Source: an optimization exercise on an open RTL-to-GDS flow (aim: small area and a short achievable clock period). Production flows keep margins and buffers that such runs may drop. Where RTL was checked, it was by simulation tests only, not by an equivalence proof against the original. Some runs may be left out. An edit can pass the tests and still lose a function that they never use. Only the layout flow was run in runs 2 to 9 and 11; the RTL was not checked for function there. No activity file was given, so power comes from the tool's default toggle rates.

**Run 1: gate families picked out**

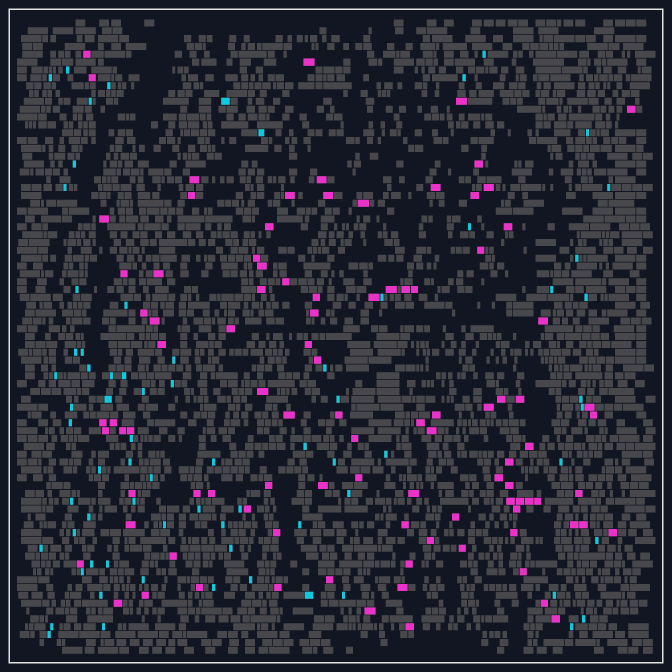
**Run 1: routing congestion**

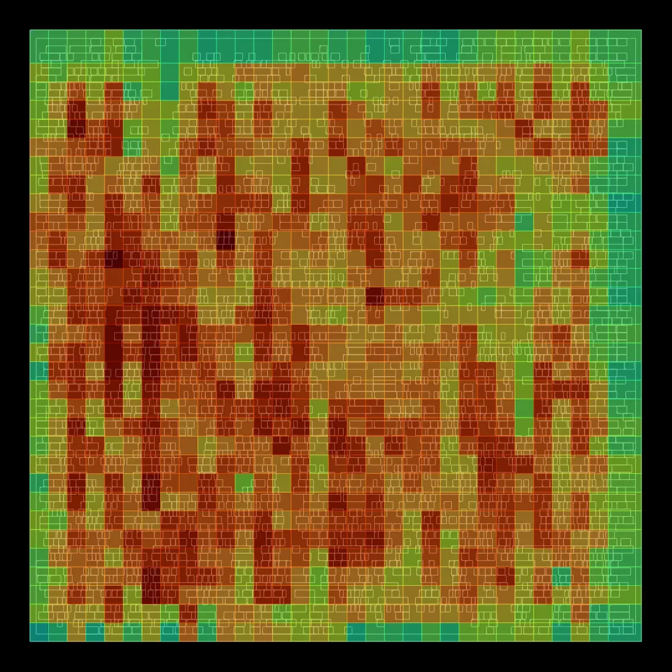
**Run 1: cell sizes after repair**

The bar under the picture is 50 um long.
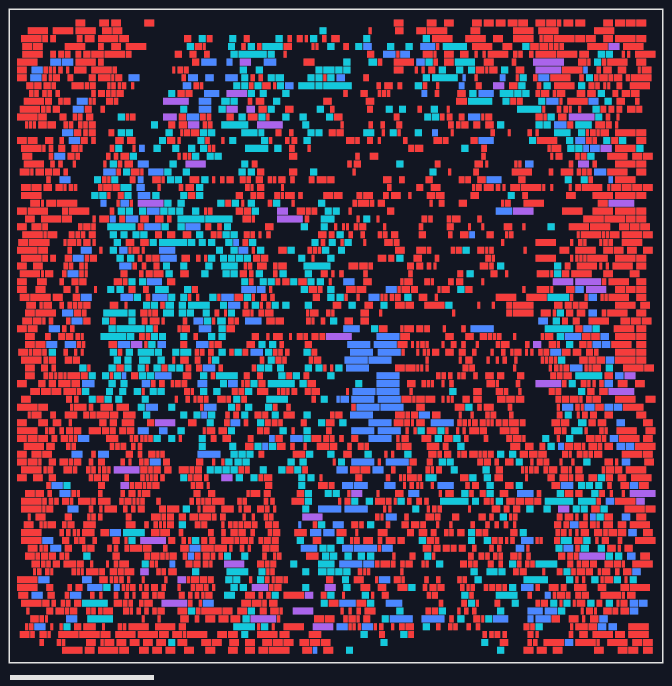
**design.v**
```verilog
`default_nettype none
module ecliptic_bitoperation
  (
   input wire          clk,
   input wire [31:0]   src1,
   input wire [31:0]   src2,
   input wire [1:0]    op,
   input wire          req,
   output logic [31:0] res,
   output logic        ack,
   input wire          nrst
   );
  logic [31:0]         sgnj_res, sgnjn_res, sgnjx_res;
  always_comb begin: bit_operation
    sgnj_res = {src2[$high(src2)], src1[$high(src1)-1:0]};
    sgnjn_res = {~src2[$high(src2)], src1[$high(src1)-1:0]};
    sgnjx_res = {src1[$high(src1)] ^ src2[$high(src2)], src1[$high(src1)-1:0]};
  end
  always_ff @(posedge clk) begin
    if (~nrst) begin
      res <= '0;
      ack <= '0;
    end else begin
      if (req) begin
        case (op)
          2'b00: res <= sgnj_res;
          2'b01: res <= sgnjn_res;
          2'b10: res <= sgnjx_res;
          default: res <= src1;
        endcase
        ack <= 'b1;
      end else begin
        res <= '0;
        ack <= '0;
      end
    end
  end
endmodule
`default_nettype wire
`default_nettype none
module ecliptic_classification
  (
   input wire         clk,
   input wire [31:0]  src,
   input wire         req,
   output logic [9:0] res,
   output logic       ack,
   input wire         nrst
   );
  logic               infinite, zero, subnormal, normal;
  logic               ninf, nnml, nsnml, nzero;
  logic               pzero, psnml, pnml, pinf;
  logic               snan, qnan;
  always_comb begin: fp_classification
    qnan = (&src[30:23]) & src[22];
    snan = (&src[30:23]) & ~src[22] & (|src[21:0]);
    infinite = (&src[30:23]) & ~(|src[22:0]);
    zero = ~(|src[30:0]);
    subnormal = ~(|src[30:23]) & (|src[22:0]);
    normal = (~zero & ~subnormal & ~infinite & ~qnan & ~snan);
    ninf  =  src[31] & infinite;
    pinf  = ~src[31] & infinite;
    nzero =  src[31] & zero;
    pzero = ~src[31] & zero;
    nsnml =  src[31] & subnormal;
    psnml = ~src[31] & subnormal;
    nnml  =  src[31] & normal;
    pnml  = ~src[31] & normal;
  end
  always_ff @(posedge clk) begin
    if (~nrst) begin
      ack <= '0;
      res <= '0;
    end else begin
      if (req) begin
        ack <= 'b1;
        res <= {qnan, snan, pinf, pnml, psnml, pzero, nzero, nsnml, nnml, ninf};
      end else begin
        ack <= '0;
        res <= '0;
      end
    end
  end
endmodule
`default_nettype wire
`default_nettype none
module ecliptic_comparison
  (
   input wire          clk,
   input wire [31:0]   src1,
   input wire [31:0]   src2,
   input wire          req,
   input wire [2:0]    op,
   output logic [31:0] res,
   output logic        invalid,
   output logic        ack,
   input wire          nrst
   );
  logic                nan_src1, nan_src2;
  logic                snan_src1, snan_src2;
  logic [31:0]         min_n, max_n;
  logic                lt_n, eq_n, le_n;
  always_comb begin: fp_comparison_min_max
    nan_src1 = (&src1[30:23]) & (|src1[22:0]);
    nan_src2 = (&src2[30:23]) & (|src2[22:0]);
    snan_src1 = (&src1[30:23]) & ~src1[22] & (|src1[21:0]);
    snan_src2 = (&src2[30:23]) & ~src2[22] & (|src2[21:0]);
    if (nan_src1 & nan_src2) begin
      min_n = 32'h7fc00000;
      max_n = 32'h7fc00000;
      lt_n = '0;
    end else if (nan_src1) begin
      min_n = src2;
      max_n = src2;
      lt_n = '0;
    end else if (nan_src2) begin
      min_n = src1;
      max_n = src1;
      lt_n = '0;
    end else begin
      case ({src1[$high(src1)], src2[$high(src2)]})
        2'b00, 2'b11: begin
          if (src1[30:23] == src2[30:23]) begin
            if (src1[22:0] < src2[22:0]) begin
              min_n = (src1[31]) ? src2 : src1;
              max_n = (src1[31]) ? src1 : src2;
              lt_n = (src1[31]) ? 'b0 : 'b1;
            end else begin
              min_n = (src1[31]) ? src1 : src2;
              max_n = (src1[31]) ? src2 : src1;
              lt_n = (src1[31]) ? 'b1 : 'b0;
            end
          end else begin
            if (src1[30:23] < src2[30:23]) begin
              min_n = (src1[31]) ? src2 : src1;
              max_n = (src1[31]) ? src1 : src2;
              lt_n = (src1[31]) ? 'b0 : 'b1;
            end else begin
              min_n = (src1[31]) ? src1 : src2;
              max_n = (src1[31]) ? src2 : src1;
              lt_n = (src1[31]) ? 'b1 : 'b0;
            end
          end
        end
        2'b01: begin
          min_n = src2;
          max_n = src1;
          lt_n = 'b0;
        end
        2'b10: begin
          min_n = src1;
          max_n = src2;
          lt_n = 'b1;
        end
      endcase
    end
    if (nan_src1 | nan_src2) begin
      eq_n = '0;
    end else begin
      if (~(|src1[30:0]) & ~(|src2[30:0])) begin: corner_case_zero
        eq_n = 'b1;
      end else if (~|(src1 ^ src2)) begin
        eq_n = 'b1;
      end else begin
        eq_n = 'b0;
      end
    end
    lt_n = lt_n & ~eq_n;
    le_n = lt_n;
  end
  always_ff @(posedge clk) begin
    if (~nrst) begin
      res <= '0;
      ack <= '0;
      invalid <= '0;
    end else begin
      if (req) begin
        case (op)
          3'b000: res <= {31'd0, le_n | eq_n};
          3'b001: res <= {31'd0, lt_n};
          3'b010: res <= {31'd0, eq_n};
          3'b100: res <= min_n;
          3'b101: res <= max_n;
          default: res <= '0;
        endcase
        ack <= 'b1;
        if (op == 3'b000 || op == 3'b001) begin
          invalid <= nan_src1 | nan_src2;
        end else if (op == 3'b010) begin
          invalid <= snan_src1 | snan_src2;
        end else if (op == 3'b100 || op == 3'b101) begin
          invalid <= snan_src1 | snan_src2;
        end else begin
          invalid <= '0;
        end
      end else begin
        res <= '0;
        ack <= '0;
        invalid <= '0;
      end
    end
  end
endmodule
`default_nettype wire
`default_nettype none
module ecliptic_converter_to_word
  (
   input wire          clk,
   input wire          req,
   input wire [31:0]   src,
   input wire [1:0]    rm,
   input wire          res_unsigned,
   output logic        ack,
   output logic [31:0] res,
   output logic        invalid,
   output logic        inexact,
   input wire          nrst
   );
  logic                signflag;
  logic [7:0]          exponent;
  logic [23:0]         mantissa;
  logic                NaN;
  logic [32:0]         int_part;
  logic                guard, sticky;
  logic                big;
  logic [7:0]          lshift, rshift;
  logic [49:0]         shifted;
  logic                round_up;
  logic [32:0]         magnitude;
  logic                OoR;  
  logic [31:0]         res_n;
  logic                invalid_n, inexact_n;
  always_comb begin
    signflag = src[31];
    exponent = src[30:23];
    mantissa = {(|exponent), src[22:0]};
    NaN = (&exponent) & (|src[22:0]);
    big = '0;
    int_part = '0;
    guard = '0;
    sticky = '0;
    lshift = exponent - 8'd150;
    rshift = 8'd150 - exponent;
    shifted = '0;
    if (exponent >= 8'd150) begin
      if (lshift > 8'd8) begin
        big = 'b1;
      end else begin
        int_part = {9'd0, mantissa} << lshift;
      end
    end else if (rshift >= 8'd26) begin
      sticky = |mantissa;
    end else begin
      shifted = {mantissa, 26'd0} >> rshift;
      int_part = {9'd0, shifted[49:26]};
      guard = shifted[25];
      sticky = |shifted[24:0];
    end
    case (rm)
      2'b00: round_up = guard & (sticky | int_part[0]);
      2'b01: round_up = 'b0;
      2'b10: round_up = signflag & (guard | sticky);
      default: round_up = ~signflag & (guard | sticky);
    endcase
    magnitude = int_part + {32'd0, round_up};
    if (big) begin
      OoR = 'b1;
    end else if (res_unsigned) begin
      OoR = (signflag) ? (|magnitude) : magnitude[32];
    end else begin
      OoR = (signflag) ? (magnitude > 33'h080000000) : (magnitude > 33'h07fffffff);
    end
    invalid_n = NaN | OoR;
    inexact_n = ~invalid_n & (guard | sticky);
    if (invalid_n) begin
      if (res_unsigned) begin
        res_n = (signflag & ~NaN) ? 32'h00000000 : 32'hffffffff;
      end else begin
        res_n = (signflag & ~NaN) ? 32'h80000000 : 32'h7fffffff;
      end
    end else if (signflag) begin
      res_n = -magnitude[31:0];
    end else begin
      res_n = magnitude[31:0];
    end
  end
  always_ff @(posedge clk) begin
    if (~nrst) begin
      ack <= '0;
      res <= '0;
      invalid <= '0;
      inexact <= '0;
    end else begin
      if (req) begin
        ack <= 'b1;
        res <= res_n;
        invalid <= invalid_n;
        inexact <= inexact_n;
      end else begin
        ack <= '0;
        res <= '0;
        invalid <= '0;
        inexact <= '0;
      end
    end
  end
endmodule
module ecliptic_converter_to_float
  (
   input wire          clk,
   input wire          req,
   input wire [31:0]   src,
   input wire [1:0]    rm,
   input wire          src_unsigned,
   output logic        ack,
   output logic [31:0] res,
   output logic        inexact,
   input wire          nrst
   );
  logic                signflag;
  logic [7:0]          exponent;
  logic [4:0]          msb;
  logic [22:0]         mantissa;
  logic [31:0]         src_abs;
  logic [31:0]         normalized;
  logic                guard, sticky, round_up;
  logic [24:0]         rounded;
  logic [31:0]         res_n;
  always_comb begin
    signflag = (src_unsigned) ? 'b0 : src[31];
    if (signflag) begin
      src_abs = -src;
    end else begin
      src_abs = src;
    end
    msb = '0;
    for (int i = 0; i < 32; i++) begin
      if (src_abs[i]) begin
        msb = i[4:0];
      end
    end
    normalized = src_abs << (5'd31 - msb);
    guard = normalized[7];
    sticky = |normalized[6:0];
    case (rm)
      2'b00: round_up = guard & (sticky | normalized[8]);
      2'b01: round_up = 'b0;
      2'b10: round_up = signflag & (guard | sticky);
      default: round_up = ~signflag & (guard | sticky);
    endcase
    rounded = {1'b0, normalized[31:8]} + {24'd0, round_up};
    if (rounded[24]) begin
      exponent = {3'd0, msb} + 8'd128;
      mantissa = rounded[23:1];
    end else begin
      exponent = {3'd0, msb} + 8'd127;
      mantissa = rounded[22:0];
    end
    if (src_abs == 32'd0) begin
      res_n = '0;
    end else begin
      res_n = {signflag, exponent, mantissa};
    end
  end
  always_ff @(posedge clk) begin
    if (~nrst) begin
      ack <= '0;
      res <= '0;
      inexact <= '0;
    end else begin
      if (req) begin
        ack <= 'b1;
        res <= res_n;
        inexact <= guard | sticky;
      end else begin
        ack <= '0;
        res <= '0;
        inexact <= '0;
      end
    end
  end
endmodule
`default_nettype wire
`default_nettype none
module ecliptic_top
  (
   input wire          clk,
   input wire          nrst,
   input wire [31:0]   src1,
   input wire [31:0]   src2,
   input wire          bop_req,
   input wire [1:0]    bop_op,
   output logic [31:0] bop_res,
   output logic        bop_ack,
   input wire          cls_req,
   output logic [9:0]  cls_res,
   output logic        cls_ack,
   input wire          cmp_req,
   input wire [2:0]    cmp_op,
   output logic [31:0] cmp_res,
   output logic        cmp_invalid,
   output logic        cmp_ack,
   input wire          cvtw_req,
   input wire [1:0]    cvtw_rm,
   input wire          cvtw_unsigned,
   output logic [31:0] cvtw_res,
   output logic        cvtw_invalid,
   output logic        cvtw_inexact,
   output logic        cvtw_ack,
   input wire          cvts_req,
   input wire [1:0]    cvts_rm,
   input wire          cvts_unsigned,
   output logic [31:0] cvts_res,
   output logic        cvts_inexact,
   output logic        cvts_ack
   );
  ecliptic_bitoperation BOP
    (
     .clk(clk),
     .req(bop_req),
     .src1(src1),
     .src2(src2),
     .op(bop_op),
     .ack(bop_ack),
     .res(bop_res),
     .nrst(nrst)
     );
  ecliptic_classification CLS
    (
     .clk(clk),
     .req(cls_req),
     .src(src1),
     .ack(cls_ack),
     .res(cls_res),
     .nrst(nrst)
     );
  ecliptic_comparison CMP
    (
     .clk(clk),
     .req(cmp_req),
     .src1(src1),
     .src2(src2),
     .op(cmp_op),
     .ack(cmp_ack),
     .res(cmp_res),
     .invalid(cmp_invalid),
     .nrst(nrst)
     );
  ecliptic_converter_to_word CVTW
    (
     .clk(clk),
     .req(cvtw_req),
     .src(src1),
     .rm(cvtw_rm),
     .res_unsigned(cvtw_unsigned),
     .ack(cvtw_ack),
     .res(cvtw_res),
     .invalid(cvtw_invalid),
     .inexact(cvtw_inexact),
     .nrst(nrst)
     );
  ecliptic_converter_to_float CVTS
    (
     .clk(clk),
     .req(cvts_req),
     .src(src1),
     .rm(cvts_rm),
     .src_unsigned(cvts_unsigned),
     .ack(cvts_ack),
     .res(cvts_res),
     .inexact(cvts_inexact),
     .nrst(nrst)
     );
endmodule
`default_nettype wire
```
**run.sh**
```bash
#!/bin/bash
# synth_recipe.tcl (not shown) runs the flow's synth.tcl, then flattens the netlist and writes it again
# the make line also repeats each setting of config.mk as NAME=value (left out here)
make -C /OpenROAD-flow-scripts/flow DESIGN_CONFIG=/design/flow/config.mk WORK_HOME=/design/flow/orfs CLKGATE_MAP_FILE= SYNTH_SCRIPT=/design/flow/synth_recipe.tcl finish
```
**config.mk**
```make
export PLATFORM = sky130hd
export DESIGN_NAME = ecliptic_top
export DESIGN_NICKNAME = ecliptic_top
export VERILOG_FILES = /design/flow/design.v
export SDC_FILE = /design/flow/constraint.sdc
export NUM_CORES = 4
export LEC_CHECK = 0
export CAP_MARGIN = 20
export CORE_MARGIN = 2
export CORE_UTILIZATION = 40
export SETUP_SLACK_MARGIN = 0.2
export SLEW_MARGIN = 20
```
**constraint.sdc**
```tcl
create_clock -name core_clock -period 7.5 [get_ports {clk}]
set_input_delay 1.5000 -clock core_clock [delete_from_list [all_inputs] [get_ports {clk}]]
set_output_delay 1.5000 -clock core_clock [all_outputs]
set_load 0.01 [all_outputs]
```
==> run summary, run 1 <==
first-pass GRT wire length=148,700 um; endpoints failing setup=0; largest family of logic cells by synthesized area=compound AO/OA/AOI/OAI gates; dpl ws=-0.4981 ns; Via Count=25,440; cell mode on critical path=buf_4; post-layout power=between 3000 and 4000 uW; Yosys top cell by area=dfxtp_1; Leakage=0.01053 uW; CP delay by family, top=compound AO/OA/AOI/OAI gates; #FFs+latches synth=147; bufs w/o clock=between 700 and 800; yosys warns=5; crit share post-route=between 90% and 100%; final hold vios=0; Final Cell Area=0.02732 mm^2; Slew HR=between 20% and 30%; Seq/Total Area, Yosys=14.91%; Sink Count=147; clock network area share=2.130%; Worst path depth=28; post-synthesis compound-gate area fraction=between 30% and 40%; well tap count=between 600 and 700; internal power=about 2200 uW; Pwr top=combinational logic; Largest cell class=multi-input combinational cells; wire per inst=25.37 um; Post-CTS Hold Buffers=0; Yosys top cell area share=14.91%; switching power total=1634 uW; drt pass-1 iters=8; Post-synth EDFFs=0; crit path capture=CVTW.res[0]$_SDFF_PN0_; TritonCTS clock tree=built; Congestion Overflow GR=0; clock group total power=911 uW; sequential cell count=147; max-cap viol count=0; drt drc=0; routed wire length=between 90,000 and 100,000 um; Area Overhead vs Synth=38.37%; status=finished clean; CP Data Arrival Time=7.62 ns; top post-synthesis cells by count=245 x nand2_1, 232 x a21oi_1, 192 x nor2_1, 164 x o21ai_0, 147 x dfxtp_1; # Post-CTS Setup Buffers=3; Min-Delay Path Class=in -> reg; Port Buffers=228; Fillers=4,728; capturing element type of the critical path=flip-flop; inverter count=between 70 and 80; pin count of the biggest net entering global routing=103; Peak supply drop=0.0001300 V; mux cell area share after synthesis=9.582%; CTS H-tree depth=4; die footprint=0.05115 mm^2; HPWL after DPL=77,820 um; layout cell share with drive strength beyond 1=a little over a quarter; crit start category=primary input; Crit path required time=around 8 ns; non-filler cells, final=3,929; initial antenna violation count=1; Worst Slack Setup Final=0.3085 ns; combinational power=approximately 2000 uW; Starting DRT DRC Count=between 2,000 and 3,000; placed cell area=0.02599 mm^2; count leader, synth=nand2_1; Slowest cell on crit path=mux4_2; Antenna Violating Nets Remaining=0; Synth Area in Simple Gates=about a quarter; Setup TNS=0 ns; Seq area share=10.77%; sequential cell power=837 uW; Hold Startpoint=src1[24]; CTS Buf Count=17; RSZ-0062 raised after global routing=false; sequential share of power=between 20% and 30%; Least-Margin Pin Slew=1.108 ns; RePlAce Congestion=about 1; area of the core=0.04885 mm^2; Max Clock Freq=~140 MHz; clock period minus final worst setup slack=7.192 ns; Worst-path clk slew=roughly 0.07 ns; clock share of power=24.0%; Max clock buf depth=2; Final #Nets=roughly 3,400; Multi-input comb cells=roughly 2,200; CP peak stage delay=approximately 0.52 ns; num rows=slightly above 80; vias in the first global route=24,160; synth top area cells=dfxtp_1 15%, a21oi_1 5.9%, a22oi_1 4.8%; Die X=between 200 and 250 um; Cell variety after synth=around 120
Back to the opening pictures, 'gate families picked out':
| color | family | cells | most used |
|---|---|---|---|
| cyan | inverters | 72 | inv_1 |
| magenta | AND-OR and OR-AND gates | 97 | a21o_1 |
fraction of area in multi-input gates: 58.81%
most common cell after layout, fill and taps aside: buf_4

Back to the opening pictures, 'routing congestion':
Total GRT Usage: 38.12%
met1 usage: 48.54%
post-layout util: 55.92%
met2 usage: 61.22%

Back to the opening pictures, 'cell sizes after repair':
| color | size | cells | share | most used |
|---|---|---|---|---|
| red | drive 1 or less | 2,368 | 73% | nand2_1 |
| blue | drive 2 | 244 | 7.5% | mux2_2 |
| cyan | drive 3 to 4 | 601 | 18% | buf_4 |
| purple | drive 6 and up | 51 | 1.6% | clkbuf_16 |

run 1: cells in the final DEF, fill, tap and decap left out, types with 15 or more instances in the layout:
master / n
o211ai_1: 36
mux4_2: 32
a31oi_1: 40
nor2_1: 187
buf_4: 532
a21oi_1: 229
o21ai_0: 154
nand3_1: 84
mux2i_1: 52
a2bb2oi_1: 23
nand2_1: 242
mux2_2: 56
a211oi_1: 33
a221oi_1: 19
o22ai_1: 33
a21o_1: 25
nand2b_1: 24
o31ai_1: 19
o21ai_1: 16
nor4_1: 34
dfxtp_1: 147
and3_1: 28
inv_1: 61
xnor2_1: 72
or3_1: 22
nor2b_1: 15
a22oi_1: 125
clkdlybuf4s50_1: 223
a21oi_2: 34
o21a_1: 19
nor3_1: 72
ha_1: 43
clkbuf_16: 17
xor2_1: 36
o2111ai_1: 15
nand4_1: 47
and2_1: 17
run 1: layer usage:
metal	part of all wire (%)	track usage, %	vias up
met1	42	48.54	12280
met2	45	61.22	1419
met4	5.1	18.46	0
met5	0	0	-
li1	-	-	11450
met3	8.4	7.819	288
## Run 2: files that changed since run 1, shown whole
==> design.v <==
`default_nettype none
module ecliptic_bitoperation
  (
   input wire          clk,
   input wire [31:0]   src1,
   input wire [31:0]   src2,
   input wire [1:0]    op,
   input wire          req,
   output logic [31:0] res,
   output logic        ack,
   input wire          nrst
   );
  logic sign;
  always_comb begin
    case (op)
      2'b00: sign = src2[31];
      2'b01: sign = ~src2[31];
      2'b10: sign = src1[31] ^ src2[31];
      default: sign = src1[31];
    endcase
  end
  always_ff @(posedge clk) begin
    if (~nrst | ~req) begin
      res <= '0;
      ack <= '0;
    end else begin
      res <= {sign, src1[30:0]};
      ack <= 1'b1;
    end
  end
endmodule
`default_nettype wire
`default_nettype none
module ecliptic_classification
  (
   input wire         clk,
   input wire [31:0]  src,
   input wire         req,
   output logic [9:0] res,
   output logic       ack,
   input wire         nrst
   );
  logic exp_ones, exp_zero, man_zero, s;
  logic [9:0] cls;
  always_comb begin
    s = src[31];
    exp_ones = &src[30:23];
    exp_zero = ~|src[30:23];
    man_zero = ~|src[22:0];
    cls[0] =  s & exp_ones & man_zero;
    cls[1] =  s & ~exp_ones & ~exp_zero;
    cls[2] =  s & exp_zero & ~man_zero;
    cls[3] =  s & exp_zero & man_zero;
    cls[4] = ~s & exp_zero & man_zero;
    cls[5] = ~s & exp_zero & ~man_zero;
    cls[6] = ~s & ~exp_ones & ~exp_zero;
    cls[7] = ~s & exp_ones & man_zero;
    cls[8] = exp_ones & ~src[22] & ~man_zero;
    cls[9] = exp_ones & src[22];
  end
  always_ff @(posedge clk) begin
    if (~nrst | ~req) begin
      ack <= '0;
      res <= '0;
    end else begin
      ack <= 1'b1;
      res <= cls;
    end
  end
endmodule
`default_nettype wire
`default_nettype none
module ecliptic_comparison
  (
   input wire          clk,
   input wire [31:0]   src1,
   input wire [31:0]   src2,
   input wire          req,
   input wire [2:0]    op,
   output logic [31:0] res,
   output logic        invalid,
   output logic        ack,
   input wire          nrst
   );
  logic s1, s2, ones1, ones2, man1, man2;
  logic nan1, nan2, snan1, snan2, any_nan;
  logic mag_lt, mag_eq, both_zero;
  logic eq, lt, src1_first, pick1;
  logic [31:0] res_n;
  logic inv_n;
  logic [31:0] lt_t [0:5];
  logic [31:0] eq_t [0:5];
  always_comb begin
    for (int i = 0; i < 32; i++) begin
      if (i < 31) begin
        lt_t[0][i] = ~src1[i] & src2[i];
        eq_t[0][i] = ~(src1[i] ^ src2[i]);
      end else begin
        lt_t[0][i] = 1'b0;
        eq_t[0][i] = 1'b1;
      end
    end
    for (int l = 0; l < 5; l++) begin
      lt_t[l+1] = '0;
      eq_t[l+1] = '0;
      for (int i = 0; i < (16 >> l); i++) begin
        lt_t[l+1][i] = lt_t[l][2*i+1] | (eq_t[l][2*i+1] & lt_t[l][2*i]);
        eq_t[l+1][i] = eq_t[l][2*i+1] & eq_t[l][2*i];
      end
    end
    mag_lt = lt_t[5][0];
    mag_eq = eq_t[5][0];
    s1 = src1[31];
    s2 = src2[31];
    ones1 = &src1[30:23];
    ones2 = &src2[30:23];
    man1 = |src1[22:0];
    man2 = |src2[22:0];
    nan1 = ones1 & man1;
    nan2 = ones2 & man2;
    snan1 = ones1 & ~src1[22] & man1;
    snan2 = ones2 & ~src2[22] & man2;
    any_nan = nan1 | nan2;
    both_zero = ~|{src1[30:0], src2[30:0]};
    eq = ~any_nan & (both_zero | (mag_eq & (s1 == s2)));
    if (s1 != s2) lt = s1 & ~both_zero;
    else lt = s1 ? ~mag_lt & ~mag_eq : mag_lt;
    lt = lt & ~any_nan;
    src1_first = (s1 != s2) ? s1 : (s1 ^ mag_lt);
    pick1 = nan2 | (~nan1 & (src1_first ^ op[0]));
    res_n = '0;
    inv_n = 1'b0;
    case (op)
      3'b000: begin res_n[0] = lt | eq; inv_n = any_nan; end
      3'b001: begin res_n[0] = lt; inv_n = any_nan; end
      3'b010: begin res_n[0] = eq; inv_n = snan1 | snan2; end
      3'b100, 3'b101: begin
        res_n = (nan1 & nan2) ? 32'h7fc00000 : (pick1 ? src1 : src2);
        inv_n = snan1 | snan2;
      end
      default: ;
    endcase
  end
  always_ff @(posedge clk) begin
    if (~nrst | ~req) begin
      res <= '0;
      ack <= '0;
      invalid <= '0;
    end else begin
      res <= res_n;
      ack <= 1'b1;
      invalid <= inv_n;
    end
  end
endmodule
`default_nettype wire
`default_nettype none
module ecliptic_converter_to_word
  (
   input wire          clk,
   input wire          req,
   input wire [31:0]   src,
   input wire [1:0]    rm,
   input wire          res_unsigned,
   output logic        ack,
   output logic [31:0] res,
   output logic        invalid,
   output logic        inexact,
   input wire          nrst
   );
  logic        s;
  logic [7:0]  e;
  logic [22:0] m;
  logic        ge127, e126, e158, ge159, nan, man_zero;
  logic [4:0]  k;
  logic [23:0] mg;
  logic [54:0] f;
  logic [31:0] ip;
  logic        guard, sticky, round_up;
  logic        inv_pre, force_zero, neg, inc;
  logic        satpos;
  logic [31:0] sat, q_n;
  logic        act_n, invalid_n, inexact_n;
  always_comb begin
    s = src[31];
    e = src[30:23];
    m = src[22:0];
    man_zero = ~|m;
    ge127 = e[7] | (&e[6:0]);
    e126 = (e == 8'd126);
    e158 = (e == 8'd158);
    ge159 = e[7] & ((|e[6:5]) | (&e[4:0]));
    nan = (&e) & ~man_zero;
    k[0] = ~e[0];
    k[1] = e[1] ^ e[0];
    k[2] = e[2] ^ (&e[1:0]);
    k[3] = e[3] ^ (&e[2:0]);
    k[4] = e[4] ^ (&e[3:0]);
    mg = ge127 ? {1'b1, m} : 24'd0;
    f = {31'd0, mg} << k;
    ip = f[54:23];
    guard = f[22] | e126;
    sticky = (|f[21:0]) | (~ge127 & (~man_zero | ((|e) & ~e126)));
    case (rm)
      2'b00: round_up = guard & (sticky | ip[0]);
      2'b01: round_up = 1'b0;
      2'b10: round_up = s & (guard | sticky);
      default: round_up = ~s & (guard | sticky);
    endcase
    inv_pre = nan | ge159 |
              (e158 & (res_unsigned ? s : ~(s & man_zero))) |
              (res_unsigned & s & ge127);
    force_zero = res_unsigned & s & ~ge127;
    invalid_n = inv_pre | (force_zero & round_up);
    inexact_n = ~invalid_n & (guard | sticky);
    satpos = ~s | nan;
    sat = {res_unsigned ? satpos : ~satpos, {31{satpos}}};
    neg = s & ~inv_pre & ~force_zero;
    inc = round_up & ~inv_pre & ~force_zero;
    q_n = inv_pre ? sat : (ip ^ {32{neg}});
    act_n = neg ^ inc;
  end
  logic [31:0] q;
  logic        act;
  always_ff @(posedge clk) begin
    if (~nrst | ~req) begin
      ack <= '0;
      q <= '0;
      act <= '0;
      invalid <= '0;
      inexact <= '0;
    end else begin
      ack <= 1'b1;
      q <= q_n;
      act <= act_n;
      invalid <= invalid_n;
      inexact <= inexact_n;
    end
  end
  logic [31:0] pa [0:5];
  always_comb begin
    pa[0] = q;
    for (int l = 0; l < 5; l++) begin
      for (int i = 0; i < 32; i++) begin
        if ((i >> l) & 1) pa[l+1][i] = pa[l][i] & pa[l][((i >> l) << l) - 1];
        else pa[l+1][i] = pa[l][i];
      end
    end
    res[0] = q[0] ^ act;
    for (int i = 1; i < 32; i++) res[i] = q[i] ^ (act & pa[5][i-1]);
  end
endmodule
module ecliptic_converter_to_float
  (
   input wire          clk,
   input wire          req,
   input wire [31:0]   src,
   input wire [1:0]    rm,
   input wire          src_unsigned,
   output logic        ack,
   output logic [31:0] res,
   output logic        inexact,
   input wire          nrst
   );
  logic        s, zero;
  logic [31:0] b, a;
  logic [31:0] po [0:5];
  logic [31:0] zv [0:5];
  logic [5:0]  zc [0:5][0:31];
  logic [5:0]  lz;
  logic [32:0] n;
  logic        guard, sticky, round_up;
  logic [7:0]  e_n;
  always_comb begin
    s = ~src_unsigned & src[31];
    zero = ~|src;
    po[0] = src;
    for (int l = 0; l < 5; l++) begin
      for (int i = 0; i < 32; i++) begin
        if ((i >> l) & 1) po[l+1][i] = po[l][i] | po[l][((i >> l) << l) - 1];
        else po[l+1][i] = po[l][i];
      end
    end
    a[0] = src[0];
    for (int i = 1; i < 32; i++) a[i] = src[i] ^ (s & po[5][i-1]);
    b = src ^ {32{s}};
    for (int i = 0; i < 32; i++) begin
      zv[0][i] = b[i];
      zc[0][i] = '0;
    end
    for (int l = 0; l < 5; l++) begin
      zv[l+1] = '0;
      for (int i = 0; i < 32; i++) zc[l+1][i] = '0;
      for (int i = 0; i < (16 >> l); i++) begin
        zv[l+1][i] = zv[l][2*i+1] | zv[l][2*i];
        zc[l+1][i] = zv[l][2*i+1] ? zc[l][2*i+1] : (zc[l][2*i] | 6'(1 << l));
      end
    end
    lz = zv[5][0] ? zc[5][0] : 6'd32;
    n = {1'b0, a} << lz;
    guard = n[7];
    sticky = |n[6:0];
    case (rm)
      2'b00: round_up = guard & (sticky | n[8]);
      2'b01: round_up = 1'b0;
      2'b10: round_up = s & (guard | sticky);
      default: round_up = ~s & (guard | sticky);
    endcase
    e_n = zero ? 8'd0 : 8'd158 - {2'd0, lz};
  end
  logic [22:0] man;
  logic [7:0]  ex;
  logic        c32, ru, sg;
  always_ff @(posedge clk) begin
    if (~nrst | ~req) begin
      ack <= '0;
      man <= '0;
      ex <= '0;
      c32 <= '0;
      ru <= '0;
      sg <= '0;
      inexact <= '0;
    end else begin
      ack <= 1'b1;
      man <= n[30:8];
      ex <= e_n;
      c32 <= n[32];
      ru <= round_up;
      sg <= s;
      inexact <= guard | sticky;
    end
  end
  logic [22:0] pm [0:5];
  logic [7:0]  pe [0:3];
  logic        ce;
  always_comb begin
    pm[0] = man;
    for (int l = 0; l < 5; l++) begin
      for (int i = 0; i < 23; i++) begin
        if ((i >> l) & 1) pm[l+1][i] = pm[l][i] & pm[l][((i >> l) << l) - 1];
        else pm[l+1][i] = pm[l][i];
      end
    end
    pe[0] = ex;
    for (int l = 0; l < 3; l++) begin
      for (int i = 0; i < 8; i++) begin
        if ((i >> l) & 1) pe[l+1][i] = pe[l][i] & pe[l][((i >> l) << l) - 1];
        else pe[l+1][i] = pe[l][i];
      end
    end
    ce = c32 | (ru & pm[5][22]);
    res[31] = sg;
    res[23] = ex[0] ^ ce;
    for (int i = 1; i < 8; i++) res[23+i] = ex[i] ^ (ce & pe[3][i-1]);
    res[0] = man[0] ^ ru;
    for (int i = 1; i < 23; i++) res[i] = man[i] ^ (ru & pm[5][i-1]);
  end
endmodule
`default_nettype wire
`default_nettype none
module ecliptic_top
  (
   input wire          clk,
   input wire          nrst,
   input wire [31:0]   src1,
   input wire [31:0]   src2,
   input wire          bop_req,
   input wire [1:0]    bop_op,
   output logic [31:0] bop_res,
   output logic        bop_ack,
   input wire          cls_req,
   output logic [9:0]  cls_res,
   output logic        cls_ack,
   input wire          cmp_req,
   input wire [2:0]    cmp_op,
   output logic [31:0] cmp_res,
   output logic        cmp_invalid,
   output logic        cmp_ack,
   input wire          cvtw_req,
   input wire [1:0]    cvtw_rm,
   input wire          cvtw_unsigned,
   output logic [31:0] cvtw_res,
   output logic        cvtw_invalid,
   output logic        cvtw_inexact,
   output logic        cvtw_ack,
   input wire          cvts_req,
   input wire [1:0]    cvts_rm,
   input wire          cvts_unsigned,
   output logic [31:0] cvts_res,
   output logic        cvts_inexact,
   output logic        cvts_ack
   );
  ecliptic_bitoperation BOP
    (
     .clk(clk),
     .req(bop_req),
     .src1(src1),
     .src2(src2),
     .op(bop_op),
     .ack(bop_ack),
     .res(bop_res),
     .nrst(nrst)
     );
  ecliptic_classification CLS
    (
     .clk(clk),
     .req(cls_req),
     .src(src1),
     .ack(cls_ack),
     .res(cls_res),
     .nrst(nrst)
     );
  ecliptic_comparison CMP
    (
     .clk(clk),
     .req(cmp_req),
     .src1(src1),
     .src2(src2),
     .op(cmp_op),
     .ack(cmp_ack),
     .res(cmp_res),
     .invalid(cmp_invalid),
     .nrst(nrst)
     );
  ecliptic_converter_to_word CVTW
    (
     .clk(clk),
     .req(cvtw_req),
     .src(src1),
     .rm(cvtw_rm),
     .res_unsigned(cvtw_unsigned),
     .ack(cvtw_ack),
     .res(cvtw_res),
     .invalid(cvtw_invalid),
     .inexact(cvtw_inexact),
     .nrst(nrst)
     );
  ecliptic_converter_to_float CVTS
    (
     .clk(clk),
     .req(cvts_req),
     .src(src1),
     .rm(cvts_rm),
     .src_unsigned(cvts_unsigned),
     .ack(cvts_ack),
     .res(cvts_res),
     .inexact(cvts_inexact),
     .nrst(nrst)
     );
endmodule
`default_nettype wire
==> run summary, run 2 <==
status=finished clean; Crit path required time=7.80 ns (-0.13 ns); commonest non-fill, non-tap cells in the layout=228 x clkdlybuf4s50_1, 227 x nand2_1, 158 x nor2_1; Total GRT Usage=28.60% (-9.5 points); HPWL after DPL=33,430 um (-57%); drt pass-1 iters=8 (unchanged); M1 WL=19,650 um (-53%); capturing element type of the critical path=flip-flop; PwrDens=168.7 mW/mm^2; first-pass GRT wire length=68,450 um (-54%); Post-CTS Hold Buffers=0 (unchanged); endpoints failing setup=0 (unchanged); Port Buffers=228 (unchanged); dpl ws=1.217 ns (+1.715 ns); GRT busiest layer=met2; top_reg_cell synth=dfxtp_1; Worst-path clk slew=0.07 ns (about the same); DR vias/cell=5.871; Sink Count=150 (+2.0%); num rows=62 (-23%); top post-synthesis cells by count=227 x nand2_1, 158 x nor2_1, 150 x dfxtp_1, 109 x a21oi_1, 97 x o21ai_0; diode count=0; drt drc=0 (unchanged); layout cell share with drive strength beyond 1=7.551% (-20 points); sequential cell power=859 uW (+2.6%); clock share of power=33.1% (+9.1 points); Area Overhead vs Synth=27.58%; Peak supply drop=0.0001110 V (-15%); Via Count=12,520 (-51%); Worst Slack Setup Final=1.530 ns (+1.222 ns); Top Registers=BOP.res: 32 flops, CMP.res: 32 flops, CVTW.q: 32 flops; crit path capture=CVTS.c32$_SDFF_PN0_; RSZ-0062 raised after global routing=false; Mean Syn Cell Area=approximately 7.4 um^2; initial antenna violation count=0 (-1); yosys warns=13 (+8); switching power total=887.1 uW (-46%); die footprint=0.03034 mm^2 (-41%); Leakage=0.005816 uW (-45%); crit start category=primary input; internal power=1607 uW (-26%); Slew HR=31.56% (+5.6 points); Max clock buf depth=2 (unchanged); RePlAce Congestion=0.9620 (-4.4%); area of the core=0.02863 mm^2 (-41%); final hold vios=0 (unchanged); most common cell after layout, fill and taps aside=clkdlybuf4s50_1; Antenna Violating Nets Remaining=0 (unchanged); # Post-CTS Setup Buffers=0 (-3); Least-Margin Pin Slew=1.027 ns (-0.08115 ns); Crit. Startpoint=src1[6]; Pwr top=registers; routed wire length=44,310 um (-56%); pin count of the biggest net entering global routing=47 (-54%); crit share post-route=79.60% (-16 points); Post-Syn Nets=1,686; Final Cell Area=0.01478 mm^2 (-46%); critical path class=in -> reg; WHS Endpoint=BOP.res[31]$_SDFF_PN0_; placed cell area=0.01420 mm^2 (-45%); TritonCTS clock tree=built; Min Hold Slack=1.616 ns; Hold Startpoint=bop_op[0]; count leader, synth=nand2_1; wire per inst=20.78 um (-18%); combinational fraction of design power=32.5%; met2 wire length=19,240 um (-57%); Die X=174.2 um (-23%); Die H=174.2 um; Pins Over Slew Limit=0; Starting DRT DRC Count=1,270 (-57%); synthesized instance count=1,563; Final #Nets=1,858 (-45%); post-layout power=2494 uW (-34%); non-filler cells, final=2,132 (-46%); combinational power=810 uW (-61%); met2 usage=44.00% (-17 points); CTS Buf Count=17 (unchanged); Congestion Overflow GR=0 (unchanged); Post-synth EDFFs=0 (unchanged); synth top area cells=dfxtp_1 26%, nand2_1 7.4%, xnor2_1 5.1%; Setup TNS=0 ns (unchanged); Yosys top cell by area=dfxtp_1; Met3 Wirelength=4110 um (-51%); DP Cell Count=around 2,100; Max Clock Freq=167.5 MHz (+20%); Min-Delay Path Class=in -> reg; post-layout util=51.63% (-4.3 points); CTS H-tree depth=4 (unchanged); Sw Share=between 30% and 40%; clock group total power=825 uW (-9.4%); max-cap viol count=0 (unchanged); #FFs+latches synth=150 (+2.0%); post-cts resize count=0; Yosys top cell area share=25.92% (+11 points); sequential share of power=34.5% (+12 points); Hold Path Depth=3; Root Driver=clkbuf_16; CP Data Arrival Time=6.27 ns (-1.35 ns); number of I/O pins=229; Initial Utilization=40.47%; top layer in use=met4; vias in the first global route=11,810 (-51%); met1 usage=39.68% (-8.9 points); clock period minus final worst setup slack=5.970 ns (-1.222 ns); Netlist Area Pre-Place=0.01158 mm^2; CP Max Fanout=31; Seq/Total Area, Yosys=25.92% (+11 points); met3 Use GR=5.774% (-2.0 points); Cell variety after synth=87 (-29%)
-- run 2: cell types whose count changed after synthesis, moves of 35 or more --
cell,delta
nor3_1,-35
mux2_2,-43
clkbuf_1,-57
o21ai_0,-67
buf_2,-45
a21oi_1,-123
a22oi_1,-120
-- run 2: layout make-up --
type | instances | area (um^2)
clock buffers | 18 | 439.2
clock inverters | 14 | 113.9
fillers | 2813 | 13840
inverters | 51 | 191.4
multi-input cells | 1246 | 7943
flip-flops and latches | 150 | 3003
well taps | 384 | 480.5
repair buffers | 269 | 2610
-- run 2: cells by family after synthesis --
logic type / after synthesis / synth area share, %
AOI/OAI and AO/OA: 391 / 21.63
adders and majority gates: 41 / 4.428
DFF: 150 / 25.92
and+or+nand+nor: 617 / 24.64
muxes: 76 / 8.478
xor gates and xnor gates: 121 / 9.148
buffers and inverters: 167 / 5.757
-- run 2: critical path, cell delays in order --
cell	delay (ns)
clkdlybuf4s50_1	0.65
or4_1	0.61
or3_1	0.36
a221o_1	0.42
o21a_1	0.16
o21a_4	0.27
nor2_8	0.35
inv_2	0.36
o41ai_1	0.54
o41ai_1	0.21
o22ai_1	0.20
nor2_1	0.07
nor4_1	0.45
a211oi_1	0.11
**Run 2: gate families picked out**

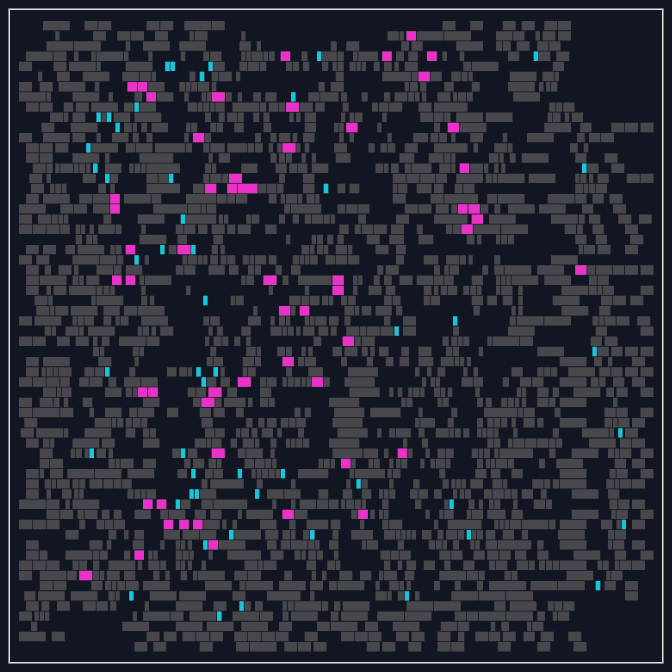
| color | family | cells | most used |
|---|---|---|---|
| magenta | AND-OR and OR-AND gates | 56 | a21o_1 |
| cyan | inverters | 51 | inv_1 |

**Run 2: wiring heat map**

35 x 35 tiles, from dark purple (low) to yellow (high), scaled to the fullest tile. Values are wire area over tile area, all layers added.
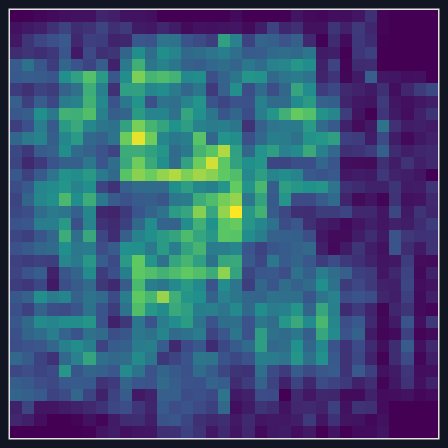
tiles over half the peak: 14%
mean over tiles: 0.24
nearly empty tiles: 6.4%
densest ninth of the die: center
fullest tile: 0.87

## Run 3: what changed since run 2
--- a/config.mk
+++ b/config.mk
@@ -10,3 +10,3 @@
 export CORE_UTILIZATION = 40
-export SETUP_SLACK_MARGIN = 0.2
+export SETUP_SLACK_MARGIN = 3.5
 export SLEW_MARGIN = 20
==> run summary, run 3 <==
status=finished clean; met2 wire length=23,700 um (+23%); drt drc=0 (unchanged); non-filler cells, final=2,362 (+11%); clock period minus final worst setup slack=4.666 ns (-1.304 ns); M1 WL=22,610 um (+15%); diode count=0 (unchanged); drt pass-1 iters=6 (-2); vias in the first global route=13,520 (+14%); cell mode on critical path=and3_4; Congestion Overflow GR=0 (unchanged); #FFs+latches synth=150 (unchanged); Peak supply drop=0.0001429 V (+29%); first-pass GRT wire length=79,640 um (+16%); area of the core=0.02863 mm^2 (unchanged); critical path class=reg -> out; RSZ-0062 raised after global routing=true; post-layout util=66.62% (+15 points); Slowest cell on crit path=dfxtp_2; CTS Buf Count=17 (unchanged); TritonCTS clock tree=built; initial antenna violation count=0 (unchanged); most common cell after layout, fill and taps aside=nand2_1; Die H=174.2 um (unchanged); Max Clock Freq=214.3 MHz (+28%); met3 Use GR=8.377% (+2.6 points); Yosys top cell area share=25.92% (unchanged); capturing element type of the critical path=primary output; Initial Utilization=40.47% (unchanged); layout cell share with drive strength beyond 1=36.50% (+29 points); Crit path required time=6.00 ns (-1.80 ns); die footprint=0.03034 mm^2 (unchanged); Leakage=0.007913 uW (+36%); Root Driver=clkbuf_16; Top Registers=BOP.res: 32 flops, CMP.res: 32 flops, CVTW.q: 32 flops; synth top area cells=dfxtp_1 26%, nand2_1 7.4%, xnor2_1 5.1%; final hold vios=0 (unchanged); placed cell area=0.01447 mm^2 (+1.9%); Slew HR=33.06% (+1.5 points); CTS H-tree depth=4 (unchanged); Starting DRT DRC Count=1,357 (+6.9%); Yosys top cell by area=dfxtp_1; crit start category=flip-flop; Critical Path, Cell by Cell=and4_4 -> and3_4 -> nand4_1 -> nor3_4 -> and4_4 -> nand3_4 -> nor2_4 -> and3_4 -> and3_4 -> nand4_1 -> or2_1 -> xnor2_2 -> buf_2; DP Cell Count=2,092 (-0.33%); Antenna Violating Nets Remaining=0 (unchanged); post-layout power=2974 uW (+19%); Setup TNS=0 ns (unchanged); worst path bufs/invs=1 (-1); PwrDens=156.0 mW/mm^2 (-7.6%); Max clock buf depth=2 (unchanged); met1 usage=45.49% (+5.8 points); Worst-path clk slew=0.08 ns (about the same); Post-Syn Nets=1,686 (unchanged); Min Hold Slack=1.370 ns (-0.2459 ns); Cell variety after synth=87 (unchanged); Seq/Total Area, Yosys=25.92% (unchanged); met2 usage=51.75% (+7.8 points); CP delay by family, top=simple AND/OR/NAND/NOR gates; count leader, synth=nand2_1
run 3: where the power goes:
group	internal, uW	switching, uW
sequential	835	30.5
combinational	529	644
clock	517	418
run 3: final timing paths:
| check | endpoint | cells past startpoint | slack (ns) | startpoint |
|---|---|---|---|---|
| worst max-delay path | cvtw_res[31] | 13 | 2.83 | CVTW.q[2]$_SDFF_PN0_ |
| worst min-delay path | CMP.res[9]$_SDFF_PP0_ | 3 | 1.37 | src1[9] |
run 3: layout make-up:
cell class / count / area (um^2)
flip-flops and latches: 150 / 3020
well taps: 384 / 480.5
multi-input cells: 1250 / 9861
inverters: 51 / 280.3
clock inverters: 14 / 176.4
clock buffers: 18 / 439.2
repair buffers: 490 / 4760
repair inverters: 5 / 52.55
fillers: 2307 / 9555
run 3: cell families after synthesis:
group           Yosys count  synth area share [%]
mux                      76                 8.478
buf+inv                 167                 5.757
simple gates            617                 24.64
flops                   150                 25.92
compound gates          391                 21.63
xor+xnor                121                 9.148
fa+ha+maj                41                 4.428
run 3: what timing repair did:
action,in CTS,in global routing
setup buffers,174,46
pin swaps,130,105
endpoints found under the setup margin,148,147
gates cloned,14,4
resized for setup,621,199
**Run 3: wiring heat map**

35 x 35 tiles, from dark purple (low) to yellow (high), scaled to the fullest tile. Values are wire area over tile area, all layers added.
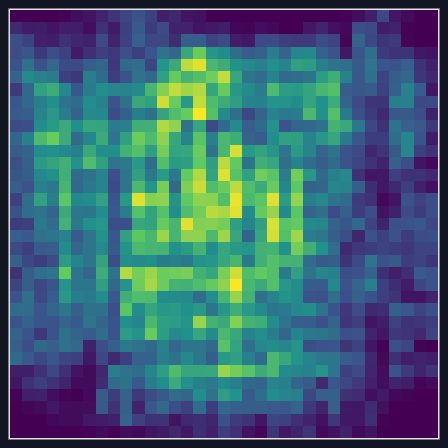
emptiest ninth of the die: south-east
fullest tile: 0.84
nearly empty tiles: 5.6%
tiles over half the peak: 26%
densest ninth of the die: center
routed wire length: 54,170 um
wire per inst: 22.93 um
Via Count: 14,260
Total GRT Usage: 33.60%

**Run 3: cell sizes after repair**

The bar under the picture is 50 um long.
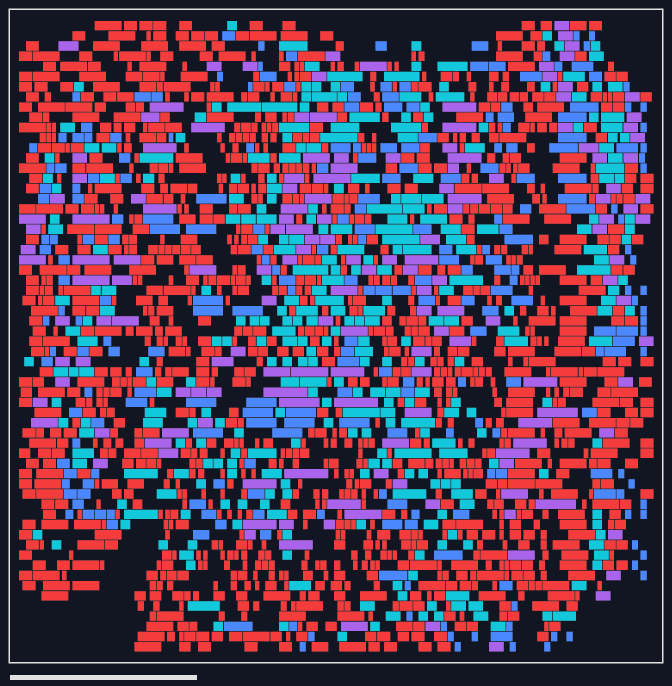
| color | size | cells | share | most used |
|---|---|---|---|---|
| red | drive 1 or less | 1,256 | 63% | nand2_1 |
| purple | drive 6 and up | 157 | 7.9% | buf_6 |
| blue | drive 2 | 251 | 13% | buf_2 |
| cyan | drive 3 to 4 | 314 | 16% | buf_4 |
Final Cell Area: 0.01907 mm^2
Area Overhead vs Synth: 64.61%
bufs w/o clock: 490

## Run 4: what changed since run 3
--- a/design.v
+++ b/design.v
@@ -42,6 +42,7 @@
    );
-  logic exp_ones, exp_zero, man_zero, s;
-  logic [9:0] cls;
+  localparam logic [2:0] K_ZERO = 3'd1, K_SUB = 3'd2, K_NORM = 3'd3,
+                         K_INF = 3'd4, K_SNAN = 3'd5, K_QNAN = 3'd6;
+  logic exp_ones, exp_zero, man_zero;
+  logic [2:0] kind_n;
   always_comb begin
-    s = src[31];
     exp_ones = &src[30:23];
@@ -49,22 +50,31 @@
     man_zero = ~|src[22:0];
-    cls[0] =  s & exp_ones & man_zero;
-    cls[1] =  s & ~exp_ones & ~exp_zero;
-    cls[2] =  s & exp_zero & ~man_zero;
-    cls[3] =  s & exp_zero & man_zero;
-    cls[4] = ~s & exp_zero & man_zero;
-    cls[5] = ~s & exp_zero & ~man_zero;
-    cls[6] = ~s & ~exp_ones & ~exp_zero;
-    cls[7] = ~s & exp_ones & man_zero;
-    cls[8] = exp_ones & ~src[22] & ~man_zero;
-    cls[9] = exp_ones & src[22];
+    if (exp_zero) kind_n = man_zero ? K_ZERO : K_SUB;
+    else if (~exp_ones) kind_n = K_NORM;
+    else if (man_zero) kind_n = K_INF;
+    else kind_n = src[22] ? K_QNAN : K_SNAN;
   end
+  logic       sg;
+  logic [2:0] kind;
   always_ff @(posedge clk) begin
     if (~nrst | ~req) begin
-      ack <= '0;
-      res <= '0;
+      sg <= '0;
+      kind <= '0;
     end else begin
-      ack <= 1'b1;
-      res <= cls;
+      sg <= src[31];
+      kind <= kind_n;
     end
   end
+  always_comb begin
+    ack = |kind;
+    res[0] =  sg & (kind == K_INF);
+    res[1] =  sg & (kind == K_NORM);
+    res[2] =  sg & (kind == K_SUB);
+    res[3] =  sg & (kind == K_ZERO);
+    res[4] = ~sg & (kind == K_ZERO);
+    res[5] = ~sg & (kind == K_SUB);
+    res[6] = ~sg & (kind == K_NORM);
+    res[7] = ~sg & (kind == K_INF);
+    res[8] = (kind == K_SNAN);
+    res[9] = (kind == K_QNAN);
+  end
 endmodule
@@ -91,3 +101,3 @@
   logic [31:0] lt_t [0:5];
-  logic [31:0] eq_t [0:5];
+  logic [31:0] gt_t [0:5];
   always_comb begin
@@ -96,6 +106,6 @@
         lt_t[0][i] = ~src1[i] & src2[i];
-        eq_t[0][i] = ~(src1[i] ^ src2[i]);
+        gt_t[0][i] = src1[i] & ~src2[i];
       end else begin
         lt_t[0][i] = 1'b0;
-        eq_t[0][i] = 1'b1;
+        gt_t[0][i] = 1'b0;
       end
@@ -104,6 +114,6 @@
       lt_t[l+1] = '0;
-      eq_t[l+1] = '0;
+      gt_t[l+1] = '0;
       for (int i = 0; i < (16 >> l); i++) begin
-        lt_t[l+1][i] = lt_t[l][2*i+1] | (eq_t[l][2*i+1] & lt_t[l][2*i]);
-        eq_t[l+1][i] = eq_t[l][2*i+1] & eq_t[l][2*i];
+        lt_t[l+1][i] = lt_t[l][2*i+1] | (~gt_t[l][2*i+1] & lt_t[l][2*i]);
+        gt_t[l+1][i] = gt_t[l][2*i+1] | (~lt_t[l][2*i+1] & gt_t[l][2*i]);
       end
@@ -111,3 +121,3 @@
     mag_lt = lt_t[5][0];
-    mag_eq = eq_t[5][0];
+    mag_eq = ~lt_t[5][0] & ~gt_t[5][0];
     s1 = src1[31];
@@ -177,2 +187,3 @@
   logic [54:0] f;
+  logic [21:0] smask;
   logic [31:0] ip;
@@ -202,3 +213,4 @@
     guard = f[22] | e126;
-    sticky = (|f[21:0]) | (~ge127 & (~man_zero | ((|e) & ~e126)));
+    smask = 22'h3fffff >> k;
+    sticky = (ge127 & |(m[21:0] & smask)) | (~ge127 & (~man_zero | ((|e) & ~e126)));
     case (rm)
@@ -239,14 +251,3 @@
   end
-  logic [31:0] pa [0:5];
-  always_comb begin
-    pa[0] = q;
-    for (int l = 0; l < 5; l++) begin
-      for (int i = 0; i < 32; i++) begin
-        if ((i >> l) & 1) pa[l+1][i] = pa[l][i] & pa[l][((i >> l) << l) - 1];
-        else pa[l+1][i] = pa[l][i];
-      end
-    end
-    res[0] = q[0] ^ act;
-    for (int i = 1; i < 32; i++) res[i] = q[i] ^ (act & pa[5][i-1]);
-  end
+  ecliptic_increment #(.W(32)) INC (.a(q), .cin(act), .y(res));
 endmodule
@@ -268,6 +269,8 @@
   logic [31:0] zv [0:5];
-  logic [5:0]  zc [0:5][0:31];
-  logic [5:0]  lz;
-  logic [32:0] n;
-  logic        guard, sticky, round_up;
+  logic [4:0]  zc [0:5][0:31];
+  logic [4:0]  lz;
+  logic [6:0]  smask;
+  logic [32:0] n [0:5];
+  logic        guard, sticky;
+  logic [7:0]  e_tab [0:31];
   logic [7:0]  e_n;
@@ -295,16 +298,13 @@
         zv[l+1][i] = zv[l][2*i+1] | zv[l][2*i];
-        zc[l+1][i] = zv[l][2*i+1] ? zc[l][2*i+1] : (zc[l][2*i] | 6'(1 << l));
+        zc[l+1][i] = zv[l][2*i+1] ? zc[l][2*i+1] : (zc[l][2*i] | 5'(1 << l));
       end
     end
-    lz = zv[5][0] ? zc[5][0] : 6'd32;
-    n = {1'b0, a} << lz;
-    guard = n[7];
-    sticky = |n[6:0];
-    case (rm)
-      2'b00: round_up = guard & (sticky | n[8]);
-      2'b01: round_up = 1'b0;
-      2'b10: round_up = s & (guard | sticky);
-      default: round_up = ~s & (guard | sticky);
-    endcase
-    e_n = zero ? 8'd0 : 8'd158 - {2'd0, lz};
+    lz = zc[5][0];
+    n[0] = {1'b0, a};
+    for (int l = 0; l < 5; l++) n[l+1] = lz[4-l] ? (n[l] << (16 >> l)) : n[l];
+    guard = n[5][7];
+    smask = 7'h7f >> lz;
+    sticky = |(a[6:0] & smask);
+    for (int i = 0; i < 32; i++) e_tab[i] = 8'(158 - i);
+    e_n = zero ? 8'd0 : e_tab[lz];
   end
@@ -312,3 +312,4 @@
   logic [7:0]  ex;
-  logic        c32, ru, sg;
+  logic        c32, g, st, sg;
+  logic [1:0]  mode;
   always_ff @(posedge clk) begin
@@ -319,15 +320,58 @@
       c32 <= '0;
-      ru <= '0;
+      g <= '0;
+      st <= '0;
       sg <= '0;
-      inexact <= '0;
+      mode <= '0;
     end else begin
       ack <= 1'b1;
-      man <= n[30:8];
+      man <= n[5][30:8];
       ex <= e_n;
-      c32 <= n[32];
-      ru <= round_up;
+      c32 <= n[5][32];
+      g <= guard;
+      st <= sticky;
       sg <= s;
-      inexact <= guard | sticky;
+      mode <= rm;
+    end
+  end
+  logic ru;
+  always_comb begin
+    case (mode)
+      2'b00: ru = g & (st | man[0]);
+      2'b01: ru = 1'b0;
+      2'b10: ru = sg & (g | st);
+      default: ru = ~sg & (g | st);
+    endcase
+    inexact = g | st;
+  end
+  ecliptic_float_round ROUND (.sg(sg), .ex(ex), .man(man), .ru(ru), .c32(c32), .res(res));
+endmodule
+module ecliptic_increment
+  #(parameter int W = 32)
+  (
+   input wire [W-1:0]  a,
+   input wire          cin,
+   output logic [W-1:0] y
+   );
+  logic [W-1:0] p [0:$clog2(W)];
+  always_comb begin
+    p[0] = a;
+    for (int l = 0; l < $clog2(W); l++) begin
+      for (int i = 0; i < W; i++) begin
+        if ((i >> l) & 1) p[l+1][i] = p[l][i] & p[l][((i >> l) << l) - 1];
+        else p[l+1][i] = p[l][i];
+      end
     end
+    y[0] = a[0] ^ cin;
+    for (int i = 1; i < W; i++) y[i] = a[i] ^ (cin & p[$clog2(W)][i-1]);
   end
+endmodule
+module ecliptic_float_round
+  (
+   input wire          sg,
+   input wire [7:0]    ex,
+   input wire [22:0]   man,
+   input wire          ru,
+   input wire          c32,
+   output logic [31:0] res
+   );
   logic [22:0] pm [0:5];
==> flow/run.sh (new file) <==
#!/bin/bash
# Standard ORFS layout, with plain buf_1 cells as the port buffers
# instead of the default clkdlybuf4s50_1 delay cells.
set -euo pipefail
export BUFFER_PORTS_ARGS="-buffer_cell sky130_fd_sc_hd__buf_1"
bash standard.sh > standard.log 2>&1
==> standard.sh (new file) <==
#!/bin/bash
# synth_recipe.tcl (not shown) runs the flow's synth.tcl, then flattens the netlist and writes it again
# the make line also repeats each setting of config.mk as NAME=value (left out here)
make -C /OpenROAD-flow-scripts/flow DESIGN_CONFIG=/design/flow/config.mk WORK_HOME=/design/flow/orfs CLKGATE_MAP_FILE= SYNTH_SCRIPT=/design/flow/synth_recipe.tcl "${@:-finish}"
--- a/config.mk
+++ b/config.mk
@@ -7,2 +7,3 @@
 export LEC_CHECK = 0
+export ABC_AREA = 1
 export CAP_MARGIN = 20
@@ -10,3 +11,4 @@
 export CORE_UTILIZATION = 40
-export SETUP_SLACK_MARGIN = 3.5
+export SETUP_SLACK_MARGIN = 4.0
 export SLEW_MARGIN = 20
+export SYNTH_HIERARCHICAL = 1
removed: run.sh
==> run summary, run 4 <==
status=finished clean; combinational power=977 uW (-16%); M1 WL=25,240 um (+12%); CP delay by family, top=simple AND/OR/NAND/NOR gates; count leader, synth=nand2_1; internal power=1644 uW (-13%); Crit path required time=6.00 ns (about the same); post-layout util=52.75% (-14 points); Yosys top cell by area=dfxtp_1; Congestion Overflow GR=0 (unchanged); Root Driver=clkbuf_16; Peak supply drop=0.0001444 V (+1.0%); Worst path depth=14 (+1); Via Count=16,990 (+19%); Antenna Violating Nets Remaining=0 (unchanged); TritonCTS clock tree=built; Critical Path, Cell by Cell=o21ai_2 -> o31ai_1 -> buf_4 -> nand2_2 -> inv_2 -> nand2_2 -> nor2_4 -> nand3_2 -> nand2_4 -> clkbuf_16 -> nand2_2 -> nand2_1 -> nand2_1 -> buf_2; clock share of power=32.0% (+0.6 points); routed wire length=55,010 um (+1.6%); switching power total=1021 uW (-6.6%); sequential cell power=836 uW (-3.5%); sequential share of power=31.4% (+2.3 points); CTS Buf Count=17 (unchanged); Yosys top cell area share=20.90% (-5.0 points); non-filler cells, final=3,179 (+35%); Leakage=0.008678 uW (+9.7%); Starting DRT DRC Count=1,708 (+26%); die footprint=0.03599 mm^2 (+19%); clock period minus final worst setup slack=3.713 ns (-0.9530 ns); met1 usage=42.17% (-3.3 points); initial antenna violation count=1 (+1); largest family of logic cells by synthesized area=simple AND/OR/NAND/NOR gates; # Post-CTS Setup Buffers=37 (-79%); cell mode on critical path=nand2_2; Fillers=3,489 (+51%); placed cell area=0.01494 mm^2 (+3.3%); Min Hold Slack=1.245 ns (-0.1255 ns); DP Cell Count=3,023 (+45%); top post-synthesis cells by count=758 x nand2_1, 378 x nand3_1, 265 x inv_1, 256 x nor2_1, 144 x dfxtp_1; drt pass-1 iters=6 (unchanged); capturing element type of the critical path=primary output; post-layout power=2665 uW (-10%); Synth Area in Simple Gates=54.38% (+30 points); post-synthesis compound-gate area fraction=9.940% (-12 points); met3 Use GR=5.147% (-3.2 points); Max clock buf depth=2 (unchanged); vias in the first global route=15,340 (+13%); Sw Share=38.31% (+1.6 points); Worst-path clk slew=0.06 ns (-0.02 ns); Cell variety after synth=60 (-31%); Crit. Startpoint=CVTS.g$_SDFF_PN0_; final hold vios=0 (unchanged); Post-Syn Nets=2,484 (+47%); clock group total power=852 uW (-8.9%); RSZ-0062 raised after global routing=true; PwrDens=147.4 mW/mm^2 (-5.5%); Initial Utilization=40.24% (-0.24 points); met2 wire length=23,980 um (+1.2%); layout cell share with drive strength beyond 1=21.99% (-15 points); met2 usage=44.62% (-7.1 points); crit start category=flip-flop; Top Registers=BOP.res: 32 flops, CMP.res: 32 flops, CVTW.q: 32 flops; Pwr top=combinational logic; Seq/Total Area, Yosys=20.90% (-5.0 points); Slowest cell on crit path=dfxtp_4; wire per inst=17.30 um (-25%); Slew HR=34.94% (+1.9 points); drt drc=0 (unchanged); most common cell after layout, fill and taps aside=nand2_1; #FFs+latches synth=144 (-4.0%); Total GRT Usage=29.44% (-4.2 points); area of the core=0.03429 mm^2 (+20%); crit path capture=cvts_res[25]
run 4: layout make-up:
| type | instances | area, um^2 | share of cell area (%) |
|---|---|---|---|
| timing repair inverter | 3 | 25.02 | 0.1384 |
| timing repair buffer | 373 | 2551 | 14.11 |
| clock inverter | 10 | 111.4 | 0.6157 |
| tap | 455 | 569.3 | 3.148 |
| inverter | 286 | 1171 | 6.475 |
| sequential | 144 | 2902 | 16.04 |
| clock buffer | 21 | 460.4 | 2.546 |
| multi-input combinational | 1887 | 10300 | 56.93 |
run 4: how the worst min path moves through the flow:
stage	startpoint	endpoint	slack, ns	cells past startpoint
2_1_floorplan	src1[21]	BOP.res[21]$_SDFF_PN0_	1.61	2
3_3_place_gp	cvts_rm[1]	CVTS.mode[1]$_SDFF_PN0_	1.71	3
3_5_place_dp	cvts_rm[1]	CVTS.mode[1]$_SDFF_PN0_	1.70	3
4_1_cts	cvts_rm[1]	CVTS.mode[1]$_SDFF_PN0_	1.23	3
5_1_grt	cvts_rm[0]	CVTS.mode[0]$_SDFF_PN0_	1.25	3
6_report	cvts_rm[0]	CVTS.mode[0]$_SDFF_PN0_	1.24	3
**Run 4: cell sizes after repair**

The bar under the picture is 50 um long.
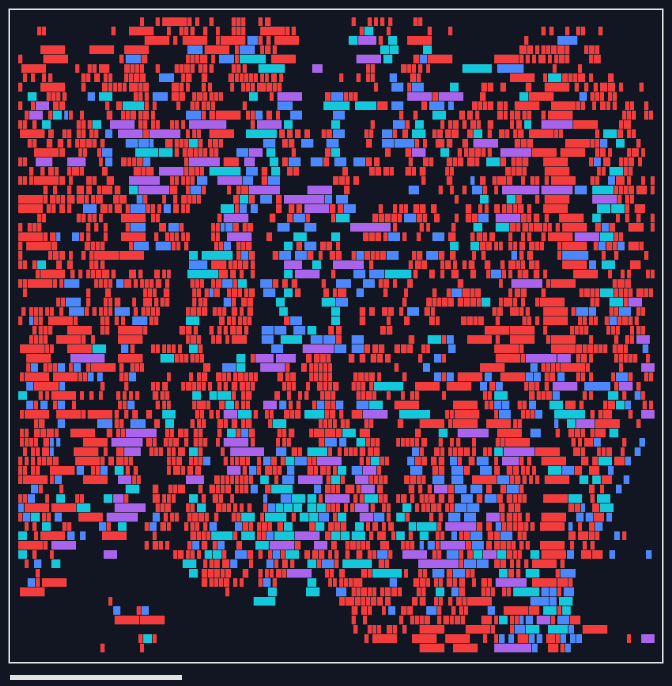
| color | size | cells | share | most used |
|---|---|---|---|---|
| blue | drive 2 | 305 | 11% | nand3_2 |
| purple | drive 6 and up | 98 | 3.6% | buf_6 |
| red | drive 1 or less | 2,125 | 78% | nand2_1 |
| cyan | drive 3 to 4 | 196 | 7.2% | buf_4 |
Worst Slack Setup Final: 3.787 ns
Area Overhead vs Synth: 31.10%
bufs w/o clock: 373
Final Cell Area: 0.01809 mm^2

**Run 4: I/O pins on the die edge**

Pins as bars across the die edge, other pins in gray.
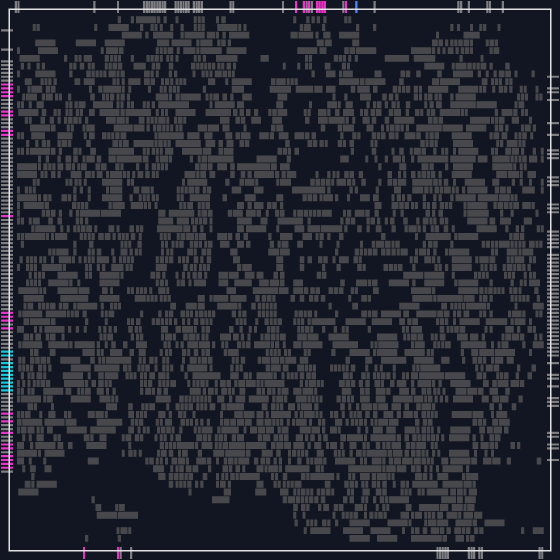
| color | port | pins | direction | edge |
|---|---|---|---|---|
| cyan | cls_res | 10 | output | west |
| blue | cvtw_inexact | 1 | output | north |
| magenta | src1 | 32 | input | 22 west, 8 north, 2 south |
Port Buffers: 228
Die H: 189.7 um
Die X: 189.7 um

## Run 5: what changed since run 4
--- a/config.mk
+++ b/config.mk
@@ -13,2 +13 @@
 export SLEW_MARGIN = 20
-export SYNTH_HIERARCHICAL = 1
==> run summary, run 5 <==
status=finished clean; Worst Slack Setup Final=3.468 ns (-0.3192 ns); vias in the first global route=13,720 (-11%); fraction of area in multi-input gates=52.87% (-4.1 points); diode count=0; inverter count=198 (-31%); PwrDens=149.0 mW/mm^2 (+1.1%); Fillers=2,657 (-24%); clock network area share=2.982% (-0.18 points); Crit. Startpoint=CVTW.q[1]$_SDFF_PN0_; clk_buf instances=23 (+9.5%); # Post-CTS Setup Buffers=102 (+180%); NonClk Buf Share=19.56% (+5.5 points); Sequential Area=0.002905 mm^2 (+0.13%); clock period minus final worst setup slack=4.032 ns (+0.3192 ns); well tap count=384 (-16%); WHS Endpoint=CVTS.mode[0]$_SDFF_PN0_; area of the core=0.02855 mm^2 (-17%); Seq area share=16.10% (+0.062 points); Hold Path Depth=3 (unchanged); Die H=173.8 um (-8.4%); Post-Syn Nets=2,059 (-17%); CTS Buf Count=17 (unchanged); Mean Syn Cell Area=5.866 um^2; Multi-input comb cells=1,551 (-18%); Die X=173.8 um (-8.4%); Yosys top cell by area=dfxtp_1; Hold Startpoint=cvts_rm[0]; Slew HR=35.21% (+0.27 points); bufs w/o clock=481 (+29%); Worst path depth=14 (unchanged); RSZ-0062 raised after global routing=true; die footprint=0.03019 mm^2 (-16%); top post-synthesis cells by count=525 x nand2_1, 285 x nor2_1, 203 x nand3_1, 171 x inv_1, 150 x o21ai_0; Post-synth ARST share=0%; DP Cell Count=2,488 (-18%); Initial Utilization=40.38% (+0.14 points); Congestion Overflow GR=0 (unchanged); Area Overhead vs Synth=56.51%; Seq/Total Area, Yosys=25.01% (+4.1 points); Top Registers=BOP.res: 32 flops, CMP.res: 32 flops, CVTW.q: 32 flops; most common cell after layout, fill and taps aside=nand2_1; initial antenna violation count=0 (-1); count leader, synth=nand2_1; Worst-path clk slew=0.06 ns (about the same); non-filler cells, final=2,787 (-12%); Leakage=0.008207 uW (-5.4%); TritonCTS clock tree=built; Root Driver=clkbuf_16; Peak supply drop=0.0001197 V (-17%); CP delay by family, top=simple AND/OR/NAND/NOR gates; Critical Path, Cell by Cell=nand4_1 -> or3_4 -> buf_4 -> nor2_4 -> inv_1 -> nor2_2 -> inv_1 -> nor2_2 -> inv_2 -> nor3_4 -> nand2_2 -> nor2_4 -> xor2_1 -> buf_2; Max clock buf depth=2 (unchanged); layout cell share with drive strength beyond 1=34.71% (+13 points); Crit path required time=6.00 ns (about the same); Starting DRT DRC Count=1,598 (-6.4%); crit path capture=cvtw_res[14]; Antenna Violating Nets Remaining=0 (unchanged); Yosys top cell area share=25.01% (+4.1 points); Port Buffers=228 (unchanged); Cell variety after synth=56 (-6.7%); crit start category=flip-flop
[run 5: changes by cell type after synthesis, moves of 89 or more]
cell,delta
nand3_1,-175
nand2_1,-233
o21ai_0,+89
inv_1,-94
[run 5: power by group]
part | switching, uW | leakage, uW | internal [uW]
sequential | 27.7 | 0.00119 | 808
combinational | 650 | 0.00676 | 387
clock | 341 | 0.000261 | 475
[run 5: layer usage]
metal / global-route usage [%] / vias up / part of all wire [%]
li1: - / 7287 / -
met1: 39.80 / 7116 / 40
met3: 5.921 / 232 / 10
met4: 14.18 / 0 / 5.7
met2: 47.97 / 1043 / 44
met5: 0 / - / 0
[run 5: metrics by stage]
stage,total power [uW],cell area (um^2),utilization [%],hold slack [ns]
final,2688,18040,63.19,1.259
after global routing,2793,18040,63.19,1.271
after CTS,2436,14960,52.42,1.254
after detailed placement,1502,12460,43.65,1.712
after global placement,1500,12460,43.65,1.719
after floorplan,1315,11590,-,1.612
[run 5: cell families after synthesis]
kind of cell | after synthesis | share of synthesized area [%]
buf+inv | 286 | 10.48
fa+ha+maj | 12 | 1.303
xor+xnor | 70 | 5.319
flops | 144 | 25.01
simple gates | 1126 | 41.87
compound gates | 324 | 15.76
mux | 3 | 0.2605
**Run 5: routing congestion**

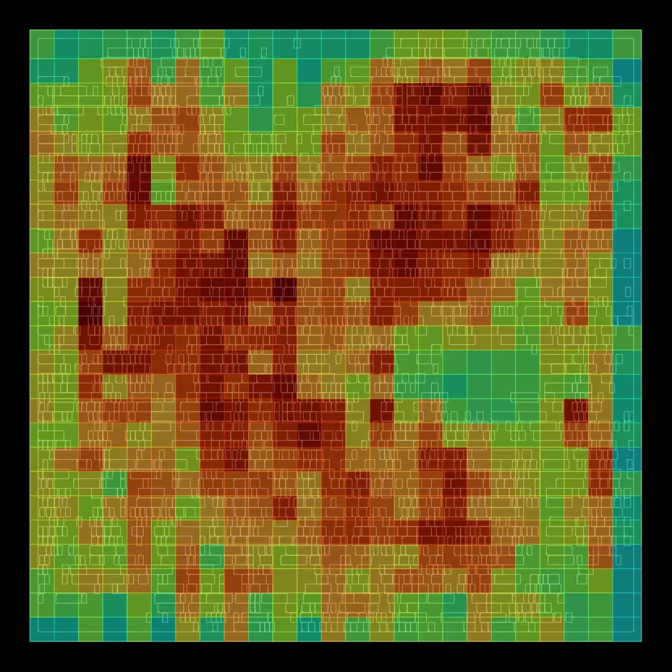
wire per inst: 19.02 um
post-layout util: 63.19%

**Run 5: wiring heat map**

35 x 35 tiles, from dark purple (low) to yellow (high), scaled to the fullest tile. Values are wire area over tile area, all layers added.
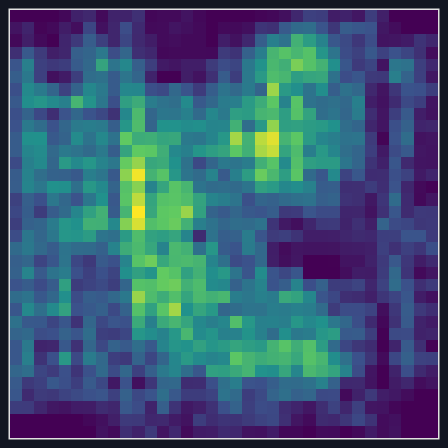
mean over tiles: 0.30
nearly empty tiles: 5.3%
tiles over half the peak: 19%
fullest tile: 0.99
Via Count: 15,680
Total GRT Usage: 30.34%
routed wire length: 53,000 um

## Run 6: what changed since run 5
--- a/config.mk
+++ b/config.mk
@@ -11,3 +11,4 @@
 export CORE_UTILIZATION = 40
-export SETUP_SLACK_MARGIN = 4.0
+export SETUP_SLACK_MARGIN = 3.0
 export SLEW_MARGIN = 20
+export SYNTH_HIERARCHICAL = 1
==> run summary, run 6 <==
initial antenna violation count=1 (+1); placed cell area=0.01494 mm^2 (+20%); Die H=189.7 um (+9.2%); Worst-path clk slew=0.06 ns (about the same); Yosys top cell area share=20.90% (-4.1 points); Synth Area in Simple Gates=54.38% (+13 points); met3 Use GR=4.999% (-0.92 points); met1 usage=39.03% (-0.78 points); Final Cell Area=0.01570 mm^2 (-13%); met2 wire length=20,410 um (-13%); post-layout power=2544 uW (-5.4%); count leader, synth=nand2_1; Max clock buf depth=2 (unchanged); Sw Share=37.89% (about the same); Via Count=16,130 (+2.9%); mux cell area share after synthesis=0% (-0.26 points); Post-synth ARST share=0% (unchanged); clock period minus final worst setup slack=4.253 ns (+0.2205 ns); Die X=189.7 um (+9.2%); Slew HR=27.95% (-7.3 points); wire per inst=16.06 um (-16%); Crit path required time=7.82 ns (+1.82 ns); CTS Buf Count=17 (unchanged); routed wire length=49,270 um (-7.0%); status=finished clean; GRT busiest layer=met2; Starting DRT DRC Count=1,390 (-13%); Post-Syn Nets=2,484 (+21%); Hold Path Depth=3 (unchanged); Met3 Wirelength=4226 um (-23%); Peak supply drop=0.0001499 V (+25%); Fillers=3,785 (+42%); combinational fraction of design power=31.3% (-7.3 points); RSZ-0062 raised after global routing=true; met2 usage=41.45% (-6.5 points); CP delay by family, top=simple AND/OR/NAND/NOR gates; Initial Utilization=40.24% (-0.14 points); Cell variety after synth=60 (+7.1%); Worst Slack Setup Final=3.247 ns (-0.2205 ns); crit path capture=CVTW.invalid$_SDFF_PN0_; Congestion Overflow GR=0 (unchanged); Leakage=0.007580 uW (-7.6%); Antenna Violating Nets Remaining=0 (unchanged); top post-synthesis cells by count=758 x nand2_1, 378 x nand3_1, 265 x inv_1, 256 x nor2_1, 144 x dfxtp_1; Seq/Total Area, Yosys=20.90% (-4.1 points); Synth Area in XOR/XNOR=1.642% (-3.7 points); Crit. Startpoint=src1[23]
[run 6: repair_timing]
action | in CTS | in global routing
pin swaps | 2 | 1
buffers inserted | 1 | 7
gates resized for setup | 9 | 11
cloned | 2 | 0
setup endpoints to repair | 51 | 48
[run 6: per-stage QoR]
step	hold slack [ns]	instances
2_1_floorplan	1.612	2390
4_1_cts	1.249	3060
6_report	1.262	3067
3_3_place_gp	1.718	3025
3_5_place_dp	1.721	3025
5_1_grt	1.260	3067
[run 6: final cells by class]
| class | count | area (um^2) | area share (%) |
|---|---|---|---|
| Inverter | 286 | 1086 | 6.917 |
| Sequential cell | 144 | 2883 | 18.36 |
| Tap cell | 455 | 569.3 | 3.626 |
| Clock inverter | 14 | 177.7 | 1.132 |
| Timing Repair Buffer | 277 | 1237 | 7.881 |
| Multi-Input combinational cell | 1873 | 9309 | 59.29 |
| Clock buffer | 18 | 439.2 | 2.797 |
[run 6: power by group through the flow]
stage	clock, uW	sequential (uW)	combinational (uW)
after floorplan	0	848	543
after global placement	0	851	766
after detailed placement	0	852	771
after CTS	929	835	779
after global routing	963	840	889
final	912	835	797
**Run 6: I/O pins on the die edge**

Pins as bars across the die edge, other pins in gray.
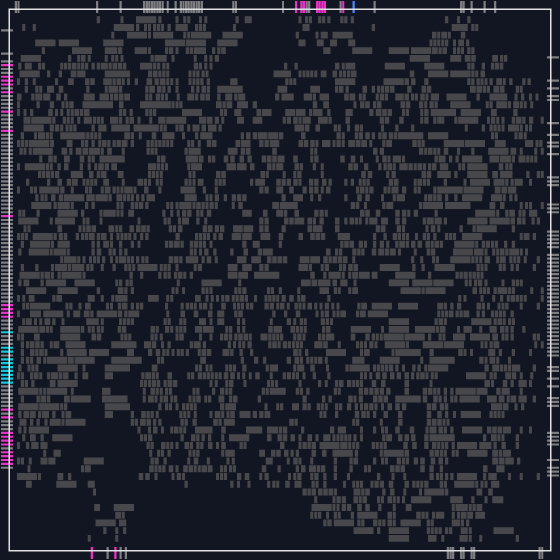
| color | port | pins | direction | edge |
|---|---|---|---|---|
| magenta | src1 | 32 | input | 22 west, 8 north, 2 south |
| blue | cvtw_inexact | 1 | output | north |
| cyan | cls_res | 10 | output | west |
all pins by edge: 108 west, 63 east, 44 north, 14 south

**Run 6: gate families picked out**

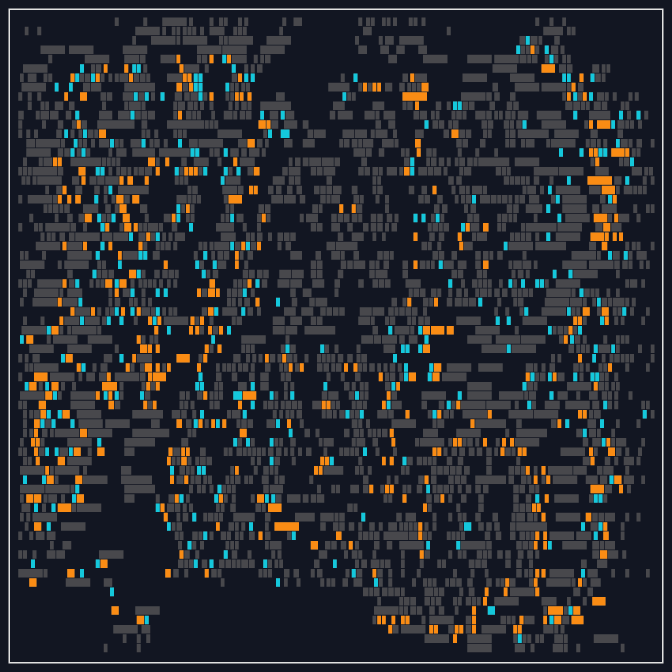
| color | family | cells | most used | where |
|---|---|---|---|---|
| cyan | inverters | 286 | inv_1 | spread over the die |
| orange | NOR gates | 358 | nor2_1 | spread over the die |
fraction of area in multi-input gates: 59.29%
most common cell after layout, fill and taps aside: nand2_1
non-filler cells, final: 3,067

## Run 7: what changed since run 6
--- a/config.mk
+++ b/config.mk
@@ -11,3 +11,3 @@
 export CORE_UTILIZATION = 40
-export SETUP_SLACK_MARGIN = 3.0
+export SETUP_SLACK_MARGIN = 3.5
 export SLEW_MARGIN = 20
==> run summary, run 7 <==
RSZ-0062 raised after global routing=true; clock period minus final worst setup slack=3.871 ns (-0.3822 ns); drt pass-1 iters=5; area of the multi-input gates=0.009399 mm^2 (+0.97%); clock group total power=912 uW (about the same); fraction of area in multi-input gates=58.85% (-0.44 points); Worst Slack Setup Final=3.629 ns (+0.3822 ns); sequential cell power=835 uW (about the same); Antenna Violating Nets Remaining=0 (unchanged); DR vias/cell=between 5 and 6; met1 usage=39.03% (unchanged); Seq/Total Area, Yosys=20.90% (unchanged); clk_buf instances=18 (unchanged); Initial Utilization=40.24% (unchanged); Via Count=16,240 (+0.64%); GRT busiest layer=met2; Mean Syn Cell Area=5.772 um^2; Congestion Overflow GR=0 (unchanged); Die X=189.7 um (unchanged); die footprint=0.03599 mm^2; met2 usage=41.52% (+0.070 points); Cell variety after synth=60 (unchanged); NonClk Buf Share=8.774% (+0.89 points); Crit path required time=7.82 ns (about the same); Multi-input comb cells=1,874 (+0.053%); Final Cell Area=0.01597 mm^2 (+1.7%); Die H=189.7 um (unchanged); Slew HR=27.98% (+0.034 points); most common cell after layout, fill and taps aside=nand2_1; Yosys top cell area share=20.90% (unchanged); top_reg_cell synth=dfxtp_1; Pwr top=clock; CP Data Arrival Time=between 4 and 5 ns; Met3 Wirelength=4088 um (-3.3%); placed cell area=0.01494 mm^2 (unchanged); initial antenna violation count=2 (+1); Min Hold Slack=1.265 ns (+0.003000 ns); post-layout power=2563 uW (+0.75%); Max Clock Freq=roughly 260 MHz; clock network area share=3.862% (-0.066 points); combinational power=816 uW (+2%); Post-Syn Nets=2,484 (unchanged); combinational fraction of design power=31.8% (+0.5 points); DP Cell Count=3,025 (unchanged); endpoints failing setup=0; Seq area share=18.11% (-0.25 points); status=finished clean; Peak supply drop=0.0001487 V (-0.80%); Sequential Area=0.002893 mm^2 (+0.35%); inverter count=286 (unchanged); commonest non-fill, non-tap cells in the layout=753 x nand2_1, 377 x nand3_1, 263 x inv_1; Sw Share=37.95% (+0.067 points); Leakage=0.007719 uW (+1.8%); count leader, synth=nand2_1; wire per inst=16.26 um (+1.2%); met2 wire length=20,860 um (+2.2%); Post-synth ARST share=0% (unchanged); met3 Use GR=5.202% (+0.20 points); Max clock buf depth=2 (unchanged); CTS Buf Count=17 (unchanged); non-filler cells, final=3,081 (+0.46%); well tap count=455 (unchanged); Fillers=3,754 (-0.82%); num rows=a little under 70; Starting DRT DRC Count=1,346 (-3.2%); routed wire length=50,090 um (+1.7%); top post-synthesis cells by count=758 x nand2_1, 378 x nand3_1, 265 x inv_1, 256 x nor2_1, 144 x dfxtp_1; Largest cell class=multi-input combinational cells; Worst-path clk slew=0.06 ns (about the same); sequential cell count=144 (unchanged); yosys warns=23
-- run 7: critical path, stage by stage --
cell      delay, ns
clkbuf_8       0.25
ha_1           0.29
nand2_2        0.12
nor2_4         0.17
ha_4           0.27
inv_1          0.19
buf_4          0.26
o21ai_0        0.22
nand3_1        0.09
nor2_1         0.09
nand2_1        0.07
nand2_1        0.14
nand3_1        0.15
nand2_2        0.12
nand3_2        0.09
nand2_1        0.08
nor2_2         0.03
-- run 7: path summary, 6_finish.rpt --
kind	end	slack [ns]	from	depth (start not counted)
worst max-delay path	CVTW.invalid$_SDFF_PN0_	3.63	src1[23]	17
worst min-delay path	CVTS.mode[1]$_SDFF_PN0_	1.27	cvts_rm[1]	3
-- run 7: cell families after synthesis --
family,after synthesis,synth area share (%)
adders and majority gates,12,1.088
DFF,144,20.90
and+or+nand+nor,1620,54.38
xor gates and xnor gates,25,1.642
buffers and inverters,375,12.05
AOI/OAI and AO/OA,214,9.940
-- run 7: repair_timing --
item                                    4_1_cts  5_1_grt
endpoints found under the setup margin       78       84
gates resized for setup                      31       36
pin swaps                                     3        8
buffers inserted                              4       15
hold buffers                                  0        0
cloned                                        2        3
**Run 7: cell sizes after repair**

The bar under the picture is 50 um long.
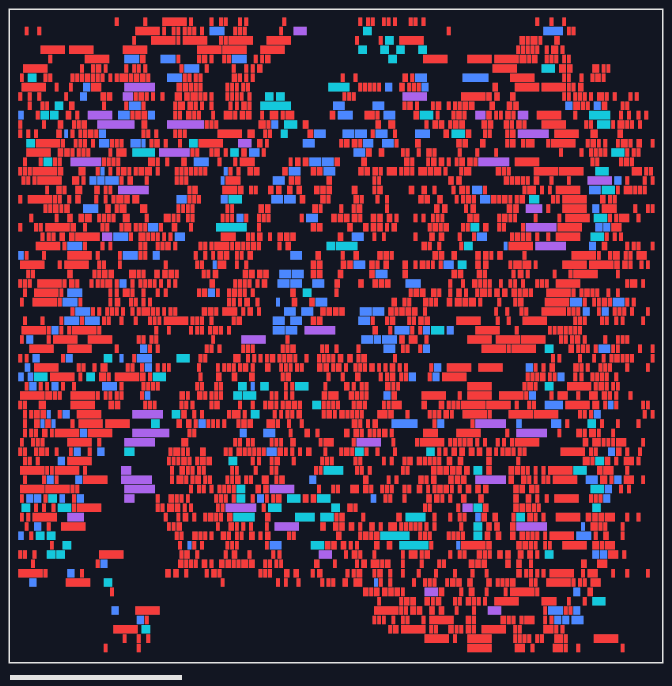
| color | size | cells | share | most used |
|---|---|---|---|---|
| purple | drive 6 and up | 42 | 1.6% | clkbuf_16 |
| blue | drive 2 | 196 | 7.5% | nand3_2 |
| cyan | drive 3 to 4 | 98 | 3.7% | buf_4 |
| red | drive 1 or less | 2,290 | 87% | nand2_1 |
Area Overhead vs Synth: 15.77%
bufs w/o clock: 290

**Run 7: gate families picked out**

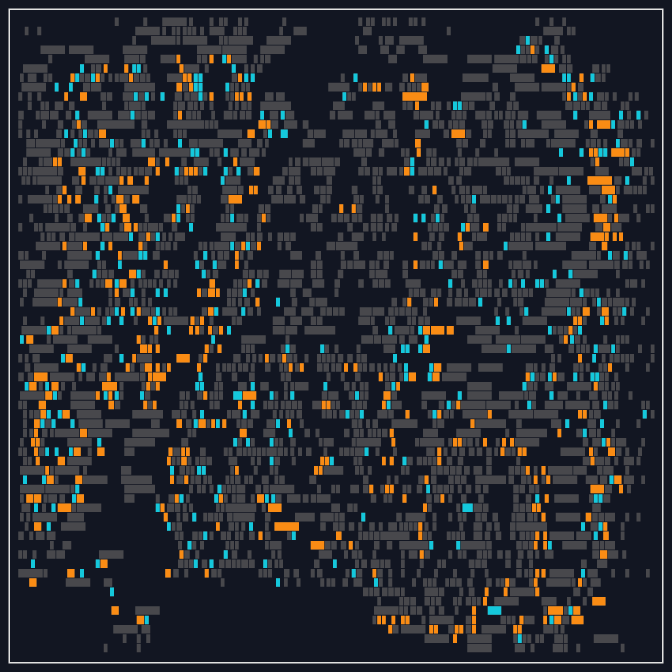
| color | family | cells | most used | where |
|---|---|---|---|---|
| cyan | inverters | 286 | inv_1 | spread over the die |
| orange | NOR gates | 358 | nor2_1 | spread over the die |

--- run 8 (changed files replaced; the others as in run 7) ---
==> design.v <==
`default_nettype none
module ecliptic_classification
  (
   input wire         sg,
   input wire [2:0]   kind,
   output logic [9:0] res,
   output logic       ack
   );
  always_comb begin
    ack = |kind;
    res[0] =  sg & (kind == 3'd4);
    res[1] =  sg & (kind == 3'd3);
    res[2] =  sg & (kind == 3'd2);
    res[3] =  sg & (kind == 3'd1);
    res[4] = ~sg & (kind == 3'd1);
    res[5] = ~sg & (kind == 3'd2);
    res[6] = ~sg & (kind == 3'd3);
    res[7] = ~sg & (kind == 3'd4);
    res[8] = (kind == 3'd5);
    res[9] = (kind == 3'd6);
  end
endmodule
`default_nettype wire
`default_nettype none
module ecliptic_increment
  #(parameter int W = 32)
  (
   input wire [W-1:0]   a,
   input wire           cin,
   output logic [W-1:0] y
   );
  logic [W-1:0] p [0:$clog2(W)];
  always_comb begin
    p[0] = a;
    for (int l = 0; l < $clog2(W); l++) begin
      for (int i = 0; i < W; i++) begin
        if ((i >> l) & 1) p[l+1][i] = p[l][i] & p[l][((i >> l) << l) - 1];
        else p[l+1][i] = p[l][i];
      end
    end
    y[0] = a[0] ^ cin;
    for (int i = 1; i < W; i++) y[i] = a[i] ^ (cin & p[$clog2(W)][i-1]);
  end
endmodule
module ecliptic_converter_to_float
  (
   input wire          sg,
   input wire [7:0]    ex,
   input wire [22:0]   man,
   input wire          c32,
   input wire          g,
   input wire          st,
   input wire [1:0]    rm,
   output logic [31:0] res,
   output logic        inexact
   );
  logic        ru;
  logic [22:0] pm [0:5];
  logic [7:0]  pe [0:3];
  logic        ce;
  always_comb begin
    case (rm)
      2'b00: ru = g & (st | man[0]);
      2'b01: ru = 1'b0;
      2'b10: ru = sg & (g | st);
      default: ru = ~sg & (g | st);
    endcase
    inexact = g | st;
    pm[0] = man;
    for (int l = 0; l < 5; l++) begin
      for (int i = 0; i < 23; i++) begin
        if ((i >> l) & 1) pm[l+1][i] = pm[l][i] & pm[l][((i >> l) << l) - 1];
        else pm[l+1][i] = pm[l][i];
      end
    end
    pe[0] = ex;
    for (int l = 0; l < 3; l++) begin
      for (int i = 0; i < 8; i++) begin
        if ((i >> l) & 1) pe[l+1][i] = pe[l][i] & pe[l][((i >> l) << l) - 1];
        else pe[l+1][i] = pe[l][i];
      end
    end
    ce = c32 | (ru & pm[5][22]);
    res[31] = sg;
    res[23] = ex[0] ^ ce;
    for (int i = 1; i < 8; i++) res[23+i] = ex[i] ^ (ce & pe[3][i-1]);
    res[0] = man[0] ^ ru;
    for (int i = 1; i < 23; i++) res[i] = man[i] ^ (ru & pm[5][i-1]);
  end
endmodule
`default_nettype wire
`default_nettype none
module ecliptic_top
  (
   input wire          clk,
   input wire          nrst,
   input wire [31:0]   src1,
   input wire [31:0]   src2,
   input wire          bop_req,
   input wire [1:0]    bop_op,
   output logic [31:0] bop_res,
   output logic        bop_ack,
   input wire          cls_req,
   output logic [9:0]  cls_res,
   output logic        cls_ack,
   input wire          cmp_req,
   input wire [2:0]    cmp_op,
   output logic [31:0] cmp_res,
   output logic        cmp_invalid,
   output logic        cmp_ack,
   input wire          cvtw_req,
   input wire [1:0]    cvtw_rm,
   input wire          cvtw_unsigned,
   output logic [31:0] cvtw_res,
   output logic        cvtw_invalid,
   output logic        cvtw_inexact,
   output logic        cvtw_ack,
   input wire          cvts_req,
   input wire [1:0]    cvts_rm,
   input wire          cvts_unsigned,
   output logic [31:0] cvts_res,
   output logic        cvts_inexact,
   output logic        cvts_ack
   );
  logic bop_sign;
  always_comb begin
    case (bop_op)
      2'b00: bop_sign = src2[31];
      2'b01: bop_sign = ~src2[31];
      2'b10: bop_sign = src1[31] ^ src2[31];
      default: bop_sign = src1[31];
    endcase
  end
  always_ff @(posedge clk) begin
    if (~nrst | ~bop_req) begin
      bop_res <= '0;
      bop_ack <= '0;
    end else begin
      bop_res <= {bop_sign, src1[30:0]};
      bop_ack <= 1'b1;
    end
  end
  logic [2:0] cls_kind_n, cls_kind;
  logic       cls_sg;
  always_comb begin
    if (~|src1[30:23]) cls_kind_n = (~|src1[22:0]) ? 3'd1 : 3'd2;    
    else if (~&src1[30:23]) cls_kind_n = 3'd3;                        
    else if (~|src1[22:0]) cls_kind_n = 3'd4;                         
    else cls_kind_n = src1[22] ? 3'd6 : 3'd5;                         
  end
  always_ff @(posedge clk) begin
    if (~nrst | ~cls_req) begin
      cls_sg <= '0;
      cls_kind <= '0;
    end else begin
      cls_sg <= src1[31];
      cls_kind <= cls_kind_n;
    end
  end
  ecliptic_classification CLS (.sg(cls_sg), .kind(cls_kind), .res(cls_res), .ack(cls_ack));
  logic cmp_s1, cmp_s2, cmp_ones1, cmp_ones2, cmp_man1, cmp_man2;
  logic cmp_nan1, cmp_nan2, cmp_snan1, cmp_snan2, cmp_any_nan;
  logic cmp_mag_lt, cmp_mag_eq, cmp_both_zero;
  logic cmp_eq, cmp_lt, cmp_src1_first, cmp_pick1;
  logic [31:0] cmp_res_n;
  logic cmp_inv_n;
  logic [31:0] cmp_lt_t [0:5];
  logic [31:0] cmp_gt_t [0:5];
  always_comb begin
    for (int i = 0; i < 32; i++) begin
      if (i < 31) begin
        cmp_lt_t[0][i] = ~src1[i] & src2[i];
        cmp_gt_t[0][i] = src1[i] & ~src2[i];
      end else begin
        cmp_lt_t[0][i] = 1'b0;
        cmp_gt_t[0][i] = 1'b0;
      end
    end
    for (int l = 0; l < 5; l++) begin
      cmp_lt_t[l+1] = '0;
      cmp_gt_t[l+1] = '0;
      for (int i = 0; i < (16 >> l); i++) begin
        cmp_lt_t[l+1][i] = cmp_lt_t[l][2*i+1] | (~cmp_gt_t[l][2*i+1] & cmp_lt_t[l][2*i]);
        cmp_gt_t[l+1][i] = cmp_gt_t[l][2*i+1] | (~cmp_lt_t[l][2*i+1] & cmp_gt_t[l][2*i]);
      end
    end
    cmp_mag_lt = cmp_lt_t[5][0];
    cmp_mag_eq = ~cmp_lt_t[5][0] & ~cmp_gt_t[5][0];
    cmp_s1 = src1[31];
    cmp_s2 = src2[31];
    cmp_ones1 = &src1[30:23];
    cmp_ones2 = &src2[30:23];
    cmp_man1 = |src1[22:0];
    cmp_man2 = |src2[22:0];
    cmp_nan1 = cmp_ones1 & cmp_man1;
    cmp_nan2 = cmp_ones2 & cmp_man2;
    cmp_snan1 = cmp_ones1 & ~src1[22] & cmp_man1;
    cmp_snan2 = cmp_ones2 & ~src2[22] & cmp_man2;
    cmp_any_nan = cmp_nan1 | cmp_nan2;
    cmp_both_zero = ~|{src1[30:0], src2[30:0]};
    cmp_eq = ~cmp_any_nan & (cmp_both_zero | (cmp_mag_eq & (cmp_s1 == cmp_s2)));
    if (cmp_s1 != cmp_s2) cmp_lt = cmp_s1 & ~cmp_both_zero;
    else cmp_lt = cmp_s1 ? ~cmp_mag_lt & ~cmp_mag_eq : cmp_mag_lt;
    cmp_lt = cmp_lt & ~cmp_any_nan;
    cmp_src1_first = (cmp_s1 != cmp_s2) ? cmp_s1 : (cmp_s1 ^ cmp_mag_lt);
    cmp_pick1 = cmp_nan2 | (~cmp_nan1 & (cmp_src1_first ^ cmp_op[0]));
    cmp_res_n = '0;
    cmp_inv_n = 1'b0;
    case (cmp_op)
      3'b000: begin cmp_res_n[0] = cmp_lt | cmp_eq; cmp_inv_n = cmp_any_nan; end
      3'b001: begin cmp_res_n[0] = cmp_lt; cmp_inv_n = cmp_any_nan; end
      3'b010: begin cmp_res_n[0] = cmp_eq; cmp_inv_n = cmp_snan1 | cmp_snan2; end
      3'b100, 3'b101: begin
        cmp_res_n = (cmp_nan1 & cmp_nan2) ? 32'h7fc00000 : (cmp_pick1 ? src1 : src2);
        cmp_inv_n = cmp_snan1 | cmp_snan2;
      end
      default: ;
    endcase
  end
  always_ff @(posedge clk) begin
    if (~nrst | ~cmp_req) begin
      cmp_res <= '0;
      cmp_ack <= '0;
      cmp_invalid <= '0;
    end else begin
      cmp_res <= cmp_res_n;
      cmp_ack <= 1'b1;
      cmp_invalid <= cmp_inv_n;
    end
  end
  logic        w_s;
  logic [7:0]  w_e;
  logic [22:0] w_m;
  logic        w_ge127, w_e126, w_e158, w_ge159, w_nan, w_man_zero;
  logic [4:0]  w_k;
  logic [23:0] w_mg;
  logic [54:0] w_f;
  logic [21:0] w_smask;
  logic [31:0] w_ip;
  logic        w_guard, w_sticky, w_round_up;
  logic        w_inv_pre, w_force_zero, w_neg, w_inc;
  logic        w_satpos;
  logic [31:0] w_sat, w_q_n;
  logic        w_act_n, w_invalid_n, w_inexact_n;
  always_comb begin
    w_s = src1[31];
    w_e = src1[30:23];
    w_m = src1[22:0];
    w_man_zero = ~|w_m;
    w_ge127 = w_e[7] | (&w_e[6:0]);
    w_e126 = (w_e == 8'd126);
    w_e158 = (w_e == 8'd158);
    w_ge159 = w_e[7] & ((|w_e[6:5]) | (&w_e[4:0]));
    w_nan = (&w_e) & ~w_man_zero;
    w_k[0] = ~w_e[0];
    w_k[1] = w_e[1] ^ w_e[0];
    w_k[2] = w_e[2] ^ (&w_e[1:0]);
    w_k[3] = w_e[3] ^ (&w_e[2:0]);
    w_k[4] = w_e[4] ^ (&w_e[3:0]);
    w_mg = w_ge127 ? {1'b1, w_m} : 24'd0;
    w_f = {31'd0, w_mg} << w_k;
    w_ip = w_f[54:23];
    w_guard = w_f[22] | w_e126;
    w_smask = 22'h3fffff >> w_k;
    w_sticky = (w_ge127 & |(w_m[21:0] & w_smask)) |
               (~w_ge127 & (~w_man_zero | ((|w_e) & ~w_e126)));
    case (cvtw_rm)
      2'b00: w_round_up = w_guard & (w_sticky | w_ip[0]);
      2'b01: w_round_up = 1'b0;
      2'b10: w_round_up = w_s & (w_guard | w_sticky);
      default: w_round_up = ~w_s & (w_guard | w_sticky);
    endcase
    w_inv_pre = w_nan | w_ge159 |
                (w_e158 & (cvtw_unsigned ? w_s : ~(w_s & w_man_zero))) |
                (cvtw_unsigned & w_s & w_ge127);
    w_force_zero = cvtw_unsigned & w_s & ~w_ge127;
    w_invalid_n = w_inv_pre | (w_force_zero & w_round_up);
    w_inexact_n = ~w_invalid_n & (w_guard | w_sticky);
    w_satpos = ~w_s | w_nan;
    w_sat = {cvtw_unsigned ? w_satpos : ~w_satpos, {31{w_satpos}}};
    w_neg = w_s & ~w_inv_pre & ~w_force_zero;
    w_inc = w_round_up & ~w_inv_pre & ~w_force_zero;
    w_q_n = w_inv_pre ? w_sat : (w_ip ^ {32{w_neg}});
    w_act_n = w_neg ^ w_inc;
  end
  logic [31:0] cvtw_q;
  logic        cvtw_act;
  always_ff @(posedge clk) begin
    if (~nrst | ~cvtw_req) begin
      cvtw_ack <= '0;
      cvtw_q <= '0;
      cvtw_act <= '0;
      cvtw_invalid <= '0;
      cvtw_inexact <= '0;
    end else begin
      cvtw_ack <= 1'b1;
      cvtw_q <= w_q_n;
      cvtw_act <= w_act_n;
      cvtw_invalid <= w_invalid_n;
      cvtw_inexact <= w_inexact_n;
    end
  end
  ecliptic_increment #(.W(32)) CVTW_INC (.a(cvtw_q), .cin(cvtw_act), .y(cvtw_res));
  logic        f_s, f_zero;
  logic [31:0] f_b, f_a;
  logic [31:0] f_po [0:5];
  logic [31:0] f_zv [0:5];
  logic [4:0]  f_zc [0:5][0:31];
  logic [4:0]  f_lz;
  logic [6:0]  f_smask;
  logic [32:0] f_n [0:5];
  logic        f_guard, f_sticky;
  logic [7:0]  f_e_tab [0:31];
  logic [7:0]  f_e_n;
  always_comb begin
    f_s = ~cvts_unsigned & src1[31];
    f_zero = ~|src1;
    f_po[0] = src1;
    for (int l = 0; l < 5; l++) begin
      for (int i = 0; i < 32; i++) begin
        if ((i >> l) & 1) f_po[l+1][i] = f_po[l][i] | f_po[l][((i >> l) << l) - 1];
        else f_po[l+1][i] = f_po[l][i];
      end
    end
    f_a[0] = src1[0];
    for (int i = 1; i < 32; i++) f_a[i] = src1[i] ^ (f_s & f_po[5][i-1]);
    f_b = src1 ^ {32{f_s}};
    for (int i = 0; i < 32; i++) begin
      f_zv[0][i] = f_b[i];
      f_zc[0][i] = '0;
    end
    for (int l = 0; l < 5; l++) begin
      f_zv[l+1] = '0;
      for (int i = 0; i < 32; i++) f_zc[l+1][i] = '0;
      for (int i = 0; i < (16 >> l); i++) begin
        f_zv[l+1][i] = f_zv[l][2*i+1] | f_zv[l][2*i];
        f_zc[l+1][i] = f_zv[l][2*i+1] ? f_zc[l][2*i+1] : (f_zc[l][2*i] | 5'(1 << l));
      end
    end
    f_lz = f_zc[5][0];
    f_n[0] = {1'b0, f_a};
    for (int l = 0; l < 5; l++) f_n[l+1] = f_lz[4-l] ? (f_n[l] << (16 >> l)) : f_n[l];
    f_guard = f_n[5][7];
    f_smask = 7'h7f >> f_lz;
    f_sticky = |(f_a[6:0] & f_smask);
    for (int i = 0; i < 32; i++) f_e_tab[i] = 8'(158 - i);
    f_e_n = f_zero ? 8'd0 : f_e_tab[f_lz];
  end
  logic [22:0] cvts_man;
  logic [7:0]  cvts_ex;
  logic        cvts_c32, cvts_g, cvts_st, cvts_sg;
  logic [1:0]  cvts_mode;
  always_ff @(posedge clk) begin
    if (~nrst | ~cvts_req) begin
      cvts_ack <= '0;
      cvts_man <= '0;
      cvts_ex <= '0;
      cvts_c32 <= '0;
      cvts_g <= '0;
      cvts_st <= '0;
      cvts_sg <= '0;
      cvts_mode <= '0;
    end else begin
      cvts_ack <= 1'b1;
      cvts_man <= f_n[5][30:8];
      cvts_ex <= f_e_n;
      cvts_c32 <= f_n[5][32];
      cvts_g <= f_guard;
      cvts_st <= f_sticky;
      cvts_sg <= f_s;
      cvts_mode <= cvts_rm;
    end
  end
  ecliptic_converter_to_float CVTS
    (.sg(cvts_sg), .ex(cvts_ex), .man(cvts_man), .c32(cvts_c32), .g(cvts_g), .st(cvts_st),
     .rm(cvts_mode), .res(cvts_res), .inexact(cvts_inexact));
endmodule
`default_nettype wire
==> run summary, run 8 <==
final hold vios=0; Via Count=14,880 (-8.4%); non-filler cells, final=2,719 (-12%); Die H=179.1 um (-5.6%); drt drc=0; Largest cell class=multi-input combinational cells; Final Cell Area=0.01461 mm^2 (-8.5%); placed cell area=0.01316 mm^2 (-12%); GRT busiest layer=met2; Max clock buf depth=2 (unchanged); count leader, synth=nand2_1; most common cell after layout, fill and taps aside=nand2_1; combinational power=798 uW (-2%); Post-synth EDFFs=0; Crit path required time=7.86 ns (+0.04 ns); Pins Over Slew Limit=0; dpl ws=1.883 ns; Max Clock Freq=244.4 MHz (-5.4%); Worst-path clk slew=0.06 ns (about the same); num rows=64 (-5.9%); NonClk Buf Share=9.439% (+0.66 points); capturing element type of the critical path=flip-flop; Initial Utilization=40.39% (+0.16 points); Area Overhead vs Synth=19.17%; Worst Slack Setup Final=3.409 ns (-0.2203 ns); clk_buf instances=19 (+1); initial antenna violation count=1 (-1); #FFs+latches synth=around 140; Hold Path Depth=3 (unchanged); first-pass GRT wire length=~71,000 um; Sw Share=37.39% (-0.57 points); Sequential Area=0.002884 mm^2 (-0.30%); Cell variety after synth=55 (-8.3%); WHS Endpoint=cvts_mode[0]$_SDFF_PN0_; DP Cell Count=2,631 (-13%); Multi-input comb cells=1,651 (-12%); critical path class=in -> reg; Post-CTS Hold Buffers=0 (unchanged); Final #Nets=2,404; Seq/Total Area, Yosys=23.52% (+2.6 points); Die X=179.1 um (-5.6%); clock network area share=4.146% (+0.28 points); top_reg_cell synth=dfxtp_1; Crit. Startpoint=src1[23]; drt pass-1 iters=9 (+4); met2 usage=42.69% (+1.2 points); Post-synth ARST share=0% (unchanged); Peak supply drop=0.0001434 V (-3.6%); Met3 Wirelength=4200 um (+2.7%); top post-synthesis cells by count=583 x nand2_1, 270 x nor2_1, 259 x nand3_1, 179 x inv_1, 144 x dfxtp_1; clock period minus final worst setup slack=4.091 ns (+0.2203 ns); Yosys top cell area share=23.52% (+2.6 points); met1 usage=39.01% (about the same); sequential cell count=144 (unchanged); DR vias/cell=5.471 (+3.8%); CP Data Arrival Time=4.46 ns (+0.27 ns); sequential cell power=837 uW (about the same); inverter count=212 (-26%); fraction of area in multi-input gates=57.28% (-1.6 points); PwrDens=172.9 mW/mm^2; Starting DRT DRC Count=1,407 (+4.5%); pin count of the biggest net entering global routing=53; Antenna Violating Nets Remaining=0 (unchanged); well tap count=396 (-13%); Congestion Overflow GR=0 (unchanged); Pwr top=clock; yosys warns=20 (-13%); Hold Startpoint=cvts_rm[0]; Seq area share=19.74% (+1.6 points); M1 WL=20,860 um; Slew HR=49.61% (+22 points); Port Buffers=228; Mean Syn Cell Area=5.848 um^2 (+1.3%); CTS Buf Count=17 (unchanged); Fillers=3,315 (-12%); post-layout power=2526 uW (-1.4%); clock group total power=891 uW (-2.3%); status=finished clean; Least-Margin Pin Slew=roughly 0.76 ns; # Post-CTS Setup Buffers=11 (+7); combinational fraction of design power=31.6% (-0.2 points); diode count=1; Setup TNS=0 ns; Post-Syn Nets=2,191 (-12%); area of the multi-input gates=0.008367 mm^2 (-11%); die footprint=0.03206 mm^2 (-11%); Yosys top cell by area=dfxtp_1; Root Driver=clkbuf_16; endpoints failing setup=0 (unchanged); clock share of power=35.3%; met3 Use GR=5.874% (+0.67 points); Min Hold Slack=1.259 ns (-0.005700 ns); Sink Count=144; commonest non-fill, non-tap cells in the layout=577 x nand2_1, 267 x nor2_1, 257 x nand3_1; RePlAce Congestion=between 0.9 and 1; crit path capture=cvtw_inexact$_SDFF_PN0_; RSZ-0062 raised after global routing=true; routed wire length=47,050 um (-6.1%); crit start category=primary input; Leakage=0.006496 uW (-16%); met2 wire length=20,280 um (-2.8%); post-cts resize count=39 (+26%); bufs w/o clock=283 (-2.4%)
## run 8: cell count changes after synthesis, moves of 14 or more
cell | before | now
a211oi_1 | 1 | 27
a211oi_2 | 16 | 0
a21oi_1 | 69 | 105
clkbuf_1 | 13 | 37
inv_1 | 265 | 179
nand2_1 | 758 | 583
nand3_1 | 378 | 259
nand3_2 | 48 | 11
nor2_1 | 256 | 270
nor2_2 | 46 | 11
o21ai_0 | 61 | 116
xor2_1 | 18 | 38
## run 8: critical path, stage by stage
cell and delay [ns]:
clkbuf_2 0.17, buf_12 0.19, inv_1 0.14, buf_8 0.23, ha_1 0.17, nand3_1 0.10, nor4_2 0.57, o21ai_0 0.38
o21ai_0 0.43, nand3_1 0.15, nand2_1 0.12, nand3_1 0.10, a21oi_1 0.17
## run 8: cell families (layout without fill, tap and decap cells)
kind of cell    after synthesis  in the layout  synth area share (%)
xor+xnor                     51             51                 3.766
fa+ha+maj                    13             13                 1.327
simple gates               1252           1259                 45.21
buf+inv                     309            527                 10.88
flops                       144            144                 23.52
compound gates              323            324                 14.97
mux                           4              4                0.3266
other cells                   0              1                     0
**Run 8: gate families picked out**

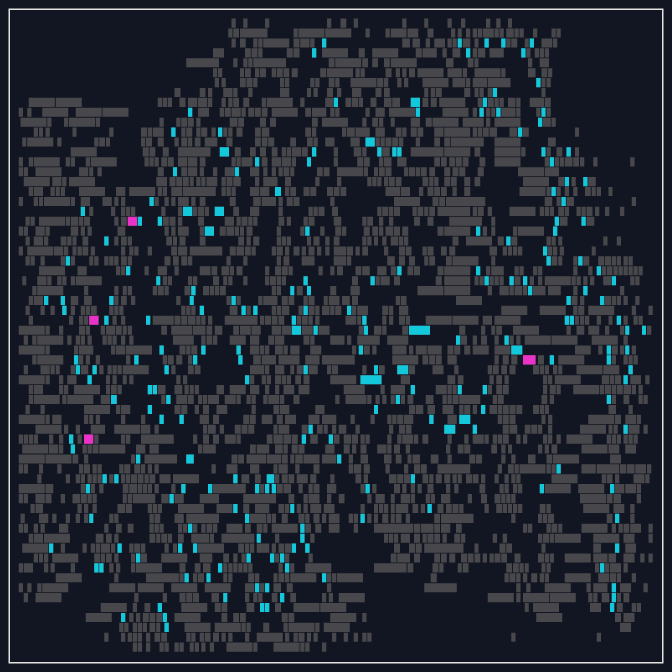
| color | family | cells | most used |
|---|---|---|---|
| magenta | AND-OR and OR-AND gates | 4 | o21a_1 |
| cyan | inverters | 212 | inv_1 |

**Run 8: routing congestion**

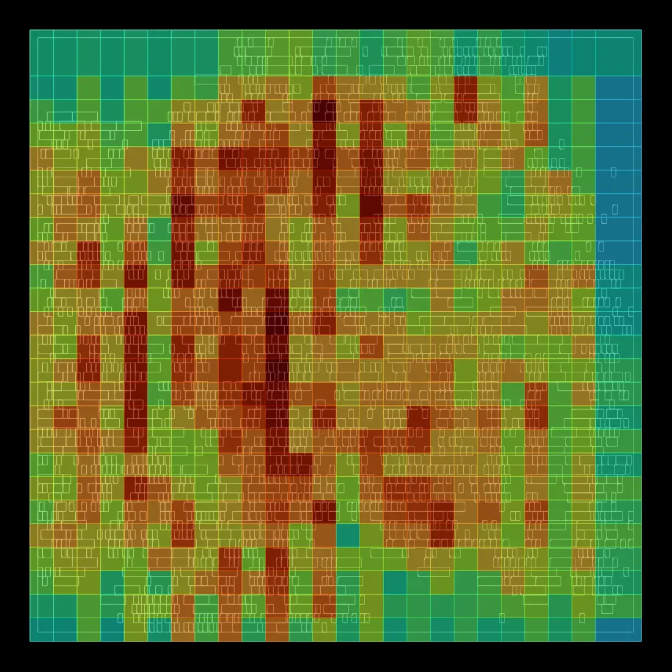
post-layout util: 48.13%
wire per inst: 17.30 um

## Run 9: what changed since run 8
--- a/config.mk
+++ b/config.mk
@@ -11,3 +11,3 @@
 export CORE_UTILIZATION = 40
-export SETUP_SLACK_MARGIN = 3.5
+export SETUP_SLACK_MARGIN = 3.75
 export SLEW_MARGIN = 20
==> run summary, run 9 <==
bufs w/o clock=306 (+8.1%); met2 wire length=21,210 um (+4.6%); Post-synth ARST share=0% (unchanged); adder-cell area share of the yosys netlist=1.327% (unchanged); Setup TNS=0 ns (unchanged); post-synthesis compound-gate area fraction=14.97% (unchanged); Sink Count=144 (unchanged); num rows=64 (unchanged); clock network area share=3.625% (-0.52 points); CP Data Arrival Time=3.98 ns (-0.48 ns); Starting DRT DRC Count=1,524 (+8.3%); Final Cell Area=0.01512 mm^2 (+3.5%); Final #Nets=2,426 (+0.92%); inverter count=212 (unchanged); PwrDens=166.2 mW/mm^2 (-3.9%); top_reg_cell synth=dfxtp_1; most common cell after layout, fill and taps aside=nand2_1; Synth Area in Simple Gates=45.21% (unchanged); Crit. Startpoint=src1[23]; NonClk Buf Share=11.03% (+1.6 points); Yosys top cell by area=dfxtp_1; Slew HR=52.34% (+2.7 points); Worst path depth=18 (+5); routed wire length=48,380 um (+2.8%); Peak supply drop=0.0001181 V (-18%); well tap count=396 (unchanged); Area Overhead vs Synth=23.33%; clock group total power=822 uW (-7.7%); CTS Buf Count=17 (unchanged); status=finished clean; clock share of power=32.7% (-2.6 points); Multi-input comb cells=1,650 (-0.061%); CP peak stage delay=0.38 ns (-0.19 ns); drt pass-1 iters=6 (-3); count leader, synth=nand2_1; #FFs+latches synth=144 (unchanged); CP delay by family, top=buffers and inverters; M1 WL=21,080 um (+1.1%); crit path capture=cvtw_q[13]$_SDFF_PN0_; met1 usage=40.13% (+1.1 points); dpl ws=1.912 ns (+0.02913 ns); Root Driver=clkbuf_16; GRT busiest layer=met2; Min Hold Slack=1.237 ns (-0.02192 ns); initial antenna violation count=0 (-1); Fillers=3,213 (-3.1%); drt drc=0 (unchanged); clock period minus final worst setup slack=3.673 ns (-0.4177 ns); critical path class=in -> reg; met2 usage=45.54% (+2.9 points); Cell variety after synth=55 (unchanged); top post-synthesis cells by count=583 x nand2_1, 270 x nor2_1, 259 x nand3_1, 179 x inv_1, 144 x dfxtp_1; Post-synth EDFFs=0 (unchanged); DP Cell Count=2,633 (+0.076%); cell mode on critical path=nand2_1; Post-CTS Hold Buffers=0 (unchanged); Seq/Total Area, Yosys=23.52% (unchanged); Mean Syn Cell Area=5.848 um^2 (unchanged); Via Count=14,970 (+0.64%); diode count=0 (-1); Met3 Wirelength=4315 um (+2.7%); DR vias/cell=5.464 (-0.13%); largest family of logic cells by synthesized area=simple AND/OR/NAND/NOR gates; clk_buf instances=19 (unchanged); Pwr top=combinational logic; commonest non-fill, non-tap cells in the layout=567 x nand2_1, 255 x nor2_1, 254 x nand3_1; Worst Slack Setup Final=3.827 ns (+0.4177 ns); RSZ-0062 raised after global routing=true; final hold vios=0 (unchanged); combinational fraction of design power=34.0% (+2.4 points); pin count of the biggest net entering global routing=36 (-32%); first-pass GRT wire length=73,010 um (+3.4%); Critical Path, Cell by Cell=clkbuf_4 -> buf_12 -> ha_4 -> nand3_2 -> nor3_4 -> nor2_4 -> buf_6 -> clkinvlp_4 -> nand2_1 -> o21ai_0 -> o21ai_1 -> buf_4 -> o22ai_1 -> inv_1 -> nand2_1 -> nand2_1 -> nand3_1 -> a21oi_1; Seq area share=19.08% (-0.67 points); Leakage=0.006715 uW (+3.4%); met3 Use GR=5.280% (-0.59 points)
==> run 9: cell count changes in the layout (fill, tap and decap cells not counted), moves of 6 or more <==
cell / previous run / this run
nor2_4: 12 / 19
nand2_2: 14 / 21
nor2_1: 267 / 255
nand2_1: 577 / 567
buf_1: 220 / 208
o21ai_2: 14 / 21
buf_4: 43 / 56
nand2_8: 3 / 9
o21ai_1: 35 / 43
o21ai_0: 102 / 89
==> run 9: how the worst min path moves through the flow <==
stage                           from                 endpoint  cells after the start
after floorplan           cvts_rm[0]  cvts_mode[0]$_SDFF_PN0_                      2
after global placement    cvts_rm[0]  cvts_mode[0]$_SDFF_PN0_                      3
after detailed placement  cvts_rm[0]  cvts_mode[0]$_SDFF_PN0_                      3
after CTS                 cvts_rm[0]  cvts_mode[0]$_SDFF_PN0_                      3
after global routing      cvts_rm[0]  cvts_mode[0]$_SDFF_PN0_                      3
final                     cvts_rm[0]  cvts_mode[0]$_SDFF_PN0_                      3
==> run 9: timing repair <==
item / 4_1_cts / 5_1_grt
resized for setup: 81 / 139
buffers inserted: 29 / 28
pin swaps: 12 / 28
setup endpoints to repair: 108 / 100
gates cloned: 10 / 8
**Run 9: wiring heat map**

36 x 36 tiles, from dark purple (low) to yellow (high), scaled to the fullest tile. Values are wire area over tile area, all layers added.
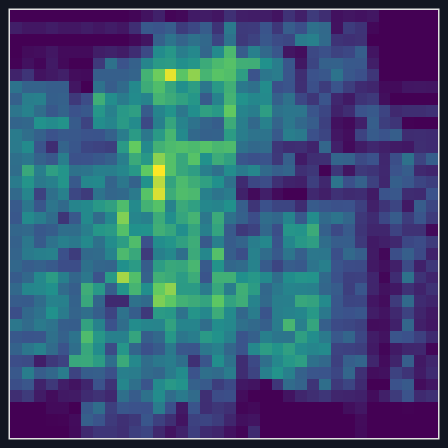
fullest tile: 0.88
nearly empty tiles: 10%
tiles over half the peak: 15%
emptiest ninth of the die: north-east
mean over tiles: 0.25

**Run 9: I/O pins on the die edge**

Pins as bars across the die edge, other pins in gray.
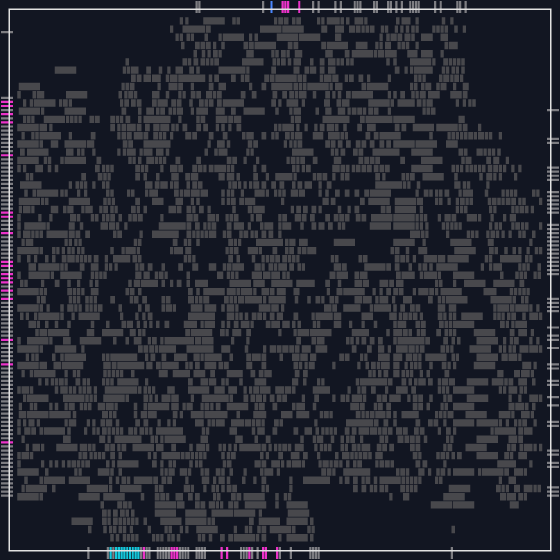
| color | port | pins | direction | edge |
|---|---|---|---|---|
| cyan | cls_res | 10 | output | south |
| magenta | src1 | 32 | input | 18 west, 10 south, 4 north |
| blue | cvtw_inexact | 1 | output | north |
all pins by edge: 99 west, 51 south, 49 east, 30 north
Die X: 179.1 um
Die H: 179.1 um

## Run 10: what changed since run 9
--- a/design.v
+++ b/design.v
@@ -25,13 +25,12 @@
 module ecliptic_increment
-  #(parameter int W = 32)
   (
-   input wire [W-1:0]   a,
-   input wire           cin,
-   output logic [W-1:0] y
+   input wire [31:0]   a,
+   input wire          cin,
+   output logic [31:0] y
    );
-  logic [W-1:0] p [0:$clog2(W)];
+  logic [31:0] p [0:5];
   always_comb begin
     p[0] = a;
-    for (int l = 0; l < $clog2(W); l++) begin
-      for (int i = 0; i < W; i++) begin
+    for (int l = 0; l < 5; l++) begin
+      for (int i = 0; i < 32; i++) begin
         if ((i >> l) & 1) p[l+1][i] = p[l][i] & p[l][((i >> l) << l) - 1];
@@ -41,3 +40,3 @@
     y[0] = a[0] ^ cin;
-    for (int i = 1; i < W; i++) y[i] = a[i] ^ (cin & p[$clog2(W)][i-1]);
+    for (int i = 1; i < 32; i++) y[i] = a[i] ^ (cin & p[5][i-1]);
   end
@@ -302,3 +301,3 @@
   end
-  ecliptic_increment #(.W(32)) CVTW_INC (.a(cvtw_q), .cin(cvtw_act), .y(cvtw_res));
+  ecliptic_increment CVTW_INC (.a(cvtw_q), .cin(cvtw_act), .y(cvtw_res));
   logic        f_s, f_zero;
==> run summary, run 10 <==
status=finished clean; Die H=179.1 um (unchanged); Seq/Total Area, Yosys=23.52% (unchanged); met2 wire length=21,210 um (unchanged); well tap count=396 (unchanged); Multi-input comb cells=1,650 (unchanged); DR vias/cell=5.464 (unchanged); Critical Path, Cell by Cell=clkbuf_4 -> buf_12 -> ha_4 -> nand3_2 -> nor3_4 -> nor2_4 -> buf_6 -> clkinvlp_4 -> nand2_1 -> o21ai_0 -> o21ai_1 -> buf_4 -> o22ai_1 -> inv_1 -> nand2_1 -> nand2_1 -> nand3_1 -> a21oi_1; Die X=179.1 um (unchanged); most common cell after layout, fill and taps aside=nand2_1; Starting DRT DRC Count=1,524 (unchanged); count leader, synth=nand2_1; final hold vios=0 (unchanged); Cell variety after synth=55 (unchanged); drt pass-1 iters=6 (unchanged); Peak supply drop=0.0001181 V (unchanged); num rows=64 (unchanged); Leakage=0.006715 uW (unchanged); Sink Count=144 (unchanged); Met3 Wirelength=4315 um (unchanged); clock period minus final worst setup slack=3.673 ns (unchanged); first-pass GRT wire length=73,010 um (unchanged); CTS Buf Count=17 (unchanged); CP Data Arrival Time=3.98 ns (about the same); Setup TNS=0 ns (unchanged); WHS Endpoint=cvts_mode[0]$_SDFF_PN0_; Final Cell Area=0.01512 mm^2 (unchanged); dpl ws=1.912 ns (unchanged); inverter count=212 (unchanged); Area Overhead vs Synth=23.33% (unchanged); Hold Path Depth=3 (unchanged); Pwr top=combinational logic; top_reg_cell synth=dfxtp_1; Via Count=14,970 (unchanged); drt drc=0 (unchanged); Mean Syn Cell Area=5.848 um^2 (unchanged); clock share of power=32.7% (about the same); bufs w/o clock=306 (unchanged); Post-synth EDFFs=0 (unchanged); Max clock buf depth=2; #FFs+latches synth=144 (unchanged); Root Driver=clkbuf_16; Seq area share=19.08% (unchanged); clk_buf instances=19 (unchanged); diode count=0 (unchanged); DP Cell Count=2,633 (unchanged); Worst Slack Setup Final=3.827 ns (unchanged); pin count of the biggest net entering global routing=36 (unchanged); Slew HR=52.34% (unchanged); critical path class=in -> reg; commonest non-fill, non-tap cells in the layout=567 x nand2_1, 255 x nor2_1, 254 x nand3_1; NonClk Buf Share=11.03% (unchanged); PwrDens=166.2 mW/mm^2 (unchanged); CP peak stage delay=0.38 ns (about the same); Post-synth ARST share=0% (unchanged); Fillers=3,213 (unchanged); HPWL after DPL=roughly 35,000 um; combinational fraction of design power=34.0% (about the same); Hold Startpoint=cvts_rm[0]; Final #Nets=2,426 (unchanged); CP delay by family, top=buffers and inverters; post-cts resize count=81 (unchanged); clock network area share=3.625% (unchanged); initial antenna violation count=0 (unchanged); yosys warns=20; vias in the first global route=approximately 13,000; Min Hold Slack=1.237 ns (unchanged); top post-synthesis cells by count=583 x nand2_1, 270 x nor2_1, 259 x nand3_1, 179 x inv_1, 144 x dfxtp_1; Yosys top cell by area=dfxtp_1
run 10: per-layer routing:
layer | vias up | GRT usage [%]
met5 | - | 0
met4 | 0 | 11.65
met3 | 110 | 5.280
met2 | 723 | 45.54
met1 | 6819 | 40.13
li1 | 7318 | -
run 10: how the worst max path moves through the flow:
| stage | startpoint | cells past startpoint | endpoint |
|---|---|---|---|
| detailed placement | src1[31] | 18 | cvts_man[3]$_SDFF_PN0_ |
| floorplan | src1[23] | 13 | cvtw_q[1]$_SDFF_PN0_ |
| finish | src1[23] | 18 | cvtw_q[13]$_SDFF_PN0_ |
| global placement | src1[31] | 18 | cvts_man[3]$_SDFF_PN0_ |
| CTS | src1[23] | 17 | cvtw_q[2]$_SDFF_PN0_ |
| global route | cvts_unsigned | 20 | cvts_man[22]$_SDFF_PN0_ |
run 10: cells by family after synthesis:
group | Yosys count | synth area share (%)
adders and majority gates | 13 | 1.327
and+or+nand+nor | 1252 | 45.21
xor gates and xnor gates | 51 | 3.766
DFF | 144 | 23.52
buffers and inverters | 309 | 10.88
AOI/OAI and AO/OA | 323 | 14.97
muxes | 4 | 0.3266
**Run 10: cell sizes after repair**

The bar under the picture is 50 um long.
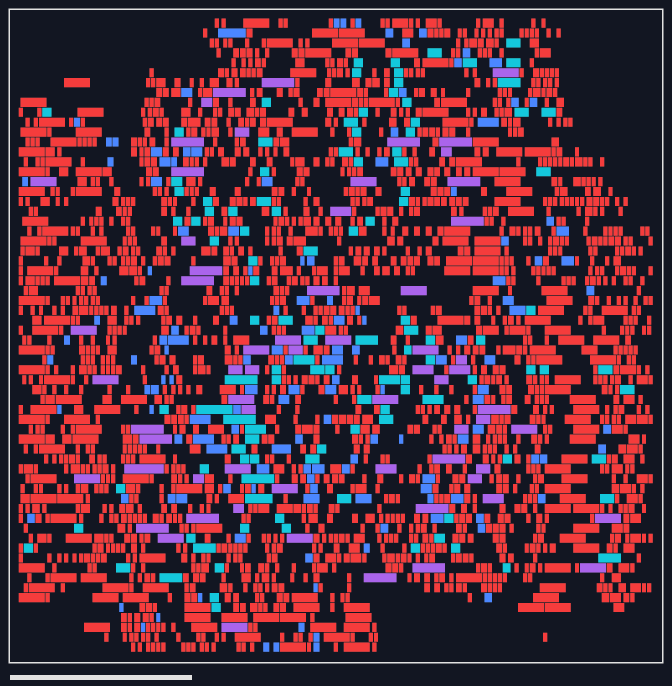
| color | size | cells | share |
|---|---|---|---|
| red | drive 1 or less | 2,024 | 86% |
| cyan | drive 3 to 4 | 114 | 4.9% |
| purple | drive 6 and up | 63 | 2.7% |
| blue | drive 2 | 143 | 6.1% |

**Run 10: gate families picked out**

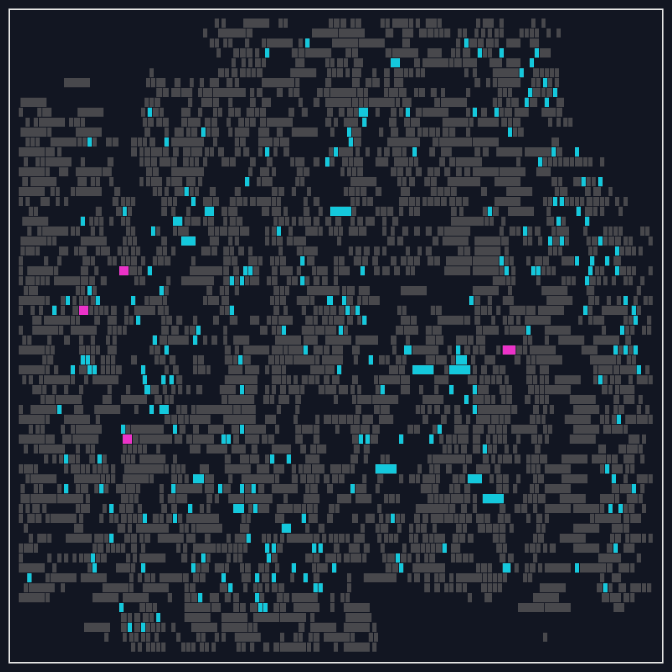
| color | family | cells | most used |
|---|---|---|---|
| magenta | AND-OR and OR-AND gates | 4 | o21a_1 |
| cyan | inverters | 212 | inv_1 |
fraction of area in multi-input gates: 56.91%
non-filler cells, final: 2,740

## Run 11: what changed since run 10
--- a/design.v
+++ b/design.v
@@ -48,3 +48,3 @@
    input wire [22:0]   man,
-   input wire          c32,
+   input wire          c,
    input wire          g,
@@ -55,6 +55,5 @@
    );
-  logic        ru;
+  logic        ru, cin, ce;
   logic [22:0] pm [0:5];
   logic [7:0]  pe [0:3];
-  logic        ce;
   always_comb begin
@@ -67,2 +66,3 @@
     inexact = g | st;
+    cin = c | ru;
     pm[0] = man;
@@ -81,3 +81,3 @@
     end
-    ce = c32 | (ru & pm[5][22]);
+    ce = cin & pm[5][22];
     res[31] = sg;
@@ -85,4 +85,4 @@
     for (int i = 1; i < 8; i++) res[23+i] = ex[i] ^ (ce & pe[3][i-1]);
-    res[0] = man[0] ^ ru;
-    for (int i = 1; i < 23; i++) res[i] = man[i] ^ (ru & pm[5][i-1]);
+    res[0] = man[0] ^ cin;
+    for (int i = 1; i < 23; i++) res[i] = man[i] ^ (cin & pm[5][i-1]);
   end
@@ -233,5 +233,5 @@
   logic        w_ge127, w_e126, w_e158, w_ge159, w_nan, w_man_zero;
-  logic [4:0]  w_k;
+  logic        w_e127;
   logic [23:0] w_mg;
-  logic [54:0] w_f;
+  logic [55:0] w_f;
   logic [21:0] w_smask;
@@ -253,12 +253,8 @@
     w_nan = (&w_e) & ~w_man_zero;
-    w_k[0] = ~w_e[0];
-    w_k[1] = w_e[1] ^ w_e[0];
-    w_k[2] = w_e[2] ^ (&w_e[1:0]);
-    w_k[3] = w_e[3] ^ (&w_e[2:0]);
-    w_k[4] = w_e[4] ^ (&w_e[3:0]);
+    w_e127 = (w_e == 8'd127);
     w_mg = w_ge127 ? {1'b1, w_m} : 24'd0;
-    w_f = {31'd0, w_mg} << w_k;
-    w_ip = w_f[54:23];
-    w_guard = w_f[22] | w_e126;
-    w_smask = 22'h3fffff >> w_k;
+    w_f = {31'd0, w_mg, 1'b0} << w_e[4:0];
+    w_ip = w_e127 ? 32'd1 : w_f[54:23];
+    w_guard = w_e127 ? w_m[22] : (w_f[22] | w_e126);
+    w_smask = w_e127 ? 22'h3fffff : (22'h1fffff >> w_e[4:0]);
     w_sticky = (w_ge127 & |(w_m[21:0] & w_smask)) |
@@ -302,5 +298,4 @@
   ecliptic_increment CVTW_INC (.a(cvtw_q), .cin(cvtw_act), .y(cvtw_res));
-  logic        f_s, f_zero;
-  logic [31:0] f_b, f_a;
-  logic [31:0] f_po [0:5];
+  logic        f_s, f_zero, f_bzero;
+  logic [31:0] f_b;
   logic [31:0] f_zv [0:5];
@@ -308,6 +303,7 @@
   logic [4:0]  f_lz;
+  logic [31:0] f_t [0:5];
   logic [6:0]  f_smask;
-  logic [32:0] f_n [0:5];
-  logic        f_guard, f_sticky;
-  logic [7:0]  f_e_tab [0:31];
+  logic [7:0]  f_cmask;
+  logic        f_guard, f_sticky, f_carry;
+  logic [7:0]  f_ze [0:5][0:31];
   logic [7:0]  f_e_n;
@@ -316,11 +312,2 @@
     f_zero = ~|src1;
-    f_po[0] = src1;
-    for (int l = 0; l < 5; l++) begin
-      for (int i = 0; i < 32; i++) begin
-        if ((i >> l) & 1) f_po[l+1][i] = f_po[l][i] | f_po[l][((i >> l) << l) - 1];
-        else f_po[l+1][i] = f_po[l][i];
-      end
-    end
-    f_a[0] = src1[0];
-    for (int i = 1; i < 32; i++) f_a[i] = src1[i] ^ (f_s & f_po[5][i-1]);
     f_b = src1 ^ {32{f_s}};
@@ -339,9 +326,17 @@
     f_lz = f_zc[5][0];
-    f_n[0] = {1'b0, f_a};
-    for (int l = 0; l < 5; l++) f_n[l+1] = f_lz[4-l] ? (f_n[l] << (16 >> l)) : f_n[l];
-    f_guard = f_n[5][7];
+    f_bzero = ~f_zv[5][0];
+    f_t[0] = src1;
+    for (int l = 0; l < 5; l++) f_t[l+1] = f_lz[4-l] ? (f_t[l] << (16 >> l)) : f_t[l];
     f_smask = 7'h7f >> f_lz;
-    f_sticky = |(f_a[6:0] & f_smask);
-    for (int i = 0; i < 32; i++) f_e_tab[i] = 8'(158 - i);
-    f_e_n = f_zero ? 8'd0 : f_e_tab[f_lz];
+    f_cmask = 8'hff >> f_lz;
+    f_sticky = |(src1[6:0] & f_smask);
+    f_guard = ~f_lz[4] & ~f_lz[3] & (f_t[5][7] ^ (f_s & f_sticky));
+    f_carry = f_s & ~|(src1[7:0] & f_cmask);
+    for (int i = 0; i < 32; i++) f_ze[0][i] = 8'(127 + i);
+    for (int l = 0; l < 5; l++) begin
+      for (int i = 0; i < 32; i++) f_ze[l+1][i] = '0;
+      for (int i = 0; i < (16 >> l); i++)
+        f_ze[l+1][i] = f_zv[l][2*i+1] ? f_ze[l][2*i+1] : f_ze[l][2*i];
+    end
+    f_e_n = f_zero ? 8'd0 : (f_bzero ? 8'd126 : f_ze[5][0]);
   end
@@ -349,3 +344,3 @@
   logic [7:0]  cvts_ex;
-  logic        cvts_c32, cvts_g, cvts_st, cvts_sg;
+  logic        cvts_c, cvts_g, cvts_st, cvts_sg;
   logic [1:0]  cvts_mode;
@@ -356,3 +351,3 @@
       cvts_ex <= '0;
-      cvts_c32 <= '0;
+      cvts_c <= '0;
       cvts_g <= '0;
@@ -363,5 +358,5 @@
       cvts_ack <= 1'b1;
-      cvts_man <= f_n[5][30:8];
+      cvts_man <= f_t[5][30:8] ^ {23{f_s}};
       cvts_ex <= f_e_n;
-      cvts_c32 <= f_n[5][32];
+      cvts_c <= f_carry;
       cvts_g <= f_guard;
@@ -373,3 +368,3 @@
   ecliptic_converter_to_float CVTS
-    (.sg(cvts_sg), .ex(cvts_ex), .man(cvts_man), .c32(cvts_c32), .g(cvts_g), .st(cvts_st),
+    (.sg(cvts_sg), .ex(cvts_ex), .man(cvts_man), .c(cvts_c), .g(cvts_g), .st(cvts_st),
      .rm(cvts_mode), .res(cvts_res), .inexact(cvts_inexact));
--- a/config.mk
+++ b/config.mk
@@ -11,3 +11,4 @@
 export CORE_UTILIZATION = 40
-export SETUP_SLACK_MARGIN = 3.75
+export CTS_BUF_LIST = sky130_fd_sc_hd__clkbuf_8
+export SETUP_SLACK_MARGIN = 3.9
 export SLEW_MARGIN = 20
==> run summary, run 11 <==
Area Overhead vs Synth=30.91%; initial antenna violation count=1 (+1); Post-synth EDFFs=0 (unchanged); HPWL after DPL=35,410 um (+2.6%); inverter count=216 (+1.9%); status=finished clean; Met3 Wirelength=4601 um (+6.6%); PwrDens=141.1 mW/mm^2 (-15%); Die X=179.1 um (about the same); well tap count=396 (unchanged); met2 usage=47.05% (+1.5 points); diode count=1 (+1); Final Cell Area=0.01605 mm^2 (+6.2%); WHS Endpoint=cvts_mode[0]$_SDFF_PN0_; Leakage=0.007211 uW (+7.4%); bufs w/o clock=360 (+18%); Max clock buf depth=2 (unchanged); commonest non-fill, non-tap cells in the layout=627 x nand2_1, 265 x nand3_1, 235 x nor2_1; dpl ws=1.900 ns (-0.01223 ns); Hold Startpoint=cvts_rm[0]; Mean Syn Cell Area=5.668 um^2 (-3.1%); clock share of power=28.5% (-4.2 points); Hold Path Depth=3 (unchanged); mux cell area share after synthesis=0.1633% (-0.16 points); clock network area share=2.487% (-1.1 points)
-- run 11: cell types whose count changed after synthesis, moves of 9 or more --
cell	previous run	this run
xnor2_1	11	2
o21ai_0	116	131
nand2_1	583	658
clkbuf_1	37	49
o21ai_1	28	9
nand3_1	259	281
nand4_1	37	46
nor2_1	270	255
a21oi_1	105	121
xor2_1	38	27
ha_1	13	3
buf_2	40	29
-- run 11: modules after synthesis, one instance, submodules excluded --
module / flip-flops and latches / times used / area (um^2)
ecliptic_increment: 0 / 1 / 988.4
ecliptic_classification: 0 / 1 / 80.08
ecliptic_converter_to_float: 0 / 1 / 947.2
ecliptic_top: 144 / 1 / 10240
-- run 11: cells by family after synthesis --
family	after synthesis
AO/OA/AOI/OAI	333
XOR/XNOR	30
adder cells (fa/ha/maj)	3
buffers and inverters	317
flip-flops	144
multiplexers	2
AND/OR/NAND/NOR	1334
-- run 11: what timing repair did --
item / in CTS / in global routing
endpoints found under the hold margin: 0 / 0
pin swaps: 20 / 58
setup buffers: 50 / 50
gates cloned: 17 / 15
endpoints found under the setup margin: 147 / 125
resized for setup: 166 / 194
**Run 11: I/O pins on the die edge**

Pins as bars across the die edge, other pins in gray.
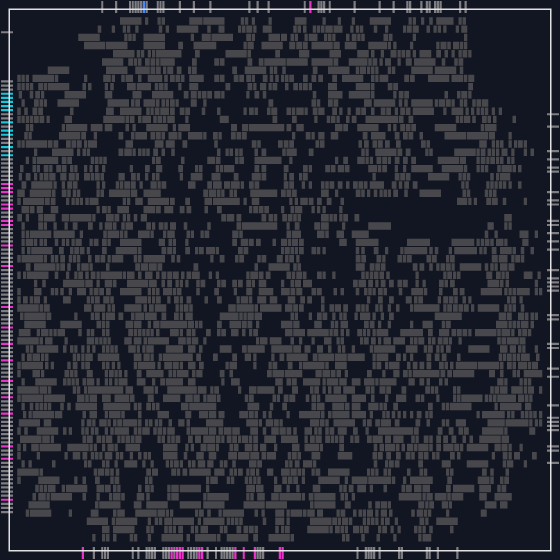
| color | port | pins | direction | edge |
|---|---|---|---|---|
| blue | cvtw_inexact | 1 | output | north |
| cyan | cls_res | 10 | output | west |
| magenta | src1 | 32 | input | 19 west, 12 south, 1 north |
all pins by edge: 107 west, 52 south, 37 north, 33 east

**Run 11: gate families picked out**

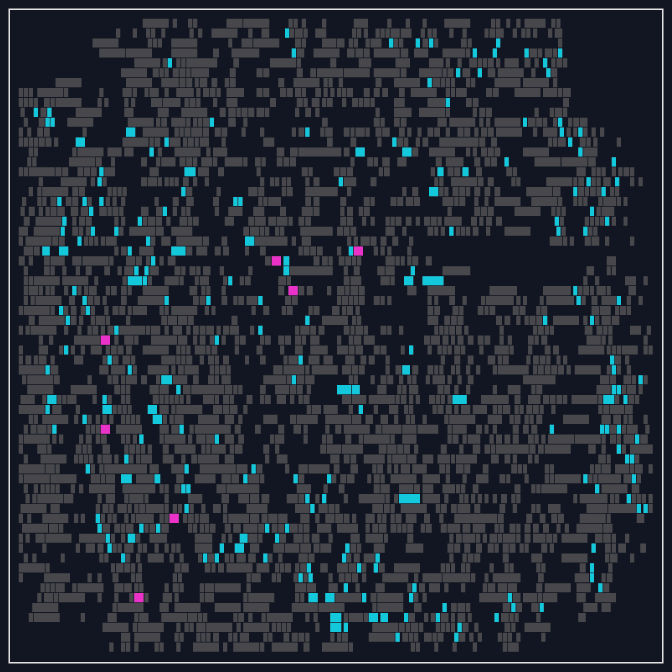
| color | family | cells | most used |
|---|---|---|---|
| magenta | AND-OR and OR-AND gates | 7 | o21a_1 |
| cyan | inverters | 216 | inv_1 |

Setup slack of run 11, layout unchanged: 3.963 ns with ideal ports, 3.925 ns with driving cells assumed (clock clkbuf_16, inputs buf_2), 3.463 ns with port delays also shifted by the 0.516 ns mid clock arrival.
